Background: an optimization exercise with open tools, aiming at small area. Do not read the settings as production practice.
RTL that was checked went through simulation tests only; none was proved equivalent to the original.
Some runs may be left out. An edit can pass the tests and still lose a function that they never use.
The RTL of runs 2 to 5 and 10 was laid out without a check of its function.
In runs 4 to 9 the design's own scripts or RTL, not TritonCTS, make the clock network.
No driver is modelled on the clock port, so clock power and skew are understated where the tree is cut down; a real chip needs a root buffer or a tree.
Power figures rest on the tool's default switching activity, not on a simulated workload.

**design/flow/design.v**
```verilog
`timescale 1ns / 1ps
module full_bridge_controller
    (
    input wire i_clk,
    input wire [10:0] i_signed_val,
    input wire i_reset,
    output wire o_TrPL,
    output wire o_TrNL,
    output wire o_TrPR,
    output wire o_TrNR
    );
    localparam IDLE = 2'b00, DEAD = 2'b01, NEG = 2'b11, POS = 2'b10;
    reg [9:0]  q;
    reg        cp, c;
    reg        r_pl, r_pr, r_nl, r_nr;
    reg [1:0]  r_state;
    reg [12:0] dc;
    wire       s    = i_signed_val[10];
    wire [9:0] duty = i_signed_val[9:0] ^ {10{s}};
    wire       done = ~dc[2] & ~dc[3] & ~dc[4] & ~dc[5] & ~dc[6] & dc[7]
                    & ~dc[8] & dc[9] & ~dc[10] & ~dc[11];
    wire [1:0] go   = s ? NEG : POS;
    always @(posedge i_clk) begin
        cp <= q < duty;
        c  <= cp;
        dc <= (r_state == DEAD) ? {~dc[11:0], dc[2] ^ dc[12]} : 13'd0;
        if (i_reset) begin
            q       <= 10'd2;
            r_pl    <= 1'b0;
            r_pr    <= 1'b0;
            r_nl    <= 1'b0;
            r_nr    <= 1'b0;
            r_state <= IDLE;
        end else begin
            q    <= (&q[9:1]) ? 10'd0 : q + 10'd1;
            r_pl <= r_nr & c;
            r_pr <= r_nl & c;
            r_nl <= r_state == NEG;
            r_nr <= r_state == POS;
            case (r_state)
                IDLE: r_state <= go;
                DEAD: if (done) r_state <= go;
                NEG:  if (!s) r_state <= DEAD;
                POS:  if (s) r_state <= DEAD;
            endcase
        end
    end
    assign o_TrPL = r_pl;
    assign o_TrPR = r_pr;
    assign o_TrNL = r_nl;
    assign o_TrNR = r_nr;
endmodule
```
**design/flow/run.sh**
```bash
#!/bin/bash
# synth_recipe.tcl (not shown) runs the flow's synth.tcl, then flattens the netlist and writes it again
# the make line also repeats each setting of config.mk as NAME=value (left out here)
make -C /OpenROAD-flow-scripts/flow DESIGN_CONFIG=/design/flow/config.mk WORK_HOME=/design/flow/orfs CLKGATE_MAP_FILE= SYNTH_SCRIPT=/design/flow/synth_recipe.tcl finish
```
**design/flow/config.mk**
```make
export PLATFORM = sky130hd
export DESIGN_NAME = full_bridge_controller
export DESIGN_NICKNAME = full_bridge_controller
export VERILOG_FILES = /design/flow/design.v
export SDC_FILE = /design/flow/constraint.sdc
export NUM_CORES = 4
export LEC_CHECK = 0
export CAP_MARGIN = 20
export CORE_MARGIN = 2
export CORE_UTILIZATION = 40
export SLEW_MARGIN = 20
```
**design/flow/constraint.sdc**
```tcl
create_clock -name core_clock -period 10.0 [get_ports {i_clk}]
set_input_delay 2.0000 -clock core_clock [delete_from_list [all_inputs] [get_ports {i_clk}]]
set_output_delay 2.0000 -clock core_clock [all_outputs]
set_load 0.01 [all_outputs]
```
### Where the registers sit, run 1

Other sequential cells in the stronger grey, the rest of the logic in the fainter grey.
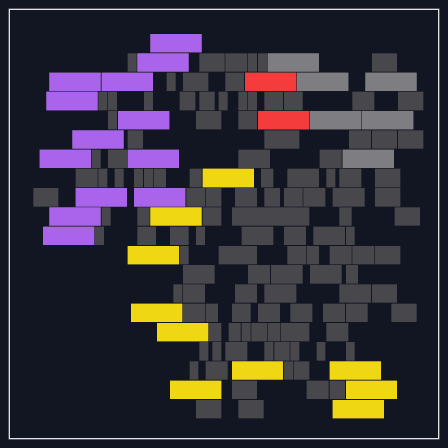
- yellow: q (sequential cells 10)
- purple: dc (sequential cells 13)
- red: r_state (sequential cells 2)
- not coloured: 6
seq pwr: 0.000136 W
sequential cell area share: 39.7%
Reg area: 621 sq um
Util after Layout: 51.2%

### I/O pins on the die edge, run 1

Scale bar: 20 um. Pins as bars across the die edge, other pins in grey.
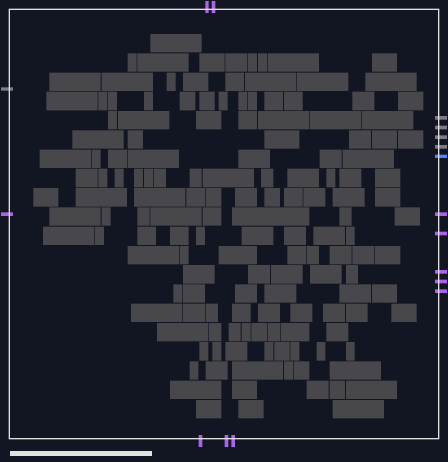
- purple: i_signed_val (pins 11; direction input; edge 5 right, 3 bottom, 2 top, 1 left)
- blue: i_reset (pins 1; direction input; edge right)
- all pins by edge: 10 right, 3 bottom, 2 left, 2 top
Die X: 60.5 um
number of port buffers: 16

### The routed nets, run 1

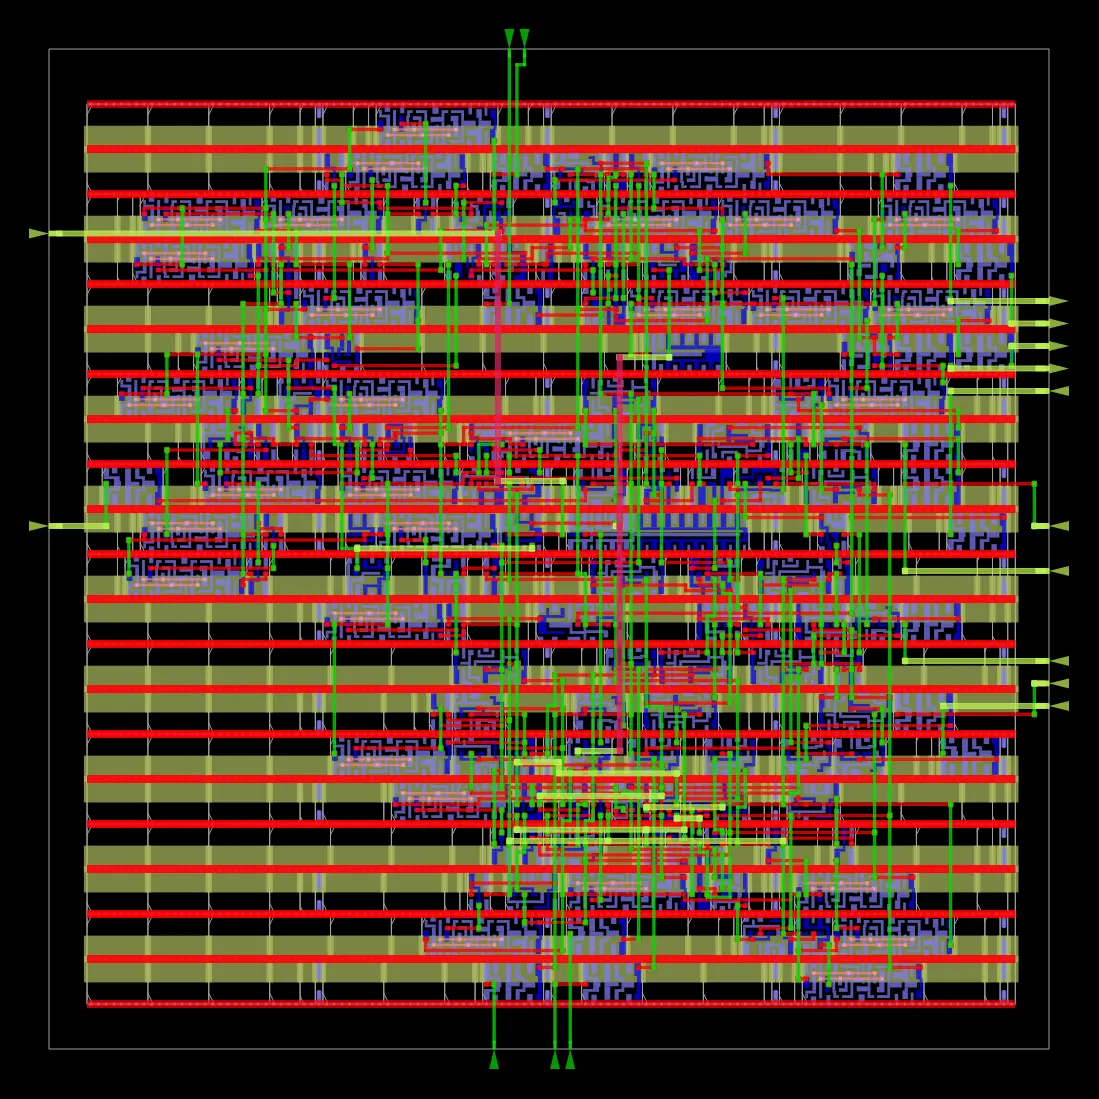
top layer reached by signal wires: met4
routed length on met3: 146 um
metal2 WL: 1010 um
final WL: 2250 um

==> qor.yml, run 1 <==
run_status:
  status: "complete, no violations"
detailed_routing:
  viasPerCell: 4.83
  postRouteAntennaNets: 0
  drt_iter0_drc: 39
  drc_errors: 0
  wl_per_cell_um: 11.6
  vias: 932
  wl_met1_um: 1050
  drtPass1Iterations: 4
cts:
  cts_resized: 0
  h-tree-depth: 2
  clk_pin_slew_ns: 0.09
  clk_latency_ns: 0.32
  hold_buffers: 0
  postCtsSetupRepairBufs: 0
  cts_buffers: 5
  clockRootBuffer: "clkbuf_4"
  cts_tree: "built"
  cts.path.max_buffers: 2
  cts.sinks: 31
grt:
  antenna_found_initial: 0
  grt_pass1_wl_um: 3930
  grt_max_degree: 14
  overflow: 0
  grt_usage_pct: 14.8
  grt_pass1_vias: 924
sta:
  worst_slew_pin_slew_ns: 0.621
  whs_ns: 0.337
  clock-skew-final_ns: 0.00819
  fin_ws_ns: 6.16
  finalSetupTns_ns: 0
  fmax_ghz: 0.261
  setup_viol: 0
  final_max_slew_viol_count: 0
  finalCritPeriodShare_pct: 38.4
  rsz0062_at_grt: "no"
  max_slew_margin_pct: 58.4
  hold_viol_final: 0
  min_period_ns: 3.84
power_and_ir_drop:
  ir_worst_vdd_v: 0.0000854
  leakagePower_nw: 0.644
  powerDensity_nw_per_um2: 169
  power_w: 0.000264
logic_synthesis:
  netlist.area_leader.share_pct: 48.7
  synthesis.area_sq_um: 1270
  ys_seq_area_share_pct: 48.7
  synth-edff-count: 0
  synth_cell_types: 31
  synth-seq-cells: 31
  synthFlopType: "dfxtp_1"
  syn_avg_cell_area_sq_um: 9.96
  netlist_instances: 128
  synth-async-reset-ratio_pct: 0
  synth_common_cells: "31 x dfxtp_1, 25 x nor2_1, 14 x xnor2_1"
  synth.top_cells.by_area: "dfxtp_1 49%, ha_1 9.8%, xnor2_1 9.6%, nor2_1 7.4%, xor2_1 2.7%"
  ys_warn_count: 1
  yosys.area.top_type: "dfxtp_1"
  synth_most_common_cell: "dfxtp_1"
cells_and_area:
  syn2layout_area_growth_pct: 22.7
  diodes: 0
  final_nets: 171
  final_area_sq_um: 1560
  multiInputGateArea_sq_um: 634
  nFillCells: 305
  final_layout_size_suffix_gt1_share_pct: 7.38
critical_path:
  path_cells: "clkdlybuf4s50_1 > xnor2_1 > ha_1 > a211o_1 > a21oi_1 > o31ai_1 > a221oi_1"
  required_ns: 10.23
  critPathMaxStageDelay_ns: 0.87
  crit_type: "input pin to register"
  cp_top_family: "buffers and inverters"
  cp_slowest_cell: "clkdlybuf4s50_1"
  start_kind: "input pin"
  cp-end-kind: "register"
  cp.arrival_ns: 4.06
  cp_num_buf_inv: 1
  crit_fanout: 12
floorplanning:
  rows: 20
  core_sq_um: 3050
  start_util_pct: 41.8
  die-area_sq_um: 3650
  io_pins: 17
run:
  max-cap-violations: 0
placed_design:
  placed_cell_area_sq_um: 1480
  gp_congestion: 0.743
  dpl.hpwl_um: 1690
  pre_cts_slack_ns: 5.79
hold_path:
  min_path_type: "register to register"
[run 1: area by class of cell]
type | count | share of cell area (%)
Inverter | 2 | 0.480
Clock inverter | 2 | 2.24
Multi-Input combinational cell | 92 | 40.6
Sequential cell | 31 | 39.7
Clock buffer | 6 | 3.28
Timing Repair Buffer | 16 | 10.2
Tap cell | 44 | 3.52
[run 1: metal layers]
metal  global-route usage [%]  vias to the layer above
met1                     18.0                      419
li1                         -                      477
met4                     7.45                        0
met5                        0                        -
met3                     4.48                        5
met2                     23.6                       31
[run 1: final timing paths]
| path | startpoint | endpoint | slack [ns] | cells past startpoint |
|---|---|---|---|---|
| min | cp | c | 0.34 | 0 |
| min reg2reg | cp | c | 0.34 | 0 |
| max | i_signed_val[10] | cp | 6.16 | 7 |
| max reg2reg | q[7] | cp | 8.50 | 5 |
[run 1: placed cells by master, fill, tap and decap left out, types with 2 or more instances in the layout]
cell type        netlist  layout
nor3_1                 2       2
nand2_1                5       5
and3b_1                2       2
xor2_1                 4       4
clkbuf_4               0       5
nor4_1                 2       2
inv_1                  2       2
ha_1                  10      10
dfxtp_1               31      31
nand2b_1               2       2
a21oi_1                3       3
xnor2_1               14      14
a21o_1                 2       2
nor3b_1                2       2
and3_1                 2       2
nor2_1                25      25
clkdlybuf4s50_1        0      16
nand3_1                4       4
[run 1: report_power, final]
part	switching, W	leakage (nW)	internal, W
registers	0.00000532	0.254	0.000130
logic	0.0000127	0.342	0.0000154
clock network	0.0000411	0.0482	0.0000590
[run 1: flip-flops by register name, indices dropped and copies added (netlist names)]
name	flops
dc	13
q	10
cp	1
c	1
r_state	2
r_nr	1
r_pr	1
r_nl	1
r_pl	1
[run 1: metrics by stage]
| step | cells | utilization (%) |
|---|---|---|
| after floorplan | 128 | - |
| after global placement | 185 | 48.4 |
| after detailed placement | 185 | 48.4 |
| after CTS | 193 | 51.2 |
| after global routing | 193 | 51.2 |
| final | 193 | 51.2 |
[run 1: kinds of logic after synthesis]
kind of cell / Yosys count / synth area share, %
compound gates: 13 / 7.65
flops: 31 / 48.7
fa+ha+maj: 10 / 9.81
buf+inv: 5 / 1.57
simple gates: 51 / 19.9
xor+xnor: 18 / 12.4
==> run 2, diff against run 1 <==
==> design/flow/design.v (replaced) <==
`timescale 1ns / 1ps
module full_bridge_controller
    (
    input wire i_clk,
    input wire [10:0] i_signed_val,
    input wire i_reset,
    output wire o_TrPL,
    output wire o_TrNL,
    output wire o_TrPR,
    output wire o_TrNR
    );
    localparam IDLE = 2'b00, DEAD = 2'b01, NEG = 2'b11, POS = 2'b10;
    reg [9:0]  r;
    reg        ncp, nc;
    reg        r_pl, r_pr, r_nl, r_nr;
    reg [1:0]  r_state;
    reg [12:0] dc;
    wire       s     = i_signed_val[10];
    wire [9:0] nduty = ~(i_signed_val[9:0] ^ {10{s}});
    wire       done  = ~dc[2] & ~dc[3] & ~dc[4] & ~dc[5] & ~dc[6] & dc[7]
                     & ~dc[8] & dc[9] & ~dc[10] & ~dc[11];
    wire [1:0] go    = s ? NEG : POS;
    wire [10:0] b;
    wire [10:0] t;
    assign b[0] = 1'b0;
    assign t[0] = 1'b1;
    genvar i;
    generate
        for (i = 0; i < 10; i = i + 1) begin : g_bit
            assign b[i+1] = (nduty[i] & r[i]) | (nduty[i] & b[i]) | (r[i] & b[i]);
            assign t[i+1] = t[i] & r[i];
        end
    endgenerate
    wire [9:0] rinc = (r ^ t[9:0]) | {9'd0, t[10]};
    always @(posedge i_clk) begin
        ncp <= b[10];
        nc  <= ncp;
        dc  <= (r_state == DEAD) ? {~dc[11:0], dc[2] ^ dc[12]} : 13'd0;
        if (i_reset) begin
            r       <= 10'd3;
            r_pl    <= 1'b0;
            r_pr    <= 1'b0;
            r_nl    <= 1'b0;
            r_nr    <= 1'b0;
            r_state <= IDLE;
        end else begin
            r    <= rinc;
            r_pl <= r_nr & ~nc;
            r_pr <= r_nl & ~nc;
            r_nl <= r_state == NEG;
            r_nr <= r_state == POS;
            case (r_state)
                IDLE: r_state <= go;
                DEAD: if (done) r_state <= go;
                NEG:  if (!s) r_state <= DEAD;
                POS:  if (s) r_state <= DEAD;
            endcase
        end
    end
    assign o_TrPL = r_pl;
    assign o_TrPR = r_pr;
    assign o_TrNL = r_nl;
    assign o_TrNR = r_nr;
endmodule
==> design/flow/flow/run.sh (new file) <==
#!/bin/bash
# Own layout flow: the standard ORFS flow with three changes:
#  - synthesis maps logic with an area-oriented ABC script (flow/area.abc)
#    and leaves adders to ABC instead of extracting half/full adder cells;
#  - port buffers are the smallest buffer, sky130_fd_sc_hd__buf_1;
#  - CTS builds a small tree without dummy loads.
# Everything else (floorplan, PDN, tap cells, placement, routing, fill) is
# the standard flow with the standard flow's config.mk and SDC.
set -euo pipefail
W=$(pwd)
F=$W/flow
export FLOW_ABC_SCRIPT=$F/area.abc
source $F/params.sh
make -C "$FLOW_HOME" DESIGN_CONFIG=$W/config.mk WORK_HOME=$W/orfs \
  CLKGATE_MAP_FILE= SYNTH_SCRIPT=$F/synth.tcl ADDER_MAP_FILE= \
  BUFFER_PORTS_ARGS="$BUF_ARGS" CTS_ARGS="$CTS" \
  CAP_MARGIN=20 CORE_MARGIN=2 CORE_UTILIZATION=40 SLEW_MARGIN=20 \
  finish > $W/make.log 2>&1
R=$W/orfs/results/$FLOW_PLATFORM/full_bridge_controller/base
: # left out here: write the final layout as DEF
==> design/flow/flow/area.abc (new file) <==
strash
&get -n
&st
&dch
&nf -R 1000
&put
==> design/flow/flow/params.sh (new file) <==
BUF_ARGS="-buffer_cell sky130_fd_sc_hd__buf_1"
CTS="-sink_clustering_enable -repair_clock_nets -dont_use_dummy_load -buf_list sky130_fd_sc_hd__clkbuf_4 -root_buf sky130_fd_sc_hd__clkbuf_4"
==> design/flow/flow/synth.tcl (new file) <==
# The standard flow's synthesis script, with every ABC call run on flow/area.abc.
proc abc {args} {
  set i [lsearch -exact $args -script]
  if {$i >= 0} {
    set args [lreplace $args $i [expr {$i + 1}] -script $::env(FLOW_ABC_SCRIPT)]
  }
  yosys abc {*}$args
}
source $::env(WORK_HOME)/../synth_recipe.tcl
==> design/flow/standard.sh (new file) <==
#!/bin/bash
# synth_recipe.tcl (not shown) runs the flow's synth.tcl, then flattens the netlist and writes it again
# the make line also repeats each setting of config.mk as NAME=value (left out here)
make -C /OpenROAD-flow-scripts/flow DESIGN_CONFIG=/design/flow/config.mk WORK_HOME=/design/flow/orfs CLKGATE_MAP_FILE= SYNTH_SCRIPT=/design/flow/synth_recipe.tcl "${@:-finish}"
removed: design/flow/run.sh
==> run 2 against run 1 <==
Via count is 13% lower. First-iteration DRC count fell by 59%. Critical path type unchanged. Register-to-register slack worse by 0.37 ns. Routed wire length shrank 21%. Highest routed layer unchanged. Maximum frequency grew 6.4%. Still clean. Critical path depth grew 3. Cell count decreased by 17%. Non-clock buffer count did not move. Worst hold slack lost 0.0090 ns.
==> qor.yml, run 2 <==
critical_path:
  crit_fanout: 12
  r2r_start: "r[1]"
  ff2ff_setup_slack_ns: 8.13
  required_ns: 10.18
  start_kind: "input pin"
  cp.arrival_ns: 3.79
  reg2reg_depth: 6
logic_synthesis:
  syn_avg_cell_area_sq_um: 9.85
  synth_cell_types: 20
  synthesis.area_sq_um: 1080
  netlist.area_leader.share_pct: 57.3
  yosys.area.top_type: "dfxtp_1"
  synth_most_common_cell: "dfxtp_1"
  synth-seq-cells: 31
  ys_seq_area_share_pct: 57.3
sta:
  setup_viol: 0
  max_slew_margin_pct: 52.5
  min_period_ns: 3.60
  finalSetupTns_ns: 0
  fin_ws_ns: 6.40
  final_max_slew_viol_count: 0
  clock-skew-final_ns: 0.0152
  worst_slew_pin_slew_ns: 0.712
  fmax_ghz: 0.277
cells_and_area:
  final_area_sq_um: 1220
  seq_area_sq_um: 621
  diodes: 0
  multiInputGateArea_sq_um: 459
  nFillCells: 256
  final_common_cell: "dfxtp_1"
placed_design:
  gp_congestion: 0.775
  dpl.hpwl_um: 1340
  pre_cts_slack_ns: 6.06
detailed_routing:
  postRouteAntennaNets: 0
  drt_iter0_drc: 16
  drc_errors: 0
  drtPass1Iterations: 4
floorplanning:
  die-area_sq_um: 3140
  die_x_um: 56.0
  io_pins: 17
cts:
  cts_resized: 0
  cts.path.max_buffers: 2
  hold_buffers: 0
  cts.sinks: 31
power_and_ir_drop:
  ir_worst_vdd_v: 0.0000862
grt:
  overflow: 0
  grt_pass1_vias: 725
  grt_max_degree: 16
run_status:
  status: "complete, no violations"
==> run 2: how the worst max path moves through the flow <==
| stage | start | to | slack (ns) | cells past startpoint |
|---|---|---|---|---|
| 2_1_floorplan | i_signed_val[1] | ncp | 6.81 | 9 |
| 3_3_place_gp | i_signed_val[10] | ncp | 6.13 | 10 |
| 3_5_place_dp | i_signed_val[10] | ncp | 6.06 | 10 |
| 4_1_cts | i_signed_val[10] | ncp | 6.38 | 10 |
| 5_1_grt | i_signed_val[10] | ncp | 6.19 | 10 |
| 6_report | i_signed_val[10] | ncp | 6.40 | 10 |
==> run 2: logic make-up after synthesis <==
group | share of synthesized area (%)
compound gates | 10.9
xor+xnor | 12.1
buf+inv | 0.346
flops | 57.3
simple gates | 19.4
==> run 2: cell type report <==
class / count / share of cell area, %
sequential: 31 / 50.9
multi-input combinational: 78 / 37.7
timing repair buffer: 16 / 4.93
clock buffer: 5 / 3.08
tap: 30 / 3.08
inverter: 1 / 0.308
==> run 2: worst max-delay path, cell delays in order <==
cell	delay, ns
buf_1	0.53
xnor2_1	0.18
a22oi_1	0.21
nor2_1	0.07
a221oi_1	0.20
o21ai_0	0.12
o21ai_0	0.08
a21oi_1	0.09
a221oi_1	0.20
o21ai_0	0.12
==> run 2: metal layers <==
| metal | vias to the layer above | global-route usage [%] | wire length [um] |
|---|---|---|---|
| met5 | - | 0 | 0 |
| met4 | 0 | 7.14 | 42 |
| met3 | 5 | 6.28 | 108 |
| met2 | 15 | 17.5 | 758 |
| met1 | 371 | 16.5 | 856 |
| li1 | 420 | - | - |
==> run 2: per-stage QoR <==
| step | hold WS (ns) | total power (W) |
|---|---|---|
| final | 0.328 | 0.000216 |
| after detailed placement | 0.323 | 0.000162 |
| after global placement | 0.317 | 0.000161 |
| after global routing | 0.336 | 0.000228 |
| after CTS | 0.329 | 0.000220 |
| after floorplan | 0.310 | 0.000154 |
==> run 2: power by group <==
group | switching, W | internal (W)
Sequential | 0.00000558 | 0.000131
Clock | 0.0000341 | 0.0000234
Combinational | 0.0000110 | 0.0000108
Total | 0.0000506 | 0.000165
### Wire density map, run 2

Scale bar: 20 um. 11 x 11 tiles, from dark blue (low) to red (high), scaled to the fullest tile. Values are wire area over tile area, all layers added.
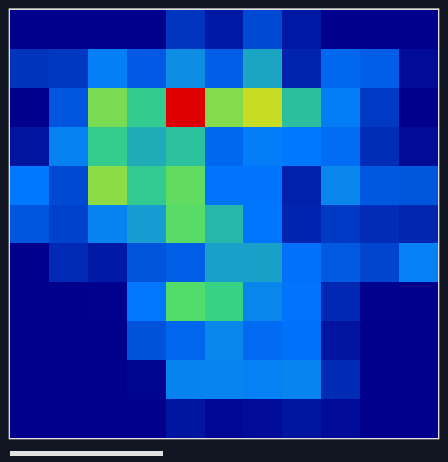
- mean over tiles: 0.092
- nearly empty tiles: 27%
- tiles over half the peak: 6.6%
- emptiest ninth of the die: lower left
- fullest tile: 0.52
drt wl/cell: 11.0 um
final WL: 1770 um
via count: 811
GRT Util Overall: 12.9%

### Congestion heat map, run 2

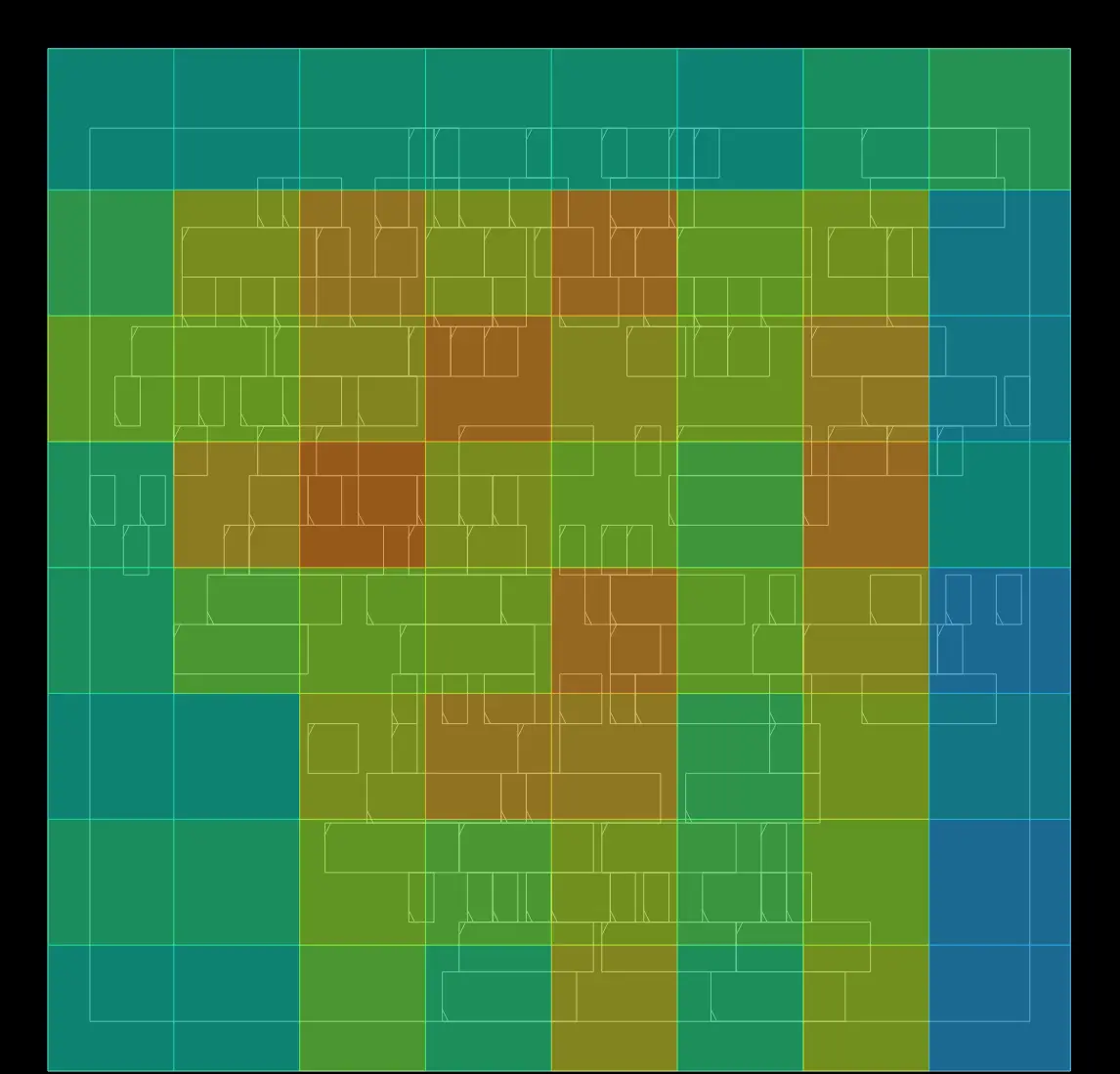
Util after Layout: 48.3%
M1 GR Usage: 16.5%

==> run 3, diff against run 2 <==
==> design/flow/design.v (replaced) <==
`timescale 1ns / 1ps
module full_bridge_controller
    (
    input wire i_clk,
    input wire [10:0] i_signed_val,
    input wire i_reset,
    output wire o_TrPL,
    output wire o_TrNL,
    output wire o_TrPR,
    output wire o_TrNR
    );
    localparam [12:0] DC_END = 13'b0_0010_1000_0000;
    reg [9:0]  r;
    reg        ncp, nc;
    reg        r_pl, r_pr;
    reg        act, sgn, e;
    reg [12:0] dc;
    wire       s     = i_signed_val[10];
    wire [9:0] nduty = ~(i_signed_val[9:0] ^ {10{s}});
    wire       done  = ~dc[2] & ~dc[3] & ~dc[4] & ~dc[5] & ~dc[6] & dc[7]
                     & ~dc[8] & dc[9] & ~dc[10] & ~dc[11];
    wire       nl    = e & sgn;
    wire       nr    = e & ~sgn;
    wire [10:0] b;
    wire [10:0] t;
    assign b[0] = 1'b0;
    assign t[0] = 1'b1;
    genvar i;
    generate
        for (i = 0; i < 10; i = i + 1) begin : g_bit
            assign b[i+1] = (nduty[i] & r[i]) | (nduty[i] & b[i]) | (r[i] & b[i]);
            assign t[i+1] = t[i] & r[i];
        end
    endgenerate
    wire [9:0] rinc = (r ^ t[9:0]) | {9'd0, t[10]};
    always @(posedge i_clk) begin
        ncp <= b[10];
        nc  <= ncp;
        sgn <= act ? sgn : s;
        if (i_reset) begin
            r    <= 10'd3;
            r_pl <= 1'b0;
            r_pr <= 1'b0;
            act  <= 1'b0;
            e    <= 1'b0;
            dc   <= DC_END;
        end else begin
            r    <= rinc;
            r_pl <= nr & ~nc;
            r_pr <= nl & ~nc;
            act  <= act ? (s == sgn) : done;
            e    <= act;
            dc   <= act ? 13'd0 : {~dc[11:0], dc[2] ^ dc[12]};
        end
    end
    assign o_TrPL = r_pl;
    assign o_TrPR = r_pr;
    assign o_TrNL = nl;
    assign o_TrNR = nr;
endmodule
==> design/flow/flow/run.sh (replaced) <==
#!/bin/bash
# Own layout flow: the standard ORFS flow (the standard flow's config.mk and SDC,
# floorplan, PDN, tap cells, placement, routing and fill unchanged) with
# these changes, set in flow/params.sh:
#  - synthesis maps logic with an area-oriented ABC script (flow/area.abc)
#    and leaves adders to ABC instead of extracting half/full adder cells;
#  - port buffers are the smallest buffer, sky130_fd_sc_hd__buf_1;
#  - CTS uses the buffers in params.sh and inserts no dummy loads.
set -euo pipefail
W=$(pwd)
F=$W/flow
export FLOW_ABC_SCRIPT=$F/area.abc
source $F/params.sh
make -C "$FLOW_HOME" DESIGN_CONFIG=$W/config.mk WORK_HOME=$W/orfs \
  CLKGATE_MAP_FILE= SYNTH_SCRIPT=$F/synth.tcl ADDER_MAP_FILE= \
  BUFFER_PORTS_ARGS="$BUF_ARGS" CTS_ARGS="$CTS" \
  finish > $W/make.log 2>&1
R=$W/orfs/results/$FLOW_PLATFORM/full_bridge_controller/base
: # left out here: write the final layout as DEF
--- a/design/flow/config.mk
+++ b/design/flow/config.mk
@@ -8,4 +8,5 @@
 export CAP_MARGIN = 20
 export CORE_MARGIN = 2
-export CORE_UTILIZATION = 40
+export CORE_UTILIZATION = 70
+export PLACE_DENSITY = 0.85
 export SLEW_MARGIN = 20
==> run 3 against run 2 <==
Power down 1.9%. Maximum frequency up 4.0%. Area after synthesis down 1.0%. Synthesized cell count down 4.5%. Critical path depth down 1. Cell count down 12%. Largest cell class unchanged. Flip-flop and latch count down 1. Via count unchanged. Sequential power down 3%. Non-clock buffer count unchanged. Worst setup slack better by 0.14 ns. Routed wire length up 5.3%.
==> qor.yml, run 3 <==
run_status:
  status: "complete, no violations"
cells_and_area:
  regMostFlops: "dc"
  final_layout_size_suffix_gt1_share_pct: 3.97
  largest_register_ffs: 13
  multiInputGateArea_sq_um: 458
  final_nets: 141
  final_area_sq_um: 1190
  final_cell_mix: "29 x dfxtp_1, 18 x nor2_1, 16 x buf_1, 15 x xnor2_1, 7 x a21oi_1"
  final_common_cell: "dfxtp_1"
logic_synthesis:
  ys_warn_count: 1
  netlist_instances: 105
  yosys.area.top_type: "dfxtp_1"
  synth-edff-count: 1
  synth_cell_types: 24
  synthFlopType: "dfxtp_1"
  netlist.area_leader.share_pct: 54.1
  synthesis.area_sq_um: 1070
  ys_seq_area_share_pct: 56.9
  synth.top_cells.by_area: "dfxtp_1 54%, xnor2_1 12%, nor2_1 6.3%, a21oi_1 3.3%, a22oi_1 2.8%"
power_and_ir_drop:
  leakagePower_nw: 0.433
  ir_worst_vdd_v: 0.000121
  pwr-share-clk_pct: 27.7
  powerDensity_nw_per_um2: 178
  intPower_w: 0.000161
  switching_share_pct: 23.9
cts:
  cts_tree: "built"
  postCtsSetupRepairBufs: 0
  clockRootBuffer: "clkbuf_4"
  cts.path.max_buffers: 2
  cts_buffers: 5
  clk_latency_ns: 0.33
  cts.sinks: 30
  cts_resized: 0
  h-tree-depth: 2
placed_design:
  dpl.hpwl_um: 1330
  io_buffers: 16
detailed_routing:
  viasPerCell: 5.71
  drc_errors: 0
  met2_length_um: 892
  drt_iter0_drc: 16
  vias: 811
  postRouteAntennaNets: 0
  met3_length_um: 139
run:
  max-cap-violations: 0
sta:
  final_max_slew_viol_count: 0
  finalCritPeriodShare_pct: 34.7
  max_slew_margin_pct: 50.6
  finalSetupTns_ns: 0
  setup_viol: 0
  rsz0062_at_grt: "no"
  clock-skew-final_ns: 0.0203
  worst_slew_pin_slew_ns: 0.741
  min_period_ns: 3.47
critical_path:
  crit_fanout: 12
  reg2reg_depth: 7
  crit_type: "input pin to register"
  ff2ff_setup_slack_ns: 7.99
  required_ns: 10.20
grt:
  grt_pass1_vias: 776
  antenna_found_initial: 0
  grt_pass1_wl_um: 3210
  overflow: 0
hold_path:
  hold-path-cell-count: 0
floorplanning:
  start_util_pct: 72.9
  core_sq_um: 1470
run 3: cell types whose count changed after synthesis, sizes merged, moves of 2 or more:
cell and change:
and2 +2, o21ai -2, a22oi +2, a31oi -2, nor2 -4, dfxtp -2, nand2 -3, a21oi +2
o21bai +2, o22ai -2, a221oi -2, o221ai +2, nor3b -2
run 3: per-layer routing:
layer	track usage, %	vias to the layer above
met4	18.8	0
li1	-	411
met1	25.8	360
met3	14.0	9
met2	37.9	31
met5	0	-
run 3: logic make-up (layout without fill, tap and decap cells):
kind of cell	count (synthesis)	in the layout	synth area share, %
simple gates	39	39	18.1
flops	30	30	56.9
compound gates	20	20	12.4
xor+xnor	15	15	12.3
buf+inv	1	22	0.350
run 3: critical path: stages:
cell	delay [ns]
buf_1	0.55
xnor2_1	0.21
a22oi_1	0.22
o21ai_0	0.10
o221ai_1	0.08
a21oi_1	0.09
a221o_1	0.26
o221ai_1	0.07
a21oi_1	0.09
run 3: path summary, 6_finish.rpt:
check | from | to
setup reg to reg | r[0] | r[9]
hold reg to reg | ncp | nc
setup / recovery | i_signed_val[10] | ncp
hold / removal | ncp | nc
run 3: cell type report:
type / count / share of cell area [%]
flip-flops and latches: 30 / 51.3
multi-input cells: 74 / 38.5
repair buffers: 16 / 5.05
clock buffers: 5 / 3.15
well taps: 16 / 1.68
inverters: 1 / 0.315
run 3: metrics by stage:
| stage | hold WS (ns) | setup slack (ns) | std cells | power, W |
|---|---|---|---|---|
| 3_3_place_gp | 0.315 | 6.33 | 137 | 0.000155 |
| 6_report | 0.331 | 6.53 | 142 | 0.000212 |
| 2_1_floorplan | 0.310 | 6.96 | 105 | 0.000149 |
| 4_1_cts | 0.332 | 6.58 | 142 | 0.000213 |
| 3_5_place_dp | 0.315 | 6.24 | 137 | 0.000156 |
| 5_1_grt | 0.335 | 6.44 | 142 | 0.000221 |
run 3: power groups by stage:
stage	clock network, W	registers [W]	logic, W
after detailed placement	0	0.000135	0.0000208
after CTS	0.0000599	0.000132	0.0000209
after floorplan	0	0.000134	0.0000150
after global placement	0	0.000135	0.0000199
final	0.0000585	0.000132	0.0000208
after global routing	0.0000645	0.000133	0.0000238
### Wire density map, run 3

Scale bar: 10 um. 9 x 9 tiles, from dark blue (low) to red (high), scaled to the fullest tile. Values are wire area over tile area, all layers added.
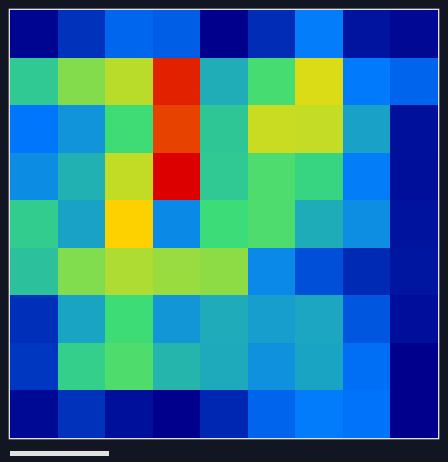
- mean over tiles: 0.17
- nearly empty tiles: 8.6%
- tiles over half the peak: 26%
GRT Util Overall: 25.2%
drt wl/cell: 13.1 um
final WL: 1860 um

### Where the registers sit, run 3

Other sequential cells in the stronger grey, the rest of the logic in the fainter grey.
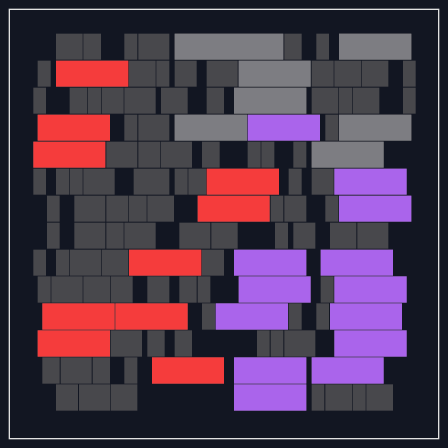
- red: r (sequential cells 10)
- purple: dc (sequential cells 13)
sequential cell area share: 51.3%
Util after Layout: 80.9%
Reg area: 611 sq um
seq pwr: 0.000132 W

==> run 4, diff against run 3 <==
--- a/design/flow/flow/run.sh
+++ b/design/flow/flow/run.sh
@@ -6,5 +6,7 @@
 #    and leaves adders to ABC instead of extracting half/full adder cells;
 #  - port buffers are the smallest buffer, sky130_fd_sc_hd__buf_1;
-#  - CTS uses the buffers in params.sh and inserts no dummy loads.
+#  - after CTS, flow/mytree.tcl replaces the clock tree with FLOW_CLK_N
+#    buffers (params.sh), each driven by the clock port and driving one
+#    cluster of flip-flops.
 set -euo pipefail
 W=$(pwd)
@@ -14,5 +16,5 @@
 make -C "$FLOW_HOME" DESIGN_CONFIG=$W/config.mk WORK_HOME=$W/orfs \
   CLKGATE_MAP_FILE= SYNTH_SCRIPT=$F/synth.tcl ADDER_MAP_FILE= \
-  BUFFER_PORTS_ARGS="$BUF_ARGS" CTS_ARGS="$CTS" \
+  BUFFER_PORTS_ARGS="$BUF_ARGS" CTS_ARGS="$CTS" POST_CTS_TCL=$F/mytree.tcl \
   finish > $W/make.log 2>&1
 R=$W/orfs/results/$FLOW_PLATFORM/full_bridge_controller/base
==> design/flow/flow/mytree.tcl (new file) <==
# Replace the clock tree that CTS built with FLOW_CLK_N buffers of type
# FLOW_CLK_CELL, each driven by the clock port and driving the clock pins of
# one cluster of flip-flops (clusters by k-means on the flip-flops' places).
set block [ord::get_db_block]
set clknet [$block findNet i_clk]
set ncl $::env(FLOW_CLK_N)
set cell $::env(FLOW_CLK_CELL)
# collect the clock sinks, following the tree down from the port
set sinks {}
set bufs {}
set nets {}
set front [list $clknet]
while {[llength $front]} {
  set net [lindex $front 0]; set front [lrange $front 1 end]
  foreach it [$net getITerms] {
    set inst [$it getInst]
    set m [$inst getMaster]
    if {[$m isSequential]} { lappend sinks $it; continue }
    if {![$it isInputSignal]} continue
    lappend bufs $inst
    foreach o [$inst getITerms] {
      if {[$o isOutputSignal] && [$o getNet] ne "NULL"} { lappend front [$o getNet]; lappend nets [$o getNet] }
    }
  }
}
puts "mytree: [llength $sinks] sinks, removing [llength $bufs] clock cells"
foreach it $sinks { $it disconnect }
foreach inst $bufs { odb::dbInst_destroy $inst }
foreach net $nets { odb::dbNet_destroy $net }
# sink places
set pts {}
foreach it $sinks {
  set b [[$it getInst] getBBox]
  lappend pts [list [expr {([$b xMin] + [$b xMax]) / 2.0}] [expr {([$b yMin] + [$b yMax]) / 2.0}]]
}
# k-means, seeded by sinks spread along x
set sorted [lsort -real -index 0 $pts]
set cent {}
for {set k 0} {$k < $ncl} {incr k} {
  lappend cent [lindex $sorted [expr {int(($k + 0.5) * [llength $sorted] / $ncl)}]]
}
for {set iter 0} {$iter < 50} {incr iter} {
  set asg {}
  foreach p $pts {
    set best 0; set bd 1e30
    for {set k 0} {$k < $ncl} {incr k} {
      set c [lindex $cent $k]
      set d [expr {abs([lindex $p 0] - [lindex $c 0]) + abs([lindex $p 1] - [lindex $c 1])}]
      if {$d < $bd} { set bd $d; set best $k }
    }
    lappend asg $best
  }
  set newc {}
  for {set k 0} {$k < $ncl} {incr k} {
    set sx 0; set sy 0; set n 0
    foreach p $pts a $asg { if {$a == $k} { set sx [expr {$sx + [lindex $p 0]}]; set sy [expr {$sy + [lindex $p 1]}]; incr n } }
    if {$n} { lappend newc [list [expr {$sx / $n}] [expr {$sy / $n}]] } else { lappend newc [lindex $cent $k] }
  }
  set cent $newc
}
set master [[ord::get_db] findMaster $cell]
for {set k 0} {$k < $ncl} {incr k} {
  set inst [odb::dbInst_create $block $master "clkbuf_leaf_$k"]
  set net [odb::dbNet_create $block "clknet_leaf_$k"]
  $net setSigType CLOCK
  [$inst findITerm A] connect $clknet
  [$inst findITerm X] connect $net
  set c [lindex $cent $k]
  $inst setLocation [expr {int([lindex $c 0])}] [expr {int([lindex $c 1])}]
  $inst setPlacementStatus PLACED
  set n 0
  foreach it $sinks a $asg { if {$a == $k} { $it connect $net; incr n } }
  puts "mytree: clkbuf_leaf_$k drives $n sinks"
}
detailed_placement
check_placement -verbose
==> design/flow/flow/params.sh (replaced) <==
BUF_ARGS="-buffer_cell sky130_fd_sc_hd__buf_1"
CTS="-sink_clustering_enable -repair_clock_nets -dont_use_dummy_load -buf_list sky130_fd_sc_hd__clkbuf_4 -root_buf sky130_fd_sc_hd__clkbuf_4"
export FLOW_CLK_N=3
export FLOW_CLK_CELL=sky130_fd_sc_hd__clkbuf_4
==> run 4 against run 3 <==
Flip-flop and latch count is the same. Cell count fell by 1.4%. Die area is the same. Routed wire length decreased by 0.11%. Sequential power about the same.
==> qor.yml, run 4 <==
run_status:
  status: "complete, no violations"
logic_synthesis:
  yosys.area.top_type: "dfxtp_1"
  synth-seq-cells: 30
  ys_warn_count: 1
  netlist_instances: 105
  synthesis.area_sq_um: 1070
  synth-edff-count: 1
  synthFlopType: "dfxtp_1"
  synth_most_common_cell: "dfxtp_1"
  syn_avg_cell_area_sq_um: 10.2
  synth-async-reset-ratio_pct: 0
  synth_common_cells: "29 x dfxtp_1, 18 x nor2_1, 15 x xnor2_1"
  synth.top_cells.by_area: "dfxtp_1 54%, xnor2_1 12%, nor2_1 6.3%, a21oi_1 3.3%, a22oi_1 2.8%"
  synth_cell_types: 24
  netlist.area_leader.share_pct: 54.1
  ys_seq_area_share_pct: 56.9
detailed_routing:
  viasPerCell: 5.57
  drt_iter0_drc: 6
  drtPass1Iterations: 5
  drc_errors: 0
  postRouteAntennaNets: 0
cts:
  clk_pin_slew_ns: 0.12
  clk_latency_ns: 0.17
power_and_ir_drop:
  powerDensity_nw_per_um2: 165
  ir_worst_vdd_v: 0.000106
  power_w: 0.000194
  leakagePower_nw: 0.424
sta:
  rsz0062_at_grt: "no"
  setup_viol: 0
  final_max_slew_viol_count: 0
  min_period_ns: 3.63
  fmax_ghz: 0.276
  hold_viol_final: 0
  finalSetupTns_ns: 0
  finalCritPeriodShare_pct: 36.3
  worst_slew_pin_slew_ns: 0.735
  max_slew_margin_pct: 51.0
grt:
  antenna_found_initial: 0
  grt_pass1_wl_um: 3210
  grt_max_degree: 17
critical_path:
  crit_fanout: 12
  cp.arrival_ns: 3.70
  crit_start: "i_signed_val[10]"
  path_cells: "buf_1 > xnor2_1 > a22oi_1 > o21ai_0 > o221ai_1 > a21oi_1 > a221o_1 > o221ai_1 > a21oi_1"
  cp-end-kind: "register"
  required_ns: 10.07
  crit_type: "input pin to register"
  r2r_start: "r[1]"
  cp_slowest_cell: "buf_1"
floorplanning:
  die_x_um: 43.1
  core_sq_um: 1470
  die-area_sq_um: 1860
  rows: 14
  start_util_pct: 72.9
placed_design:
  gp_congestion: 0.813
  dpl.hpwl_um: 1330
  io_buffers: 16
cells_and_area:
  seq_area_sq_um: 611
  final_cell_mix: "29 x dfxtp_1, 18 x nor2_1, 16 x buf_1, 15 x xnor2_1, 7 x a21oi_1"
  largest_register_ffs: 13
  final_layout_size_suffix_gt1_share_pct: 2.42
  nFillCells: 107
  top_regs: "dc: 13 flops, r: 10 flops"
  regMostFlops: "dc"
  multiInputGateArea_sq_um: 458
  final_common_cell: "dfxtp_1"
hold_path:
  min_path_type: "register to register"
[run 4: cell counts after synthesis]
No cell type changed its count.
[run 4: power by group]
group	total, W	switching [W]	internal, W
sequential	0.000133	0.00000529	0.000127
combinational	0.0000211	0.0000107	0.0000103
clock	0.0000407	0.0000263	0.0000144
[run 4: kinds of logic after synthesis]
logic type	after synthesis	share of synthesized area [%]
flip-flops	30	56.9
XOR/XNOR	15	12.3
buffers and inverters	1	0.350
AO/OA/AOI/OAI	20	12.4
AND/OR/NAND/NOR	39	18.1
[run 4: cell type report]
type	count	share of cell area, %
repair buffers	16	5.11
flip-flops and latches	30	52.0
well taps	16	1.70
multi-input cells	74	39.0
inverters	1	0.319
plain buffers	3	1.92
[run 4: routing by layer]
layer | up-vias | part of all wire, % | wire length (um) | track usage, %
met3 | 3 | 5.9 | 109 | 8.94
met5 | - | 0 | 0 | 0
met1 | 345 | 39 | 728 | 25.0
met4 | 0 | 1.0 | 19 | 6.67
met2 | 26 | 54 | 1000 | 43.3
li1 | 406 | - | - | -
[run 4: per-stage QoR]
| stage | std cells | util, % | setup WS (ns) | hold slack (ns) | area [sq um] |
|---|---|---|---|---|---|
| after detailed placement | 137 | 78.3 | 6.24 | 0.315 | 1150 |
| final | 140 | 79.8 | 6.37 | 0.342 | 1170 |
| after global placement | 137 | 78.3 | 6.33 | 0.315 | 1150 |
| after global routing | 140 | 79.8 | 6.25 | 0.345 | 1170 |
| after floorplan | 105 | - | 6.96 | 0.310 | 1070 |
[run 4: worst max-delay path, delay by kind of cell]
family | cells | cell delay, ns
AOI/OAI and AO/OA | 7 | 0.89
buffers and inverters | 1 | 0.54
xor gates and xnor gates | 1 | 0.25
[run 4: worst paths after layout]
kind / cells past startpoint / slack (ns) / endpoint
max reg2reg: 7 / 7.96 / r[9]
min: 0 / 0.34 / nc
max: 9 / 6.37 / ncp
min reg2reg: 0 / 0.34 / nc
### Wire density map, run 4

Scale bar: 10 um. 9 x 9 tiles, from dark blue (low) to red (high), scaled to the fullest tile. Values are wire area over tile area, all layers added.
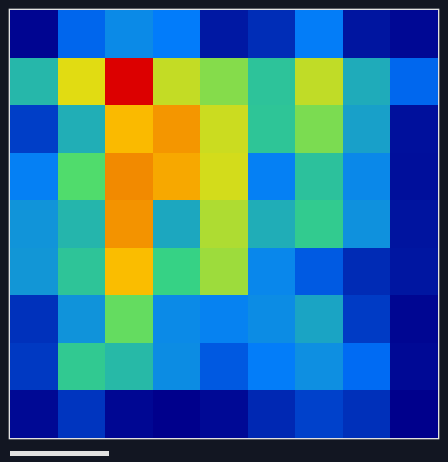
- fullest tile: 0.48
- tiles over half the peak: 22%
- nearly empty tiles: 11%
- emptiest ninth of the die: lower right
- mean over tiles: 0.16
drt wl/cell: 13.3 um
final WL: 1860 um
GRT Util Overall: 23.7%

### Signal wires on met3, run 4

Cells faint in the background.
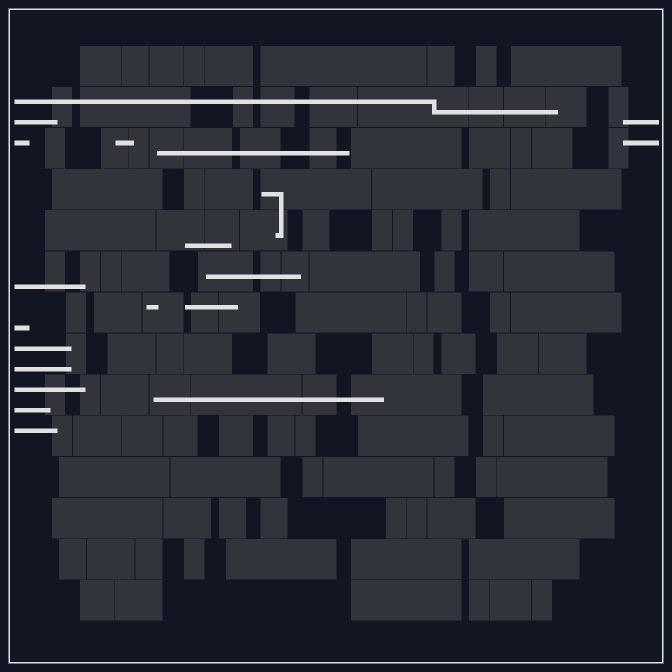
- share of all routed wire: 5.9%
- main direction: horizontal
met3 GRT Util: 8.94%
via count: 780

==> run 5, diff against run 4 <==
==> design/flow/flow/params.sh (replaced) <==
BUF_ARGS="-buffer_cell sky130_fd_sc_hd__buf_1"
CTS="-sink_clustering_enable -repair_clock_nets -dont_use_dummy_load -buf_list sky130_fd_sc_hd__clkbuf_4 -root_buf sky130_fd_sc_hd__clkbuf_4"
export FLOW_CLK_N=1
export FLOW_CLK_CELL=sky130_fd_sc_hd__clkbuf_16
==> run 5 against run 4 <==
Still clean on timing, DRC and antenna. Area after synthesis did not move. Power rose by 2.2%. Clock power rose by 12%. Worst setup slack improved by 0.013 ns. Global-route usage fell by 2.1 points. Cell count fell by 1.4%. Die area did not move. Combinational power barely moved. Critical path type unchanged.
==> qor.yml, run 5 <==
run_status:
  status: "complete, no violations"
power_and_ir_drop:
  p_comb_share_pct: 10.5
  ir_worst_vdd_v: 0.000106
  powerDensity_nw_per_um2: 169
  switching_share_pct: 21.4
  leakagePower_nw: 0.423
  power_w: 0.000199
  seqPwrFrac_pct: 66.6
  power_switching_w: 0.0000425
  pwr-share-clk_pct: 22.9
  intPower_w: 0.000156
logic_synthesis:
  netlist_instances: 105
  synthFlopType: "dfxtp_1"
  ys_seq_area_share_pct: 56.9
  synthesis.area_sq_um: 1070
  synth_cell_types: 24
  synth_most_common_cell: "dfxtp_1"
  synth-edff-count: 1
  yosys.area.top_type: "dfxtp_1"
  syn_avg_cell_area_sq_um: 10.2
  ys_warn_count: 1
  synth_common_cells: "29 x dfxtp_1, 18 x nor2_1, 15 x xnor2_1"
critical_path:
  cp-end-kind: "register"
  reg2reg_depth: 7
  required_ns: 10.06
  crit_type: "input pin to register"
  cp.arrival_ns: 3.67
  start_kind: "input pin"
  crit_fanout: 12
cells_and_area:
  post-route-util_pct: 80.0
  largest_register_ffs: 13
  regMostFlops: "dc"
  final_nets: 137
  final_cell_count_no_fill: 138
  diodes: 0
  multiInputGateArea_sq_um: 458
  final_cell_mix: "29 x dfxtp_1, 18 x nor2_1, 16 x buf_1, 15 x xnor2_1, 7 x a21oi_1"
  final_layout_size_suffix_gt1_share_pct: 0.820
  syn2layout_area_growth_pct: 9.80
  top_regs: "dc: 13 flops, r: 10 flops"
  final_common_cell: "dfxtp_1"
  seq_area_sq_um: 611
placed_design:
  dpl.hpwl_um: 1330
  io_buffers: 16
  gp_congestion: 0.813
  placed_cells_incl_taps: 137
detailed_routing:
  drt_iter0_drc: 11
  drtPass1Iterations: 4
  viasPerCell: 5.67
  drc_errors: 0
  postRouteAntennaNets: 0
sta:
  finalCritPeriodShare_pct: 36.1
  min_period_ns: 3.61
  clock-skew-final_ns: 0.00300
  hold_viol_final: 0
  worst_slew_pin_slew_ns: 0.733
  rsz0062_at_grt: "no"
  fmax_ghz: 0.277
  whs_ns: 0.337
  final_max_slew_viol_count: 0
  max_slew_margin_pct: 51.1
floorplanning:
  die_x_um: 43.1
  start_util_pct: 72.9
  io_pins: 17
  die-area_sq_um: 1860
  core_sq_um: 1470
  rows: 14
grt:
  antenna_found_initial: 0
  grt_pass1_wl_um: 3060
  overflow: 0
  grt_usage_pct: 21.6
  grt_max_degree: 31
cts:
  cts.sinks: 30
  clk_latency_ns: 0.16
run:
  max-cap-violations: 0
hold_path:
  hold-path-cell-count: 0
  min_path_type: "register to register"
run 5: final cells by class:
class	instances	area share, %
repair buffers	16	5.10
flip-flops and latches	30	51.9
inverters	1	0.319
well taps	16	1.70
multi-input cells	74	38.9
plain buffers	1	2.13
run 5: final timing paths:
| check | startpoint | end | slack (ns) |
|---|---|---|---|
| hold reg to reg | ncp | nc | 0.34 |
| setup reg to reg | r[0] | r[9] | 8.01 |
| hold / removal | ncp | nc | 0.34 |
| setup / recovery | i_signed_val[10] | ncp | 6.39 |
run 5: cell families after synthesis:
kind of cell | count (synthesis) | share of synthesized area [%]
AND/OR/NAND/NOR | 39 | 18.1
flip-flops | 30 | 56.9
AO/OA/AOI/OAI | 20 | 12.4
XOR/XNOR | 15 | 12.3
buffers and inverters | 1 | 0.350
run 5: critical path, stage by stage:
cell,delay [ns]
buf_1,0.54
xnor2_1,0.22
a22oi_1,0.22
o21ai_0,0.10
o221ai_1,0.07
a21oi_1,0.09
a221o_1,0.26
o221ai_1,0.07
a21oi_1,0.09
run 5: per-layer routing:
| layer | global-route usage, % | vias up | part of all wire (%) |
|---|---|---|---|
| li1 | - | 400 | - |
| met1 | 25.3 | 357 | 41 |
| met2 | 39.7 | 24 | 54 |
| met3 | 3.83 | 2 | 4.5 |
| met4 | 6.06 | 0 | 1.1 |
| met5 | 0 | - | 0 |
run 5: power by group through the flow:
| stage | sequential [W] | clock, W | combinational, W |
|---|---|---|---|
| 2_1_floorplan | 0.000134 | 0 | 0.0000150 |
| 3_3_place_gp | 0.000135 | 0 | 0.0000199 |
| 3_5_place_dp | 0.000135 | 0 | 0.0000208 |
| 5_1_grt | 0.000133 | 0.0000490 | 0.0000238 |
| 6_report | 0.000132 | 0.0000454 | 0.0000209 |
run 5: per-stage QoR:
stage | cell area [sq um] | worst slack (ns)
floorplan | 1070 | 6.96
global placement | 1150 | 6.33
detailed placement | 1150 | 6.24
global route | 1180 | 6.28
finish | 1180 | 6.39
### Wire density map, run 5

Scale bar: 10 um. 9 x 9 tiles, from dark blue (low) to red (high), scaled to the fullest tile. Values are wire area over tile area, all layers added.
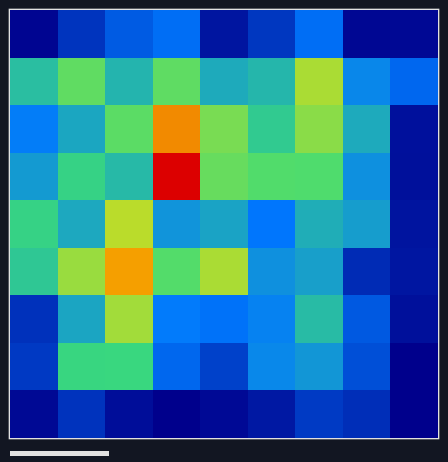
- tiles over half the peak: 21%
- fullest tile: 0.48
- nearly empty tiles: 9.9%
- mean over tiles: 0.15
drt wl/cell: 12.7 um
final WL: 1750 um

### Signal wires on met3, run 5

Cells faint in the background.
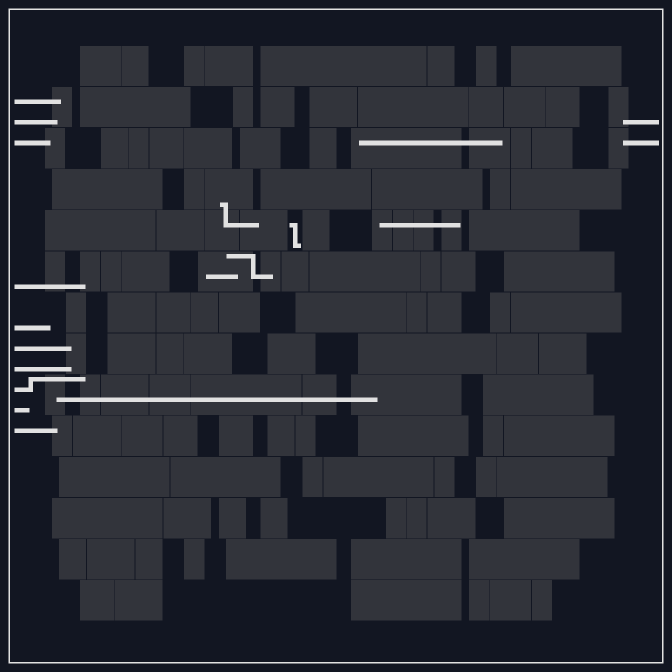
- wire length on this layer: 79.7 um
- nets with wire on the layer: 17
met3 GRT Util: 3.83%
via count: 783

==> run 6, diff against run 5 <==
--- a/design/flow/design.v
+++ b/design/flow/design.v
@@ -13,5 +13,5 @@
     reg [9:0]  r;
     reg        ncp, nc;
-    reg        r_pl, r_pr;
+    reg        oo;
     reg        act, sgn, e;
     reg [12:0] dc;
@@ -37,9 +37,8 @@
         ncp <= b[10];
         nc  <= ncp;
-        sgn <= act ? sgn : s;
+        sgn <= (act | e) ? sgn : s;
         if (i_reset) begin
             r    <= 10'd3;
-            r_pl <= 1'b0;
-            r_pr <= 1'b0;
+            oo   <= 1'b0;
             act  <= 1'b0;
             e    <= 1'b0;
@@ -47,6 +46,5 @@
         end else begin
             r    <= rinc;
-            r_pl <= nr & ~nc;
-            r_pr <= nl & ~nc;
+            oo   <= e & ~nc;
             act  <= act ? (s == sgn) : done;
             e    <= act;
@@ -54,6 +52,6 @@
         end
     end
-    assign o_TrPL = r_pl;
-    assign o_TrPR = r_pr;
+    assign o_TrPL = oo & ~sgn;
+    assign o_TrPR = oo & sgn;
     assign o_TrNL = nl;
     assign o_TrNR = nr;
--- a/design/flow/config.mk
+++ b/design/flow/config.mk
@@ -7,6 +7,6 @@
 export LEC_CHECK = 0
 export CAP_MARGIN = 20
-export CORE_MARGIN = 2
-export CORE_UTILIZATION = 70
-export PLACE_DENSITY = 0.85
+export CORE_AREA = 2.3 2.72 58.16 58.16
+export DIE_AREA = 0 0 60.46 60.46
+export PLACE_DENSITY = 0.6
 export SLEW_MARGIN = 20
==> run 6 against run 5 <==
Clock power hardly changed. Via count is 0.64% lower. Highest routed layer unchanged. Routed wire length is 2.2% higher. Largest cell class unchanged. Clock skew is 0.00070 ns lower. Maximum frequency hardly changed. Synthesized cell count is 1.9% higher. Cell count is 22% higher. Critical path type unchanged. Power is 1.5% lower. Die area is 96% higher.
==> qor.yml, run 6 <==
sta:
  setup_viol: 0
  max_slew_margin_pct: 52.5
  hold_viol_final: 0
  finalCritPeriodShare_pct: 36.1
  min_period_ns: 3.61
  worst_slew_pin_slew_ns: 0.713
  final_max_slew_viol_count: 0
logic_synthesis:
  ys_seq_area_share_pct: 55.5
  yosys.area.top_type: "dfxtp_1"
  ys_warn_count: 1
  synth_most_common_cell: "dfxtp_1"
  netlist_instances: 107
  synth-seq-cells: 29
  synth_common_cells: "28 x dfxtp_1, 19 x nor2_1, 16 x xnor2_1"
  synth-async-reset-ratio_pct: 0
  syn_avg_cell_area_sq_um: 9.94
  synth.top_cells.by_area: "dfxtp_1 53%, xnor2_1 13%, nor2_1 6.7%, a21oi_1 3.3%, edfxtp_1 2.8%"
  synthesis.area_sq_um: 1060
  synth_cell_types: 23
  synthFlopType: "dfxtp_1"
  netlist.area_leader.share_pct: 52.7
cells_and_area:
  post-route-util_pct: 39.8
  syn2layout_area_growth_pct: 13.2
  regMostFlops: "dc"
  top_regs: "dc: 13 flops, r: 10 flops"
  largest_register_ffs: 13
  diodes: 0
  final_cell_mix: "28 x dfxtp_1, 19 x nor2_1, 16 x xnor2_1, 16 x buf_1, 7 x a21oi_1"
  final_common_cell: "dfxtp_1"
placed_design:
  dpl.hpwl_um: 1390
  gp_congestion: 0.740
  io_buffers: 16
critical_path:
  r2r-end: "r[9]"
  start_kind: "input pin"
  crit_start: "i_signed_val[10]"
  r2r_start: "r[0]"
  required_ns: 10.05
  cp_slowest_cell: "buf_1"
  reg2reg_depth: 6
  cp.arrival_ns: 3.67
  crit_type: "input pin to register"
  cp.depth: 10
  cp-end-kind: "register"
detailed_routing:
  drtPass1Iterations: 4
  viasPerCell: 4.63
  drc_errors: 0
  postRouteAntennaNets: 0
  drt_iter0_drc: 14
grt:
  grt_pass1_wl_um: 3060
  grt_max_degree: 30
  overflow: 0
  antenna_found_initial: 0
hold_path:
  hold-path-cell-count: 0
  min_path_type: "register to register"
floorplanning:
  core_sq_um: 3030
  start_util_pct: 35.1
  die-area_sq_um: 3660
run:
  max-cap-violations: 0
cts:
  clk_pin_slew_ns: 0.10
  clk_latency_ns: 0.16
power_and_ir_drop:
  ir_worst_vdd_v: 0.0000705
  powerDensity_nw_per_um2: 162
  leakagePower_nw: 0.417
run_status:
  status: "complete, no violations"
## run 6: metal layers
metal | global-route usage (%) | wire (um) | up-vias
met4 | 2.80 | 23 | 0
met3 | 3.20 | 91 | 2
met1 | 13.6 | 833 | 351
met5 | 0 | 0 | -
li1 | - | - | 406
met2 | 19.1 | 842 | 19
## run 6: area by class of cell
cell class	instances	area, sq um
Timing Repair Buffer	16	60.1
Sequential cell	29	591
Buffer	1	25.0
Multi-Input combinational cell	78	473
Tap cell	44	55.1
Fill cell	309	1820
## run 6: worst min-delay path by stage
| stage | start | slack, ns | endpoint |
|---|---|---|---|
| 3_5_place_dp | ncp | 0.32 | nc |
| 2_1_floorplan | ncp | 0.31 | nc |
| 5_1_grt | ncp | 0.35 | nc |
| 6_report | ncp | 0.34 | nc |
| 3_3_place_gp | ncp | 0.32 | nc |
## run 6: logic make-up after synthesis
logic type	after synthesis	synth area share (%)
xor+xnor	16	13.2
simple gates	42	19.5
flops	29	55.5
compound gates	20	11.8
## run 6: per-stage QoR
stage	hold slack, ns	worst slack [ns]	cell area, sq um	power (W)	std cells
detailed placement	0.316	6.18	1180	0.000153	167
global placement	0.317	6.31	1180	0.000152	167
floorplan	0.310	6.94	1060	0.000145	107
finish	0.338	6.39	1200	0.000196	168
global route	0.352	6.08	1200	0.000205	168
## run 6: report_power, final
part | total (W) | internal, W | switching (W)
clock | 0.0000455 | 0.0000185 | 0.0000270
combinational | 0.0000213 | 0.0000106 | 0.0000107
sequential | 0.000129 | 0.000123 | 0.00000545
total | 0.000196 | 0.000152 | 0.0000431
### I/O pins on the die edge, run 6

Scale bar: 20 um. Pins as bars across the die edge, other pins in grey.
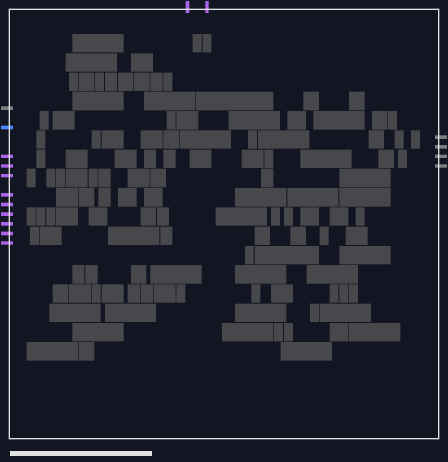
- blue: i_reset (pins 1; direction input; edge left)
- purple: i_signed_val (pins 11; direction input; edge 9 left, 2 top)
- all pins by edge: 11 left, 4 right, 2 top
die height: 60.5 um
Die X: 60.5 um

### Wire density map, run 6

Scale bar: 20 um. 12 x 12 tiles, from dark blue (low) to red (high), scaled to the fullest tile. Values are wire area over tile area, all layers added.
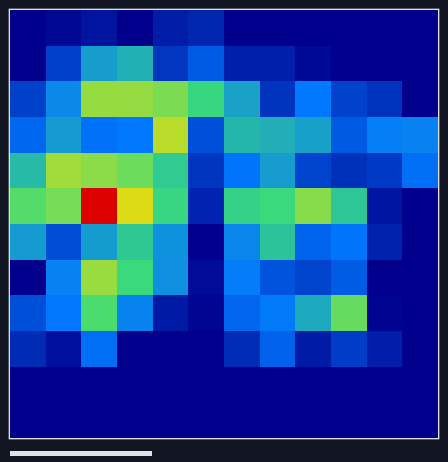
- emptiest ninth of the die: bottom centre
- densest ninth of the die: middle left
- nearly empty tiles: 36%
- mean over tiles: 0.078
- tiles over half the peak: 10%
- fullest tile: 0.41
GRT Util Overall: 11.1%
via count: 778
final WL: 1790 um
drt wl/cell: 10.7 um

==> run 7, diff against run 6 <==
--- a/design/flow/config.mk
+++ b/design/flow/config.mk
@@ -9,4 +9,4 @@
 export CORE_AREA = 2.3 2.72 58.16 58.16
 export DIE_AREA = 0 0 60.46 60.46
-export PLACE_DENSITY = 0.6
+export PLACE_DENSITY = 0.9
 export SLEW_MARGIN = 20
==> run 7 against run 6 <==
Clock power about the same. Cell area did not move. Global-route usage decreased by 0.093 points. Clock skew is essentially flat. Via count down 0.77%. Flip-flop and latch count unchanged. Worst hold slack improved by 0.013 ns. Synthesized cell count did not move. Sequential power about the same. Maximum frequency fell by 1.1%.
==> qor.yml, run 7 <==
floorplanning:
  rows: 20
  die_x_um: 60.5
  die-area_sq_um: 3660
  die_y_um: 60.5
  core_sq_um: 3030
  io_pins: 17
  start_util_pct: 35.1
cells_and_area:
  largest_register_ffs: 13
  diodes: 0
  final_nets: 139
  final_area_sq_um: 1200
  final_common_cell: "dfxtp_1"
  regMostFlops: "dc"
  top_regs: "dc: 13 flops, r: 10 flops"
  final_cell_mix: "28 x dfxtp_1, 19 x nor2_1, 16 x xnor2_1, 16 x buf_1, 7 x a21oi_1"
  nFillCells: 311
  final_layout_size_suffix_gt1_share_pct: 0.806
  syn2layout_area_growth_pct: 13.2
detailed_routing:
  vias: 772
  drc_errors: 0
  routed_wirelength_um: 1760
  wl_per_cell_um: 10.4
  postRouteAntennaNets: 0
  drt_iter0_drc: 12
  viasPerCell: 4.60
  drtPass1Iterations: 4
placed_design:
  io_buffers: 16
  placed_cell_area_sq_um: 1180
  dpl.hpwl_um: 1330
  gp_congestion: 0.771
power_and_ir_drop:
  intPower_w: 0.000152
  ir_worst_vdd_v: 0.0000774
  seqPwrFrac_pct: 65.8
  pwr-share-clk_pct: 23.3
  leakagePower_nw: 0.417
  switching_share_pct: 21.9
  p_comb_share_pct: 10.9
  power_w: 0.000195
  powerDensity_nw_per_um2: 162
  power_switching_w: 0.0000428
grt:
  antenna_found_initial: 0
  overflow: 0
  grt_max_degree: 30
  grt_pass1_vias: 739
  grt_pass1_wl_um: 3030
logic_synthesis:
  netlist.area_leader.share_pct: 52.7
  ys_warn_count: 1
  synth-edff-count: 1
  synth-async-reset-ratio_pct: 0
  synth.top_cells.by_area: "dfxtp_1 53%, xnor2_1 13%, nor2_1 6.7%, a21oi_1 3.3%, edfxtp_1 2.8%"
  synth_common_cells: "28 x dfxtp_1, 19 x nor2_1, 16 x xnor2_1"
  synth_cell_types: 23
  ys_seq_area_share_pct: 55.5
  yosys.area.top_type: "dfxtp_1"
  synthFlopType: "dfxtp_1"
  netlist_instances: 107
  synthesis.area_sq_um: 1060
  synth-seq-cells: 29
  syn_avg_cell_area_sq_um: 9.94
  synth_most_common_cell: "dfxtp_1"
sta:
  rsz0062_at_grt: "no"
  finalCritPeriodShare_pct: 36.5
  max_slew_margin_pct: 46.4
  whs_ns: 0.351
  hold_viol_final: 0
  finalSetupTns_ns: 0
  final_max_slew_viol_count: 0
  clock-skew-final_ns: 0.00198
  setup_viol: 0
  min_period_ns: 3.65
  worst_slew_pin_slew_ns: 0.805
  fmax_ghz: 0.274
critical_path:
  crit_fanout: 12
  reg2reg_depth: 6
  cp.arrival_ns: 3.70
  start_kind: "input pin"
  cp_slowest_cell: "buf_1"
  crit_type: "input pin to register"
  path_cells: "buf_1 > xnor2_1 > a22oi_1 > nor2_1 > a21oi_1 > o21ai_0 > o221ai_1 > a21oi_1 > a221oi_1 > o21ai_0"
  required_ns: 10.05
  critPathMaxStageDelay_ns: 0.59
  cp-end-kind: "register"
cts:
  clk_latency_ns: 0.16
  cts.sinks: 29
  clk_pin_slew_ns: 0.10
hold_path:
  hold-path-cell-count: 0
  min_path_type: "register to register"
run:
  max-cap-violations: 0
run_status:
  status: "complete, no violations"
run 7: cell counts in the layout (fill, tap and decap cells not counted):
Identical to the previous run, type by type.
run 7: kinds of logic after synthesis:
kind of cell	Yosys count	synth area share [%]
flops	29	55.5
simple gates	42	19.5
xor+xnor	16	13.2
compound gates	20	11.8
run 7: metal layers:
metal / track usage, % / vias to the layer above / routed length, um
met5: 0 / - / 0
met4: 4.97 / 0 / 34
met3: 2.77 / 4 / 88
met2: 18.9 / 21 / 808
met1: 12.8 / 342 / 824
li1: - / 405 / -
run 7: final cells by class:
| class | instances | area, sq um | share of cell area (%) |
|---|---|---|---|
| sequential | 29 | 591 | 49.1 |
| multi-input combinational | 78 | 473 | 39.3 |
| tap | 44 | 55.1 | 4.57 |
| timing repair buffer | 16 | 60.1 | 4.99 |
| buffer | 1 | 25.0 | 2.08 |
run 7: worst paths after layout:
check	startpoint	endpoint	slack, ns
setup / recovery	i_signed_val[10]	ncp	6.35
hold / removal	ncp	nc	0.35
setup reg to reg	r[0]	r[9]	8.19
hold reg to reg	ncp	nc	0.35
run 7: power by group through the flow:
stage	Sequential [W]	Clock (W)	Combinational (W)
3_5_place_dp	0.000131	0	0.0000214
6_report	0.000128	0.0000455	0.0000212
2_1_floorplan	0.000130	0	0.0000155
3_3_place_gp	0.000131	0	0.0000208
5_1_grt	0.000129	0.0000519	0.0000243
run 7: metrics by stage:
| stage | cells | setup WS (ns) |
|---|---|---|
| after floorplan | 107 | 6.94 |
| after global placement | 167 | 6.26 |
| after detailed placement | 167 | 6.12 |
| after global routing | 168 | 6.07 |
| final | 168 | 6.35 |
run 7: critical path: cells and delay by family:
| kind | cells | cell delay (ns) |
|---|---|---|
| compound gates | 7 | 0.88 |
| xor+xnor | 1 | 0.16 |
| buf+inv | 1 | 0.59 |
| simple gates | 1 | 0.06 |
### Congestion heat map, run 7

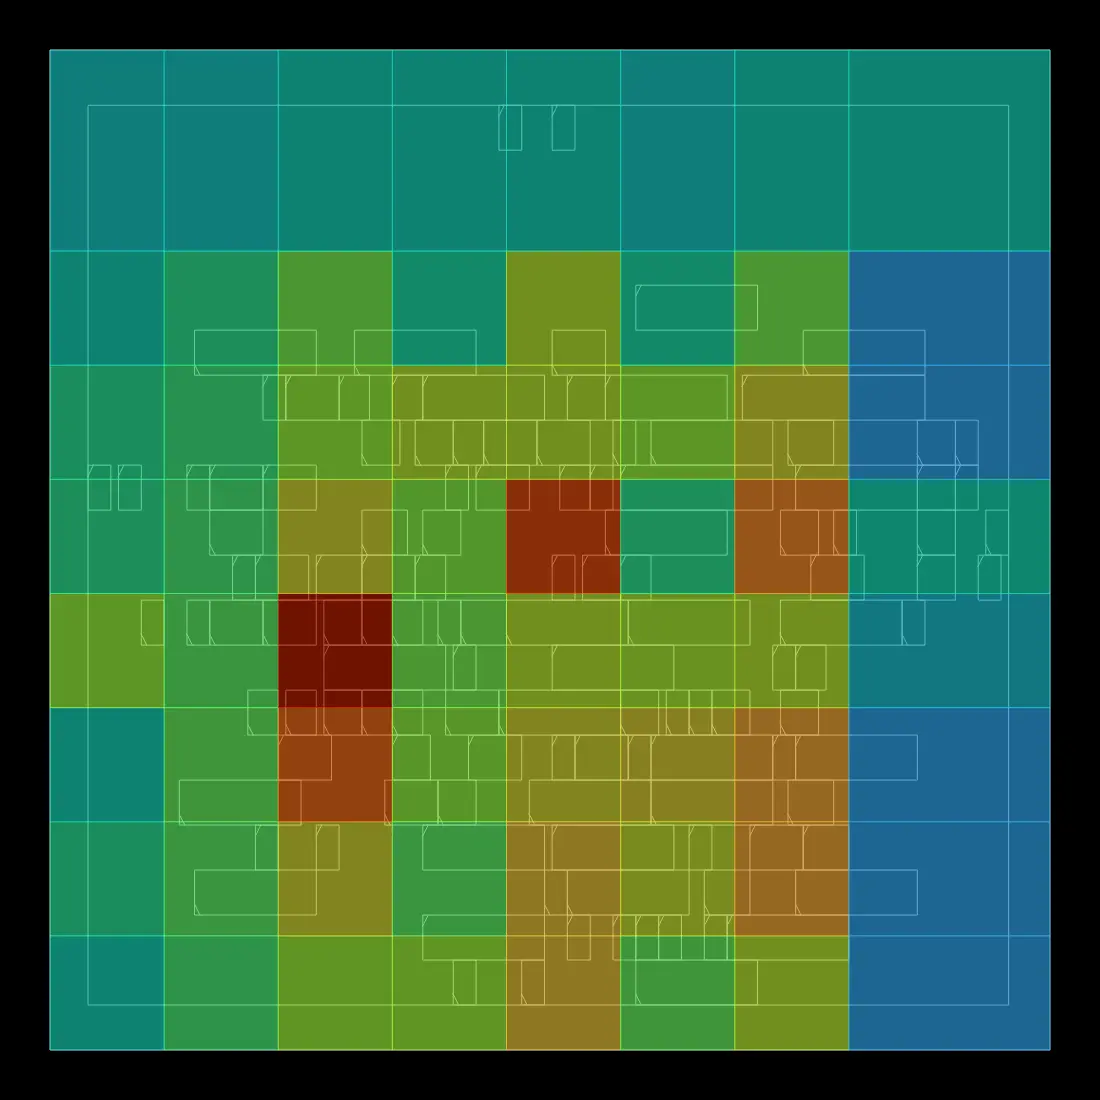
Util after Layout: 39.8%
GRT Util Overall: 11.0%
M1 GR Usage: 12.8%

### I/O pins on the die edge, run 7

Scale bar: 20 um. Pins as bars across the die edge, other pins in grey.
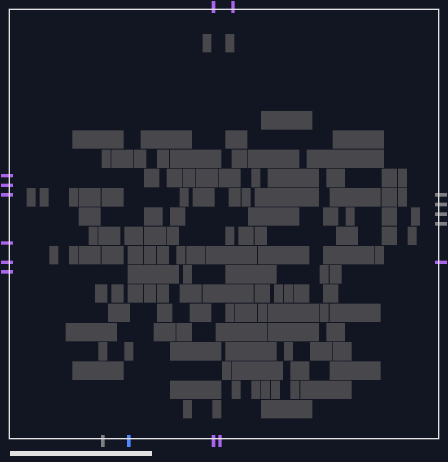
- purple: i_signed_val (pins 11; direction input; edge 6 left, 2 bottom, 2 top, 1 right)
- blue: i_reset (pins 1; direction input; edge bottom)
- all pins by edge: 6 left, 5 right, 4 bottom, 2 top

==> run 8, diff against run 7 <==
--- a/design/flow/design.v
+++ b/design/flow/design.v
@@ -13,6 +13,6 @@
     reg [9:0]  r;
     reg        ncp, nc;
-    reg        oo;
-    reg        act, sgn, e;
+    reg        noo;      
+    reg        act, sgn, ne;    
     reg [12:0] dc;
     wire       s     = i_signed_val[10];
@@ -20,4 +20,6 @@
     wire       done  = ~dc[2] & ~dc[3] & ~dc[4] & ~dc[5] & ~dc[6] & dc[7]
                      & ~dc[8] & dc[9] & ~dc[10] & ~dc[11];
+    wire       e     = ~ne;
+    wire       oo    = ~noo;
     wire       nl    = e & sgn;
     wire       nr    = e & ~sgn;
@@ -40,13 +42,13 @@
         if (i_reset) begin
             r    <= 10'd3;
-            oo   <= 1'b0;
+            noo  <= 1'b1;
             act  <= 1'b0;
-            e    <= 1'b0;
+            ne   <= 1'b1;
             dc   <= DC_END;
         end else begin
             r    <= rinc;
-            oo   <= e & ~nc;
+            noo  <= ~(e & ~nc);
             act  <= act ? (s == sgn) : done;
-            e    <= act;
+            ne   <= ~act;
             dc   <= act ? 13'd0 : {~dc[11:0], dc[2] ^ dc[12]};
         end
==> design/flow/flow/params.sh (replaced) <==
BUF_ARGS="-buffer_cell sky130_fd_sc_hd__buf_1"
CTS="-sink_clustering_enable -repair_clock_nets -dont_use_dummy_load -buf_list sky130_fd_sc_hd__clkbuf_4 -root_buf sky130_fd_sc_hd__clkbuf_4"
export FLOW_CLK_N=1
export FLOW_CLK_CELL=sky130_fd_sc_hd__buf_12
==> run 8 against run 7 <==
Sequential share of layout area up 0.41 points. Flip-flop and latch count unchanged. Via count down 0.65%. Clock skew up 0.00075 ns. Combinational power about the same. Cell count up 0.60%. Clock power down 7.5%. Worst hold slack better by 0.0053 ns. Cell area down 0.83%. Register-to-register slack better by 0.02 ns. Still clean. Sequential power about the same.
==> qor.yml, run 8 <==
run_status:
  status: "complete, no violations"
cells_and_area:
  diodes: 0
  top_regs: "dc: 13 flops, r: 10 flops"
  seq_area_sq_um: 591
  final_layout_size_suffix_gt1_share_pct: 0.800
  final_area_sq_um: 1190
  final_nets: 140
  multiInputGateArea_sq_um: 468
  final_common_cell: "dfxtp_1"
  final_cell_mix: "28 x dfxtp_1, 20 x nor2_1, 16 x xnor2_1, 16 x buf_1, 7 x a21oi_1"
  regMostFlops: "dc"
  post-route-util_pct: 39.4
  largest_register_ffs: 13
  syn2layout_area_growth_pct: 12.8
  nFillCells: 304
floorplanning:
  core_sq_um: 3030
  start_util_pct: 35.0
  io_pins: 17
  die_y_um: 60.5
  die-area_sq_um: 3660
  rows: 20
  die_x_um: 60.5
hold_path:
  min_path_type: "register to register"
  hold-path-cell-count: 0
logic_synthesis:
  yosys.area.top_type: "dfxtp_1"
  synth-edff-count: 1
  synthesis.area_sq_um: 1060
  ys_seq_area_share_pct: 55.8
  synth_cell_types: 22
  synth_common_cells: "28 x dfxtp_1, 20 x nor2_1, 16 x xnor2_1"
  syn_avg_cell_area_sq_um: 9.80
  synthFlopType: "dfxtp_1"
  synth-seq-cells: 29
  synth-async-reset-ratio_pct: 0
  ys_warn_count: 1
  synth.top_cells.by_area: "dfxtp_1 53%, xnor2_1 13%, nor2_1 7.1%, a21oi_1 3.3%, edfxtp_1 2.8%"
  synth_most_common_cell: "dfxtp_1"
  netlist.area_leader.share_pct: 53.0
  netlist_instances: 108
placed_design:
  io_buffers: 16
  dpl.hpwl_um: 1270
  gp_congestion: 0.730
  placed_cell_area_sq_um: 1170
critical_path:
  crit_type: "input pin to register"
  crit_fanout: 12
  cp-end-kind: "register"
  required_ns: 10.02
  cp.arrival_ns: 3.67
  reg2reg_depth: 6
  start_kind: "input pin"
sta:
  hold_viol_final: 0
  rsz0062_at_grt: "no"
  max_slew_margin_pct: 51.2
  min_period_ns: 3.65
  worst_slew_pin_slew_ns: 0.732
  final_max_slew_viol_count: 0
  fmax_ghz: 0.274
  clock-skew-final_ns: 0.00273
  setup_viol: 0
  finalSetupTns_ns: 0
  finalCritPeriodShare_pct: 36.5
grt:
  grt_max_degree: 30
  grt_pass1_wl_um: 2930
  grt_usage_pct: 10.6
  grt_pass1_vias: 729
  overflow: 0
  antenna_found_initial: 0
detailed_routing:
  drtPass1Iterations: 4
  drc_errors: 0
  wl_per_cell_um: 10.0
  postRouteAntennaNets: 0
  viasPerCell: 4.54
  drt_iter0_drc: 29
run:
  max-cap-violations: 0
power_and_ir_drop:
  powerDensity_nw_per_um2: 161
  leakagePower_nw: 0.417
  ir_worst_vdd_v: 0.0000731
cts:
  cts.sinks: 29
  clk_pin_slew_ns: 0.10
  clk_latency_ns: 0.13
run 8: layout make-up:
cell class                 count  area share [%]
multi-input combinational     79            39.2
buffer                         1            1.68
tap                           44            4.61
timing repair buffer          16            5.03
sequential                    29            49.5
run 8: metrics by stage:
step | worst slack [ns] | hold WS [ns] | power, W | cells
after floorplan | 6.94 | 0.310 | 0.000146 | 108
after global placement | 6.29 | 0.323 | 0.000152 | 168
after detailed placement | 6.21 | 0.325 | 0.000153 | 168
after global routing | 6.11 | 0.364 | 0.000202 | 169
final | 6.35 | 0.356 | 0.000193 | 169
run 8: cell families (layout without fill, tap and decap cells):
group / after synthesis / in the layout / share of synthesized area, %
compound gates: 20 / 20 / 11.8
xor+xnor: 16 / 16 / 13.2
buf+inv: 0 / 17 / 0
flops: 29 / 29 / 55.8
simple gates: 43 / 43 / 19.1
run 8: final timing paths:
kind | startpoint | to | slack [ns]
worst max-delay path | i_signed_val[10] | ncp | 6.35
worst min-delay path | ncp | nc | 0.36
worst max register to register | r[1] | r[9] | 8.21
worst min register to register | ncp | nc | 0.36
run 8: worst max-delay path, cell delays in order:
cell and delay, ns:
buf_1 0.54, xnor2_1 0.15, a22oi_1 0.21, nor2_1 0.06
a21oi_1 0.11, o21ai_0 0.10, o221ai_1 0.08, a21oi_1 0.09
a221oi_1 0.21, o21ai_0 0.12
run 8: layer usage:
| layer | vias to the layer above | track usage, % | part of all wire (%) |
|---|---|---|---|
| li1 | 414 | - | - |
| met1 | 342 | 12.8 | 50 |
| met2 | 9 | 18.2 | 44 |
| met3 | 2 | 2.99 | 5.0 |
| met4 | 0 | 3.73 | 1.7 |
| met5 | - | 0 | 0 |
run 8: power breakdown:
group,internal [W],leakage (nW),switching (W),total [W]
registers,0.000123,0.241,0.00000566,0.000129
clock network,0.0000163,0.00940,0.0000258,0.0000421
logic,0.0000109,0.167,0.0000105,0.0000214
### I/O pins on the die edge, run 8

Scale bar: 20 um. Pins as bars across the die edge, other pins in grey.
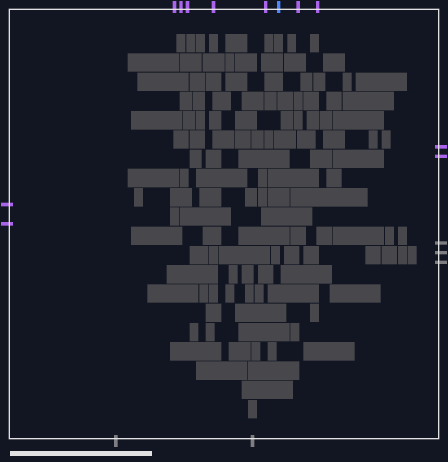
- purple: i_signed_val (pins 11; direction input; edge 7 top, 2 right, 2 left)
- blue: i_reset (pins 1; direction input; edge top)
- all pins by edge: 8 top, 5 right, 2 bottom, 2 left

### Signal wires on met3, run 8

Cells faint in the background.
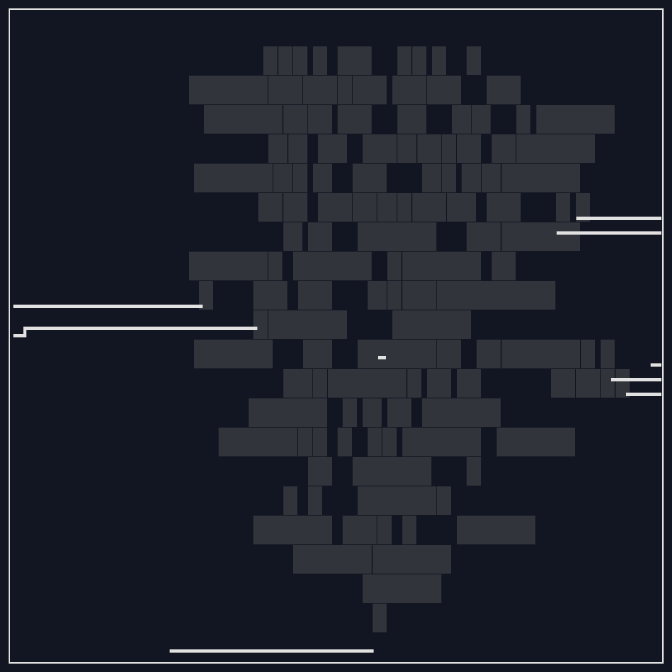
- share of all routed wire: 5.0%
- main direction: horizontal
- wire length on this layer: 84.2 um
- nets with wire on the layer: 8
- longest straight run: 21.4 um
met3 GRT Util: 2.99%
via count: 767
final WL: 1690 um

==> run 9, diff against run 8 <==
==> design/flow/flow/area.abc (replaced) <==
strash
&get -n
&st
&dch
&nf -R 1000
&st
&dch
&nf -R 1000
&put
==> run 9 against run 8 <==
Still clean on timing, DRC and antenna. Combinational power about the same. Clock power increased by 4%. Via count up 2.5%. Sequential share of layout area up 0.16 points. Clock skew barely moved. Global-route usage rose by 0.54 points. Synthesized cell count decreased by 0.93%. Sequential power hardly changed. Cell area shrank 0.31%. Cell count down 0.59%. First-iteration DRC count decreased by 28%. Critical path type unchanged. Highest routed layer unchanged.
==> qor.yml, run 9 <==
sta:
  finalCritPeriodShare_pct: 37.9
  min_period_ns: 3.79
  final_max_slew_viol_count: 0
  finalSetupTns_ns: 0
  clock-skew-final_ns: 0.00291
  whs_ns: 0.338
  setup_viol: 0
  fin_ws_ns: 6.21
  fmax_ghz: 0.264
  rsz0062_at_grt: "no"
  max_slew_margin_pct: 47.9
  hold_viol_final: 0
cells_and_area:
  final_nets: 139
  largest_register_ffs: 13
  regMostFlops: "dc"
  final_common_cell: "dfxtp_1"
  final_layout_size_suffix_gt1_share_pct: 0.806
  final_cell_mix: "28 x dfxtp_1, 16 x nor2_1, 16 x buf_1, 11 x xnor2_1, 10 x a21oi_1"
  top_regs: "dc: 13 flops, r: 10 flops"
  nFillCells: 305
  syn2layout_area_growth_pct: 12.8
  multiInputGateArea_sq_um: 460
detailed_routing:
  drtPass1Iterations: 4
  drt_iter0_drc: 21
  postRouteAntennaNets: 0
  drc_errors: 0
  wl_per_cell_um: 10.8
  viasPerCell: 4.68
logic_synthesis:
  synthFlopType: "dfxtp_1"
  netlist_instances: 107
  syn_avg_cell_area_sq_um: 9.86
  synth_common_cells: "28 x dfxtp_1, 16 x nor2_1, 11 x xnor2_1"
  netlist.area_leader.share_pct: 53.1
  synth_most_common_cell: "dfxtp_1"
  synthesis.area_sq_um: 1050
  ys_warn_count: 1
  yosys.area.top_type: "dfxtp_1"
  synth.top_cells.by_area: "dfxtp_1 53%, xnor2_1 9.1%, nor2_1 5.7%, a21oi_1 4.7%, edfxtp_1 2.8%"
  synth-seq-cells: 29
  synth-edff-count: 1
  synth-async-reset-ratio_pct: 0
  synth_cell_types: 27
  ys_seq_area_share_pct: 56.0
critical_path:
  start_kind: "input pin"
  path_cells: "buf_1 > xnor2_1 > a22oi_1 > a21oi_1 > a221oi_1 > o21ai_0 > a222oi_1 > o21ai_0"
  cp_top_family: "compound AO/OA/AOI/OAI gates"
  crit_top_cell: "o21ai_0"
  crit_fanout: 13
  critPathMaxStageDelay_ns: 0.57
  cp.arrival_ns: 3.82
  required_ns: 10.03
  ff2ff_setup_slack_ns: 8.17
  cp-end-kind: "register"
  cp_num_buf_inv: 1
  crit_type: "input pin to register"
  cp_slowest_cell: "buf_1"
run_status:
  status: "complete, no violations"
floorplanning:
  die_y_um: 60.5
  die-area_sq_um: 3660
  die_x_um: 60.5
  rows: 20
  start_util_pct: 34.8
  io_pins: 17
grt:
  grt_pass1_wl_um: 3170
  grt_usage_pct: 11.2
  overflow: 0
  grt.busiest_layer: "met2"
  grt_pass1_vias: 766
  met1_usage_pct: 14.7
  antenna_found_initial: 0
  grt_util_met2_pct: 20.0
power_and_ir_drop:
  intPower_w: 0.000150
  pwr-share-clk_pct: 22.6
  powerDensity_nw_per_um2: 162
  seqPwrFrac_pct: 66.5
  leakagePower_nw: 0.426
  ir_worst_vdd_v: 0.0000823
  switching_share_pct: 22.4
  power_w: 0.000193
  power_switching_w: 0.0000433
  p_comb_share_pct: 10.9
cts:
  clk_pin_slew_ns: 0.10
  clk_latency_ns: 0.14
  cts.sinks: 29
placed_design:
  pre_cts_slack_ns: 6.05
  placed_cells_incl_taps: 167
  gp_congestion: 0.746
  io_buffers: 16
  dpl.hpwl_um: 1390
run:
  max-cap-violations: 0
hold_path:
  min_path_type: "register to register"
## run 9: changes by cell type in the layout (fill, tap and decap cells not counted), sizes merged, moves of 2 or more
cell	previous run	this run
xnor2	16	11
nor2	20	16
o21a	0	4
a21oi	7	10
nor2b	4	2
## run 9: final timing paths
kind	endpoint	startpoint	cells past startpoint
worst max-delay path	ncp	i_signed_val[10]	8
worst min-delay path	nc	ncp	0
worst max register to register	r[9]	r[0]	6
worst min register to register	nc	ncp	0
## run 9: cell families (layout without fill, tap and decap cells)
logic type / count (synthesis) / after routing / synth area share [%]
XOR/XNOR: 11 / 11 / 9.13
AO/OA/AOI/OAI: 30 / 30 / 18.3
flip-flops: 29 / 29 / 56.0
AND/OR/NAND/NOR: 36 / 36 / 16.3
buffers and inverters: 1 / 18 / 0.356
## run 9: layout make-up
cell class	instances	area share [%]
Tap cell	44	4.63
Timing Repair Buffer	16	5.05
Sequential cell	29	49.6
Multi-Input combinational cell	77	38.7
Inverter	1	0.315
Buffer	1	1.68
## run 9: power groups by stage
stage / combinational [W] / clock [W] / sequential, W
2_1_floorplan: 0.0000153 / 0 / 0.000130
3_3_place_gp: 0.0000206 / 0 / 0.000131
3_5_place_dp: 0.0000212 / 0 / 0.000131
5_1_grt: 0.0000241 / 0.0000502 / 0.000130
6_report: 0.0000211 / 0.0000436 / 0.000129
## run 9: metrics by stage
step | cell area (sq um) | utilization [%]
after floorplan | 1050 | -
after global placement | 1170 | 38.6
after detailed placement | 1170 | 38.6
after global routing | 1190 | 39.3
final | 1190 | 39.3
## run 9: metal layers
layer,vias up,share of wire (%)
li1,414,-
met1,356,48
met2,14,48
met3,2,3.3
met4,0,0.44
met5,-,0
### Where the registers sit, run 9

Other sequential cells in the stronger grey, the rest of the logic in the fainter grey.
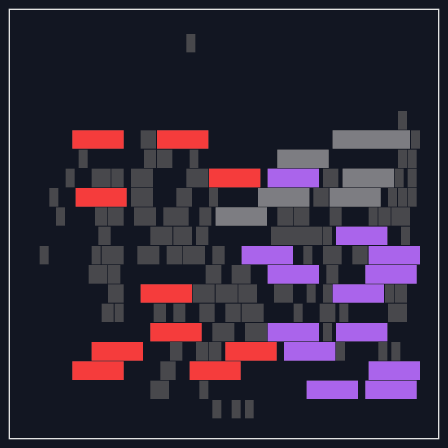
- purple: dc (sequential cells 13)
- red: r (sequential cells 10)
- not coloured: 6
seq pwr: 0.000129 W
sequential cell area share: 49.6%
Reg area: 591 sq um
Util after Layout: 39.3%

### Signal wires on met3, run 9

Cells faint in the background.
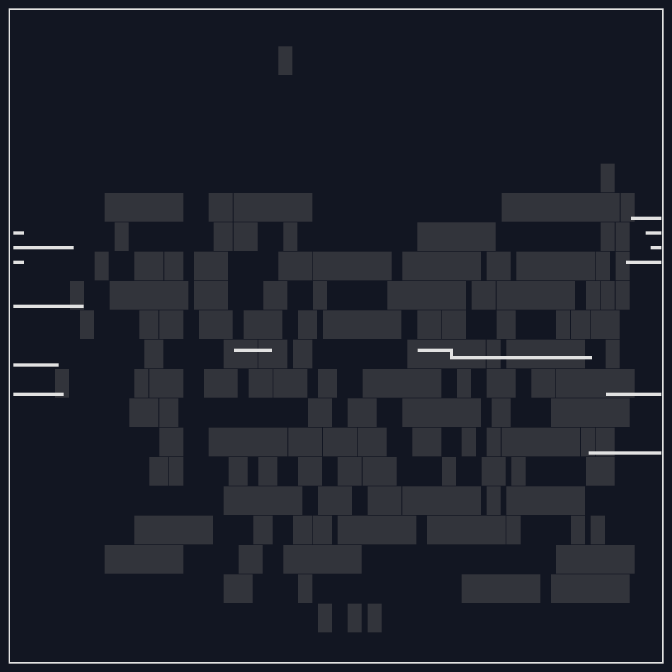
- nets with wire on the layer: 13
- share of all routed wire: 3.3%
- main direction: horizontal
- longest straight run: 12.9 um
- wire length on this layer: 59.6 um
final WL: 1810 um
met3 GRT Util: 1.28%
via count: 786

==> run 10, diff against run 9 <==
==> design/flow/design.v (replaced) <==
`timescale 1ns / 1ps
module pwm(
    input [9:0] i_duty_cycle,
    input i_clk,
    output o_pwm_signal,
    input i_reset
    );
    reg [9:0] counter;
    reg r_pwm_output;
    always @(posedge i_clk) begin
        if(!i_reset) begin
            if(counter < i_duty_cycle) begin
                r_pwm_output <= 1'b1;
            end else begin
                r_pwm_output <= 1'b0;
            end
            if(counter >= 1022) begin
                counter <= 0;
            end else begin
                counter <= counter + 1;
            end
        end else begin
            counter <= 0;
            r_pwm_output <= 1'b0;
        end
    end
    assign o_pwm_signal = r_pwm_output; 
endmodule
`timescale 1ns / 1ps
module full_bridge_controller
    #(
    parameter dead_time = 5000
    )
    (
    input wire i_clk,
    input wire [10:0] i_signed_val,
    input wire i_reset,
    output wire o_TrPL,
    output wire o_TrNL,
    output wire o_TrPR,
    output wire o_TrNR
    );
    reg [9:0] r_PWM_TrPL;
    reg [10:0] r_signed_val_delayd;
    reg [31:0] r_dead_time_counter;
    reg r_TrNL;
    reg [9:0] r_PWM_TrPR;
    reg r_TrNR;
    reg last_sign;   
    reg [2:0] r_state;  
  pwm TrPL_pwm(
    r_PWM_TrPL,
    i_clk,
    o_TrPL,
    i_reset);
  pwm TrPR_pwm(
    r_PWM_TrPR,
    i_clk,
    o_TrPR,
    i_reset);
    always @(posedge i_clk) begin
        if(!i_reset) begin
            r_signed_val_delayd <= i_signed_val;
            case(r_state) 
                3'b000: begin
                    r_PWM_TrPL <= 0;
                    r_TrNL <= 1'b0;
                    r_PWM_TrPR <= 0;
                    r_TrNR <= 1'b0;   
                end
                3'b001: begin
                    r_PWM_TrPL <= 0;
                    r_TrNL <= 1'b0;
                    r_PWM_TrPR <= 0;
                    r_TrNR <= 1'b0;   
                end
                3'b100: begin
                    r_PWM_TrPL <= 0;
                    r_TrNL <= 1'b1;
                    r_PWM_TrPR <= ~r_signed_val_delayd[9:0];  
                    r_TrNR <= 1'b0;   
                end
                3'b110: begin
                    r_PWM_TrPL <= r_signed_val_delayd[9:0];
                    r_TrNL <= 1'b0;
                    r_PWM_TrPR <= 0;
                    r_TrNR <= 1'b1;   
                end
                default: begin
                    r_PWM_TrPL <= 0;
                    r_TrNL <= 0;
                    r_PWM_TrPR <= 0;
                    r_TrNR <= 0;
                    r_state <= 0;
                end
            endcase
            case(r_state) 
                3'b000: begin
                    r_state <= i_signed_val[10] ? 3'b100 : 3'b110;
                    r_dead_time_counter <= 0;
                    last_sign <= i_signed_val[10];
                end
                3'b001: begin
                    if(r_dead_time_counter >= dead_time) begin
                        if(i_signed_val[10] == 0) begin
                            r_state <= 3'b110;
                        end else begin
                            r_state <= 3'b100;
                        end
                       r_dead_time_counter <= 0;
                       last_sign <= i_signed_val[10];
                    end else begin
                       r_dead_time_counter <= r_dead_time_counter + 1;
                    end
                end
                3'b100: begin
                    if(i_signed_val[10] != last_sign) begin
                        r_state <= 3'b001;
                    end
                end
                3'b110: begin
                    if(i_signed_val[10] != last_sign) begin
                        r_state <= 3'b001;
                    end
                end
                default: begin
                    r_state <= 0;
                end
            endcase
        end else begin
            r_PWM_TrPL <= 0;
            r_TrNL <= 0;
            r_PWM_TrPR <= 0;
            r_TrNR <= 0;
            r_state <= 0;
        end
    end
    assign o_TrNL = r_TrNL;
    assign o_TrNR = r_TrNR;
endmodule
==> design/flow/run.sh (new file) <==
#!/bin/bash
# synth_recipe.tcl (not shown) runs the flow's synth.tcl, then flattens the netlist and writes it again
# the make line also repeats each setting of config.mk as NAME=value (left out here)
make -C /OpenROAD-flow-scripts/flow DESIGN_CONFIG=/design/flow/config.mk WORK_HOME=/design/flow/orfs CLKGATE_MAP_FILE= SYNTH_SCRIPT=/design/flow/synth_recipe.tcl finish
--- a/design/flow/config.mk
+++ b/design/flow/config.mk
@@ -7,6 +7,5 @@
 export LEC_CHECK = 0
 export CAP_MARGIN = 20
-export CORE_AREA = 2.3 2.72 58.16 58.16
-export DIE_AREA = 0 0 60.46 60.46
-export PLACE_DENSITY = 0.9
+export CORE_MARGIN = 2
+export CORE_UTILIZATION = 40
 export SLEW_MARGIN = 20
removed: design/flow/flow/run.sh
removed: design/flow/flow/area.abc
removed: design/flow/flow/mytree.tcl
removed: design/flow/flow/params.sh
removed: design/flow/flow/synth.tcl
removed: design/flow/standard.sh
==> run 10 against run 9 <==
Global-route usage rose by 1.3 points. Clock power rose to 6.1 times the previous value. Critical path type unchanged. Sequential power rose to 3.3 times the previous value. Highest routed layer unchanged. Critical endpoint is now r_PWM_TrPL[0]. Cell count rose to 2.8 times the previous value. Via count increased to 2.8 times the previous value. Core utilization is 8.8 points higher.
==> qor.yml, run 10 <==
run_status:
  status: "complete, no violations"
cts:
  hold_buffers: 0
  cts_tree: "built"
  clk_latency_ns: 0.36
  cts.path.max_buffers: 2
  clockRootBuffer: "clkbuf_8"
  cts_buffers: 9
  postCtsSetupRepairBufs: 0
  clk_pin_slew_ns: 0.09
  cts_resized: 0
critical_path:
  crit_fanout: 12
  critPathMaxStageDelay_ns: 0.65
  required_ns: 10.31
  cp_slowest_cell: "clkdlybuf4s50_1"
  ff2ff_setup_slack_ns: 8.24
  cp-end-kind: "register"
  path_cells: "clkdlybuf4s50_1 > inv_1 > nand2_1 > nor2_1 > and2_1"
  r2r-end: "last_sign"
  cp.arrival_ns: 3.90
  start_kind: "input pin"
  reg2reg_depth: 5
sta:
  clock-skew-final_ns: 0.0114
  whs_ns: 0.430
  rsz0062_at_grt: "no"
  hold_viol_final: 0
  max_slew_margin_pct: 52.2
  finalCritPeriodShare_pct: 36.0
  setup_viol: 0
  finalSetupTns_ns: 0
  worst_slew_pin_slew_ns: 0.713
  final_max_slew_viol_count: 0
  min_period_ns: 3.60
floorplanning:
  die-area_sq_um: 9960
  rows: 34
  start_util_pct: 41.7
  core_sq_um: 8810
cells_and_area:
  final_nets: 394
  final_cell_count_no_fill: 470
  final_layout_size_suffix_gt1_share_pct: 8.56
  diodes: 0
  largest_register_ffs: 32
  final_cell_mix: "47 x dfxtp_1, 43 x edfxtp_1, 42 x nor2_1, 28 x inv_1, 24 x ha_1"
  syn2layout_area_growth_pct: 15.3
  regMostFlops: "r_dead_time_counter"
  final_common_cell: "dfxtp_1"
logic_synthesis:
  ys_warn_count: 2
  synthesis.area_sq_um: 3670
  synth_most_common_cell: "dfxtp_1"
  ys_seq_area_share_pct: 60.8
  yosys.area.top_type: "edfxtp_1"
  synth_cell_types: 37
  synth-edff-count: 43
  synth_common_cells: "47 x dfxtp_1, 43 x edfxtp_1, 42 x nor2_1"
  netlist_instances: 316
  syn_avg_cell_area_sq_um: 11.6
  synth.top_cells.by_area: "edfxtp_1 35%, dfxtp_1 26%, ha_1 8.2%, nor2_1 4.3%, xor2_1 3.3%"
  synth-async-reset-ratio_pct: 0
  synth-seq-cells: 90
  netlist.area_leader.share_pct: 35.2
  synthFlopType: "dfxtp_1"
detailed_routing:
  routed_wirelength_um: 5700
  postRouteAntennaNets: 0
  viasPerCell: 4.64
  drtPass1Iterations: 4
  vias: 2181
  drt_iter0_drc: 38
grt:
  grt_pass1_vias: 2156
  grt_usage_pct: 12.5
  grt_pass1_wl_um: 9680
  antenna_found_initial: 0
  overflow: 0
power_and_ir_drop:
  ir_worst_vdd_v: 0.0000775
  leakagePower_nw: 1.60
placed_design:
  dpl.hpwl_um: 4020
  gp_congestion: 0.757
  io_buffers: 16
  placed_cells_incl_taps: 454
hold_path:
  worstHoldStart: "r_signed_val_delayd[4]"
  hold-path-cell-count: 1
run:
  max-cap-violations: 0
==> run 10: cells by family after synthesis <==
logic type | after synthesis | synth area share (%)
other | 1 | 0.102
AO/OA/AOI/OAI | 28 | 5.55
buffers and inverters | 33 | 3.75
flip-flops | 90 | 60.8
adder cells (fa/ha/maj) | 24 | 8.18
XOR/XNOR | 25 | 5.96
AND/OR/NAND/NOR | 115 | 15.7
==> run 10: per-stage QoR <==
stage	power [W]	utilization [%]	instance area, sq um	setup WS [ns]
final	0.000750	48.1	4240	6.40
after global routing	0.000784	48.1	4240	6.20
after CTS	0.000761	48.1	4240	6.35
after detailed placement	0.000493	45.6	4020	5.96
after global placement	0.000492	45.6	4020	6.06
after floorplan	0.000471	-	3740	4.91
==> run 10: routing by layer <==
| metal | vias to the layer above | track usage, % | share of wire (%) |
|---|---|---|---|
| met1 | 1001 | 15.3 | 47 |
| met5 | - | 0 | 0 |
| met4 | 0 | 6.64 | 2.2 |
| li1 | 1148 | - | - |
| met2 | 20 | 20.8 | 48 |
| met3 | 12 | 2.51 | 2.5 |
==> run 10: critical path, delay by kind of cell <==
kind	cells	cell delay [ns]
buffers and inverters	2	1.14
and+or+nand+nor	3	0.75
==> run 10: worst max path at each step <==
stage | startpoint | end | slack [ns] | cells after the start
after floorplan | i_reset | last_sign | 4.91 | 4
after global placement | i_reset | r_PWM_TrPL[8] | 6.06 | 5
after detailed placement | i_reset | r_PWM_TrPL[0] | 5.96 | 5
after CTS | i_reset | r_PWM_TrPL[0] | 6.35 | 5
after global routing | i_reset | r_PWM_TrPL[2] | 6.20 | 5
final | i_reset | r_PWM_TrPL[0] | 6.40 | 5
==> run 10: final cells by class <==
class                           instances  area, sq um
Fill cell                             812         4570
Multi-Input combinational cell        211         1380
Sequential cell                        90         2230
Clock inverter                          5         57.6
Timing Repair Buffer                   17          168
Inverter                               28          105
Clock buffer                           11          163
Tap cell                              108          135
==> run 10: where the power goes <==
group | total, W | internal, W | switching (W)
combinational | 0.0000545 | 0.0000252 | 0.0000293
clock | 0.000267 | 0.000138 | 0.000128
sequential | 0.000429 | 0.000414 | 0.0000155
### The routed nets, run 10

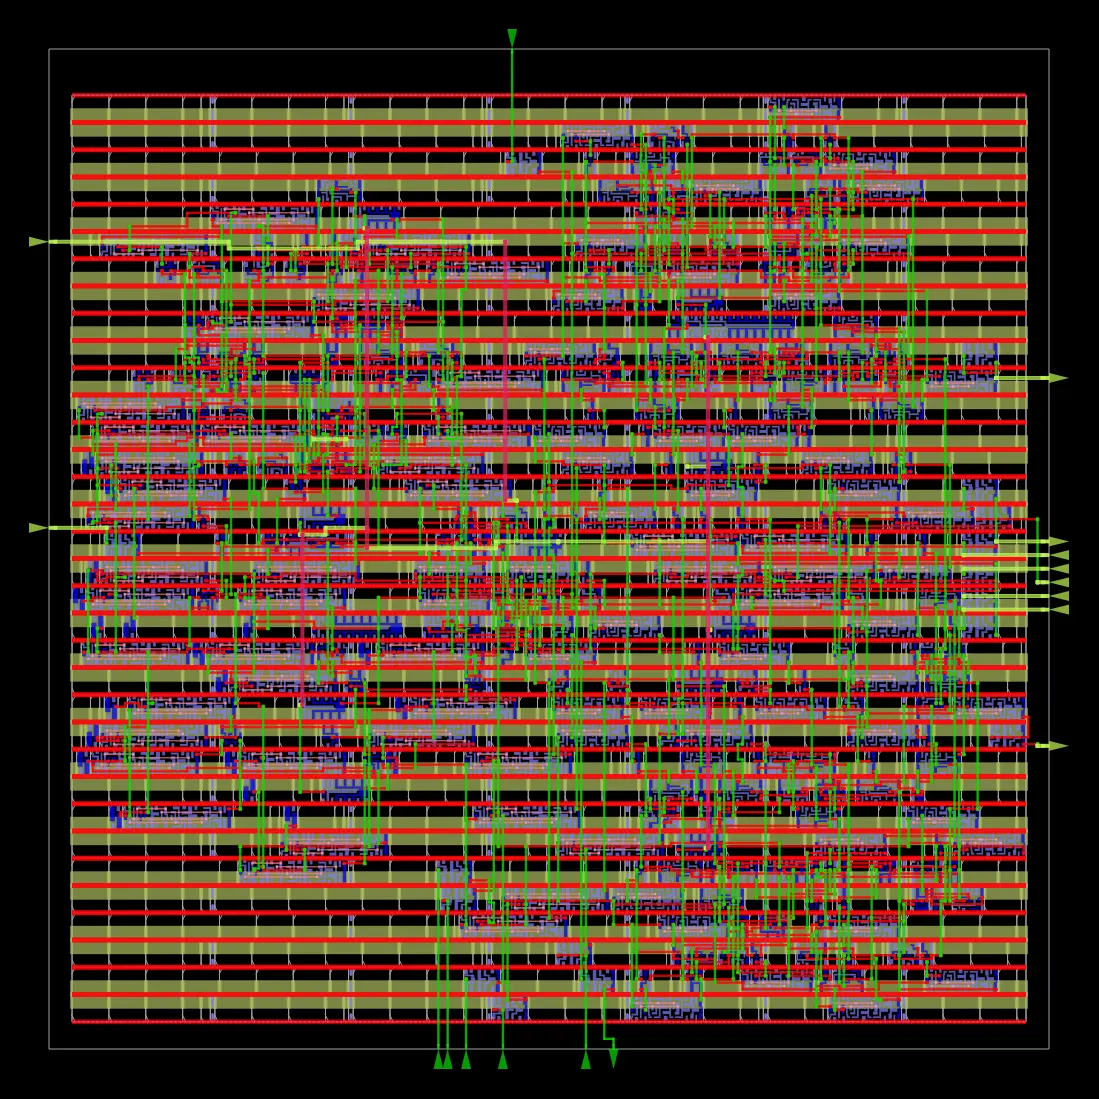
routed length on met3: 145 um
drt wl/cell: 12.1 um

### I/O pins on the die edge, run 10

Scale bar: 20 um. Pins as bars across the die edge, other pins in grey.
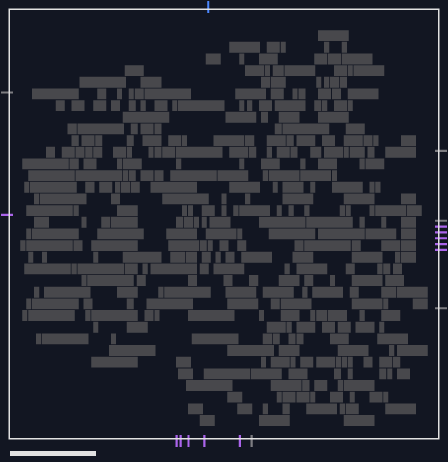
- purple: i_signed_val (pins 11; direction input; edge 5 bottom, 5 right, 1 left)
- blue: i_reset (pins 1; direction input; edge top)
- all pins by edge: 8 right, 6 bottom, 2 left, 1 top
Die X: 99.8 um
die height: 99.8 um

-- afterwards: timing with drivers on the ports --
How much do the figures lean on ideal ports? The routed layouts below were timed once more, with nothing changed but the port constraints. Step 1 assumes that a clkbuf_16 drives the clock port and a buf_2 every other input. Step 2 adds t to the input delays and takes it off the output delays; t is the mean of the earliest and latest rising clock arrival at the registers after step 1. Input paths then give back, and output paths get back, about the clock's delay inside the block. Three values: ideal ports, drivers, drivers and shift; two values: the first two.
run	shift t [ns]	setup WS [ns]	worst setup path after step 2	worst register clock-pin slew, ns	worst slew at a driven data input, ns
run 1	0.340	6.165 / 6.157 / 5.817	input to register	0.10 / 0.10	0.03
run 2	0.330	6.396 / 6.391 / 6.061	input to register	0.09 / 0.09	0.03
run 3	0.340	6.534 / 6.532 / 6.193	input to register	0.09 / 0.09	0.03
run 4	0.190	6.375 / 6.385 / 6.195	input to register	0.12 / 0.12	0.03
run 5	0.190	6.388 / 6.393 / 6.204	input to register	0.10 / 0.10	0.03
run 6	0.193	6.386 / 6.393 / 6.201	input to register	0.10 / 0.10	0.03
run 7	0.191	6.346 / 6.347 / 6.157	input to register	0.10 / 0.10	0.03
run 8	0.163	6.354 / 6.360 / 6.197	input to register	0.10 / 0.10	0.04
run 9	0.164	6.208 / 6.208 / 6.044	input to register	0.10 / 0.10	0.03
run 10	0.378	6.404 / 6.410 / 6.032	input to register	0.09 / 0.09	0.03
After both steps every run listed still meets setup and hold. The setup slack of run 10, which loses most, moves by +0.006 ns with the drivers and by -0.372 ns with both steps.
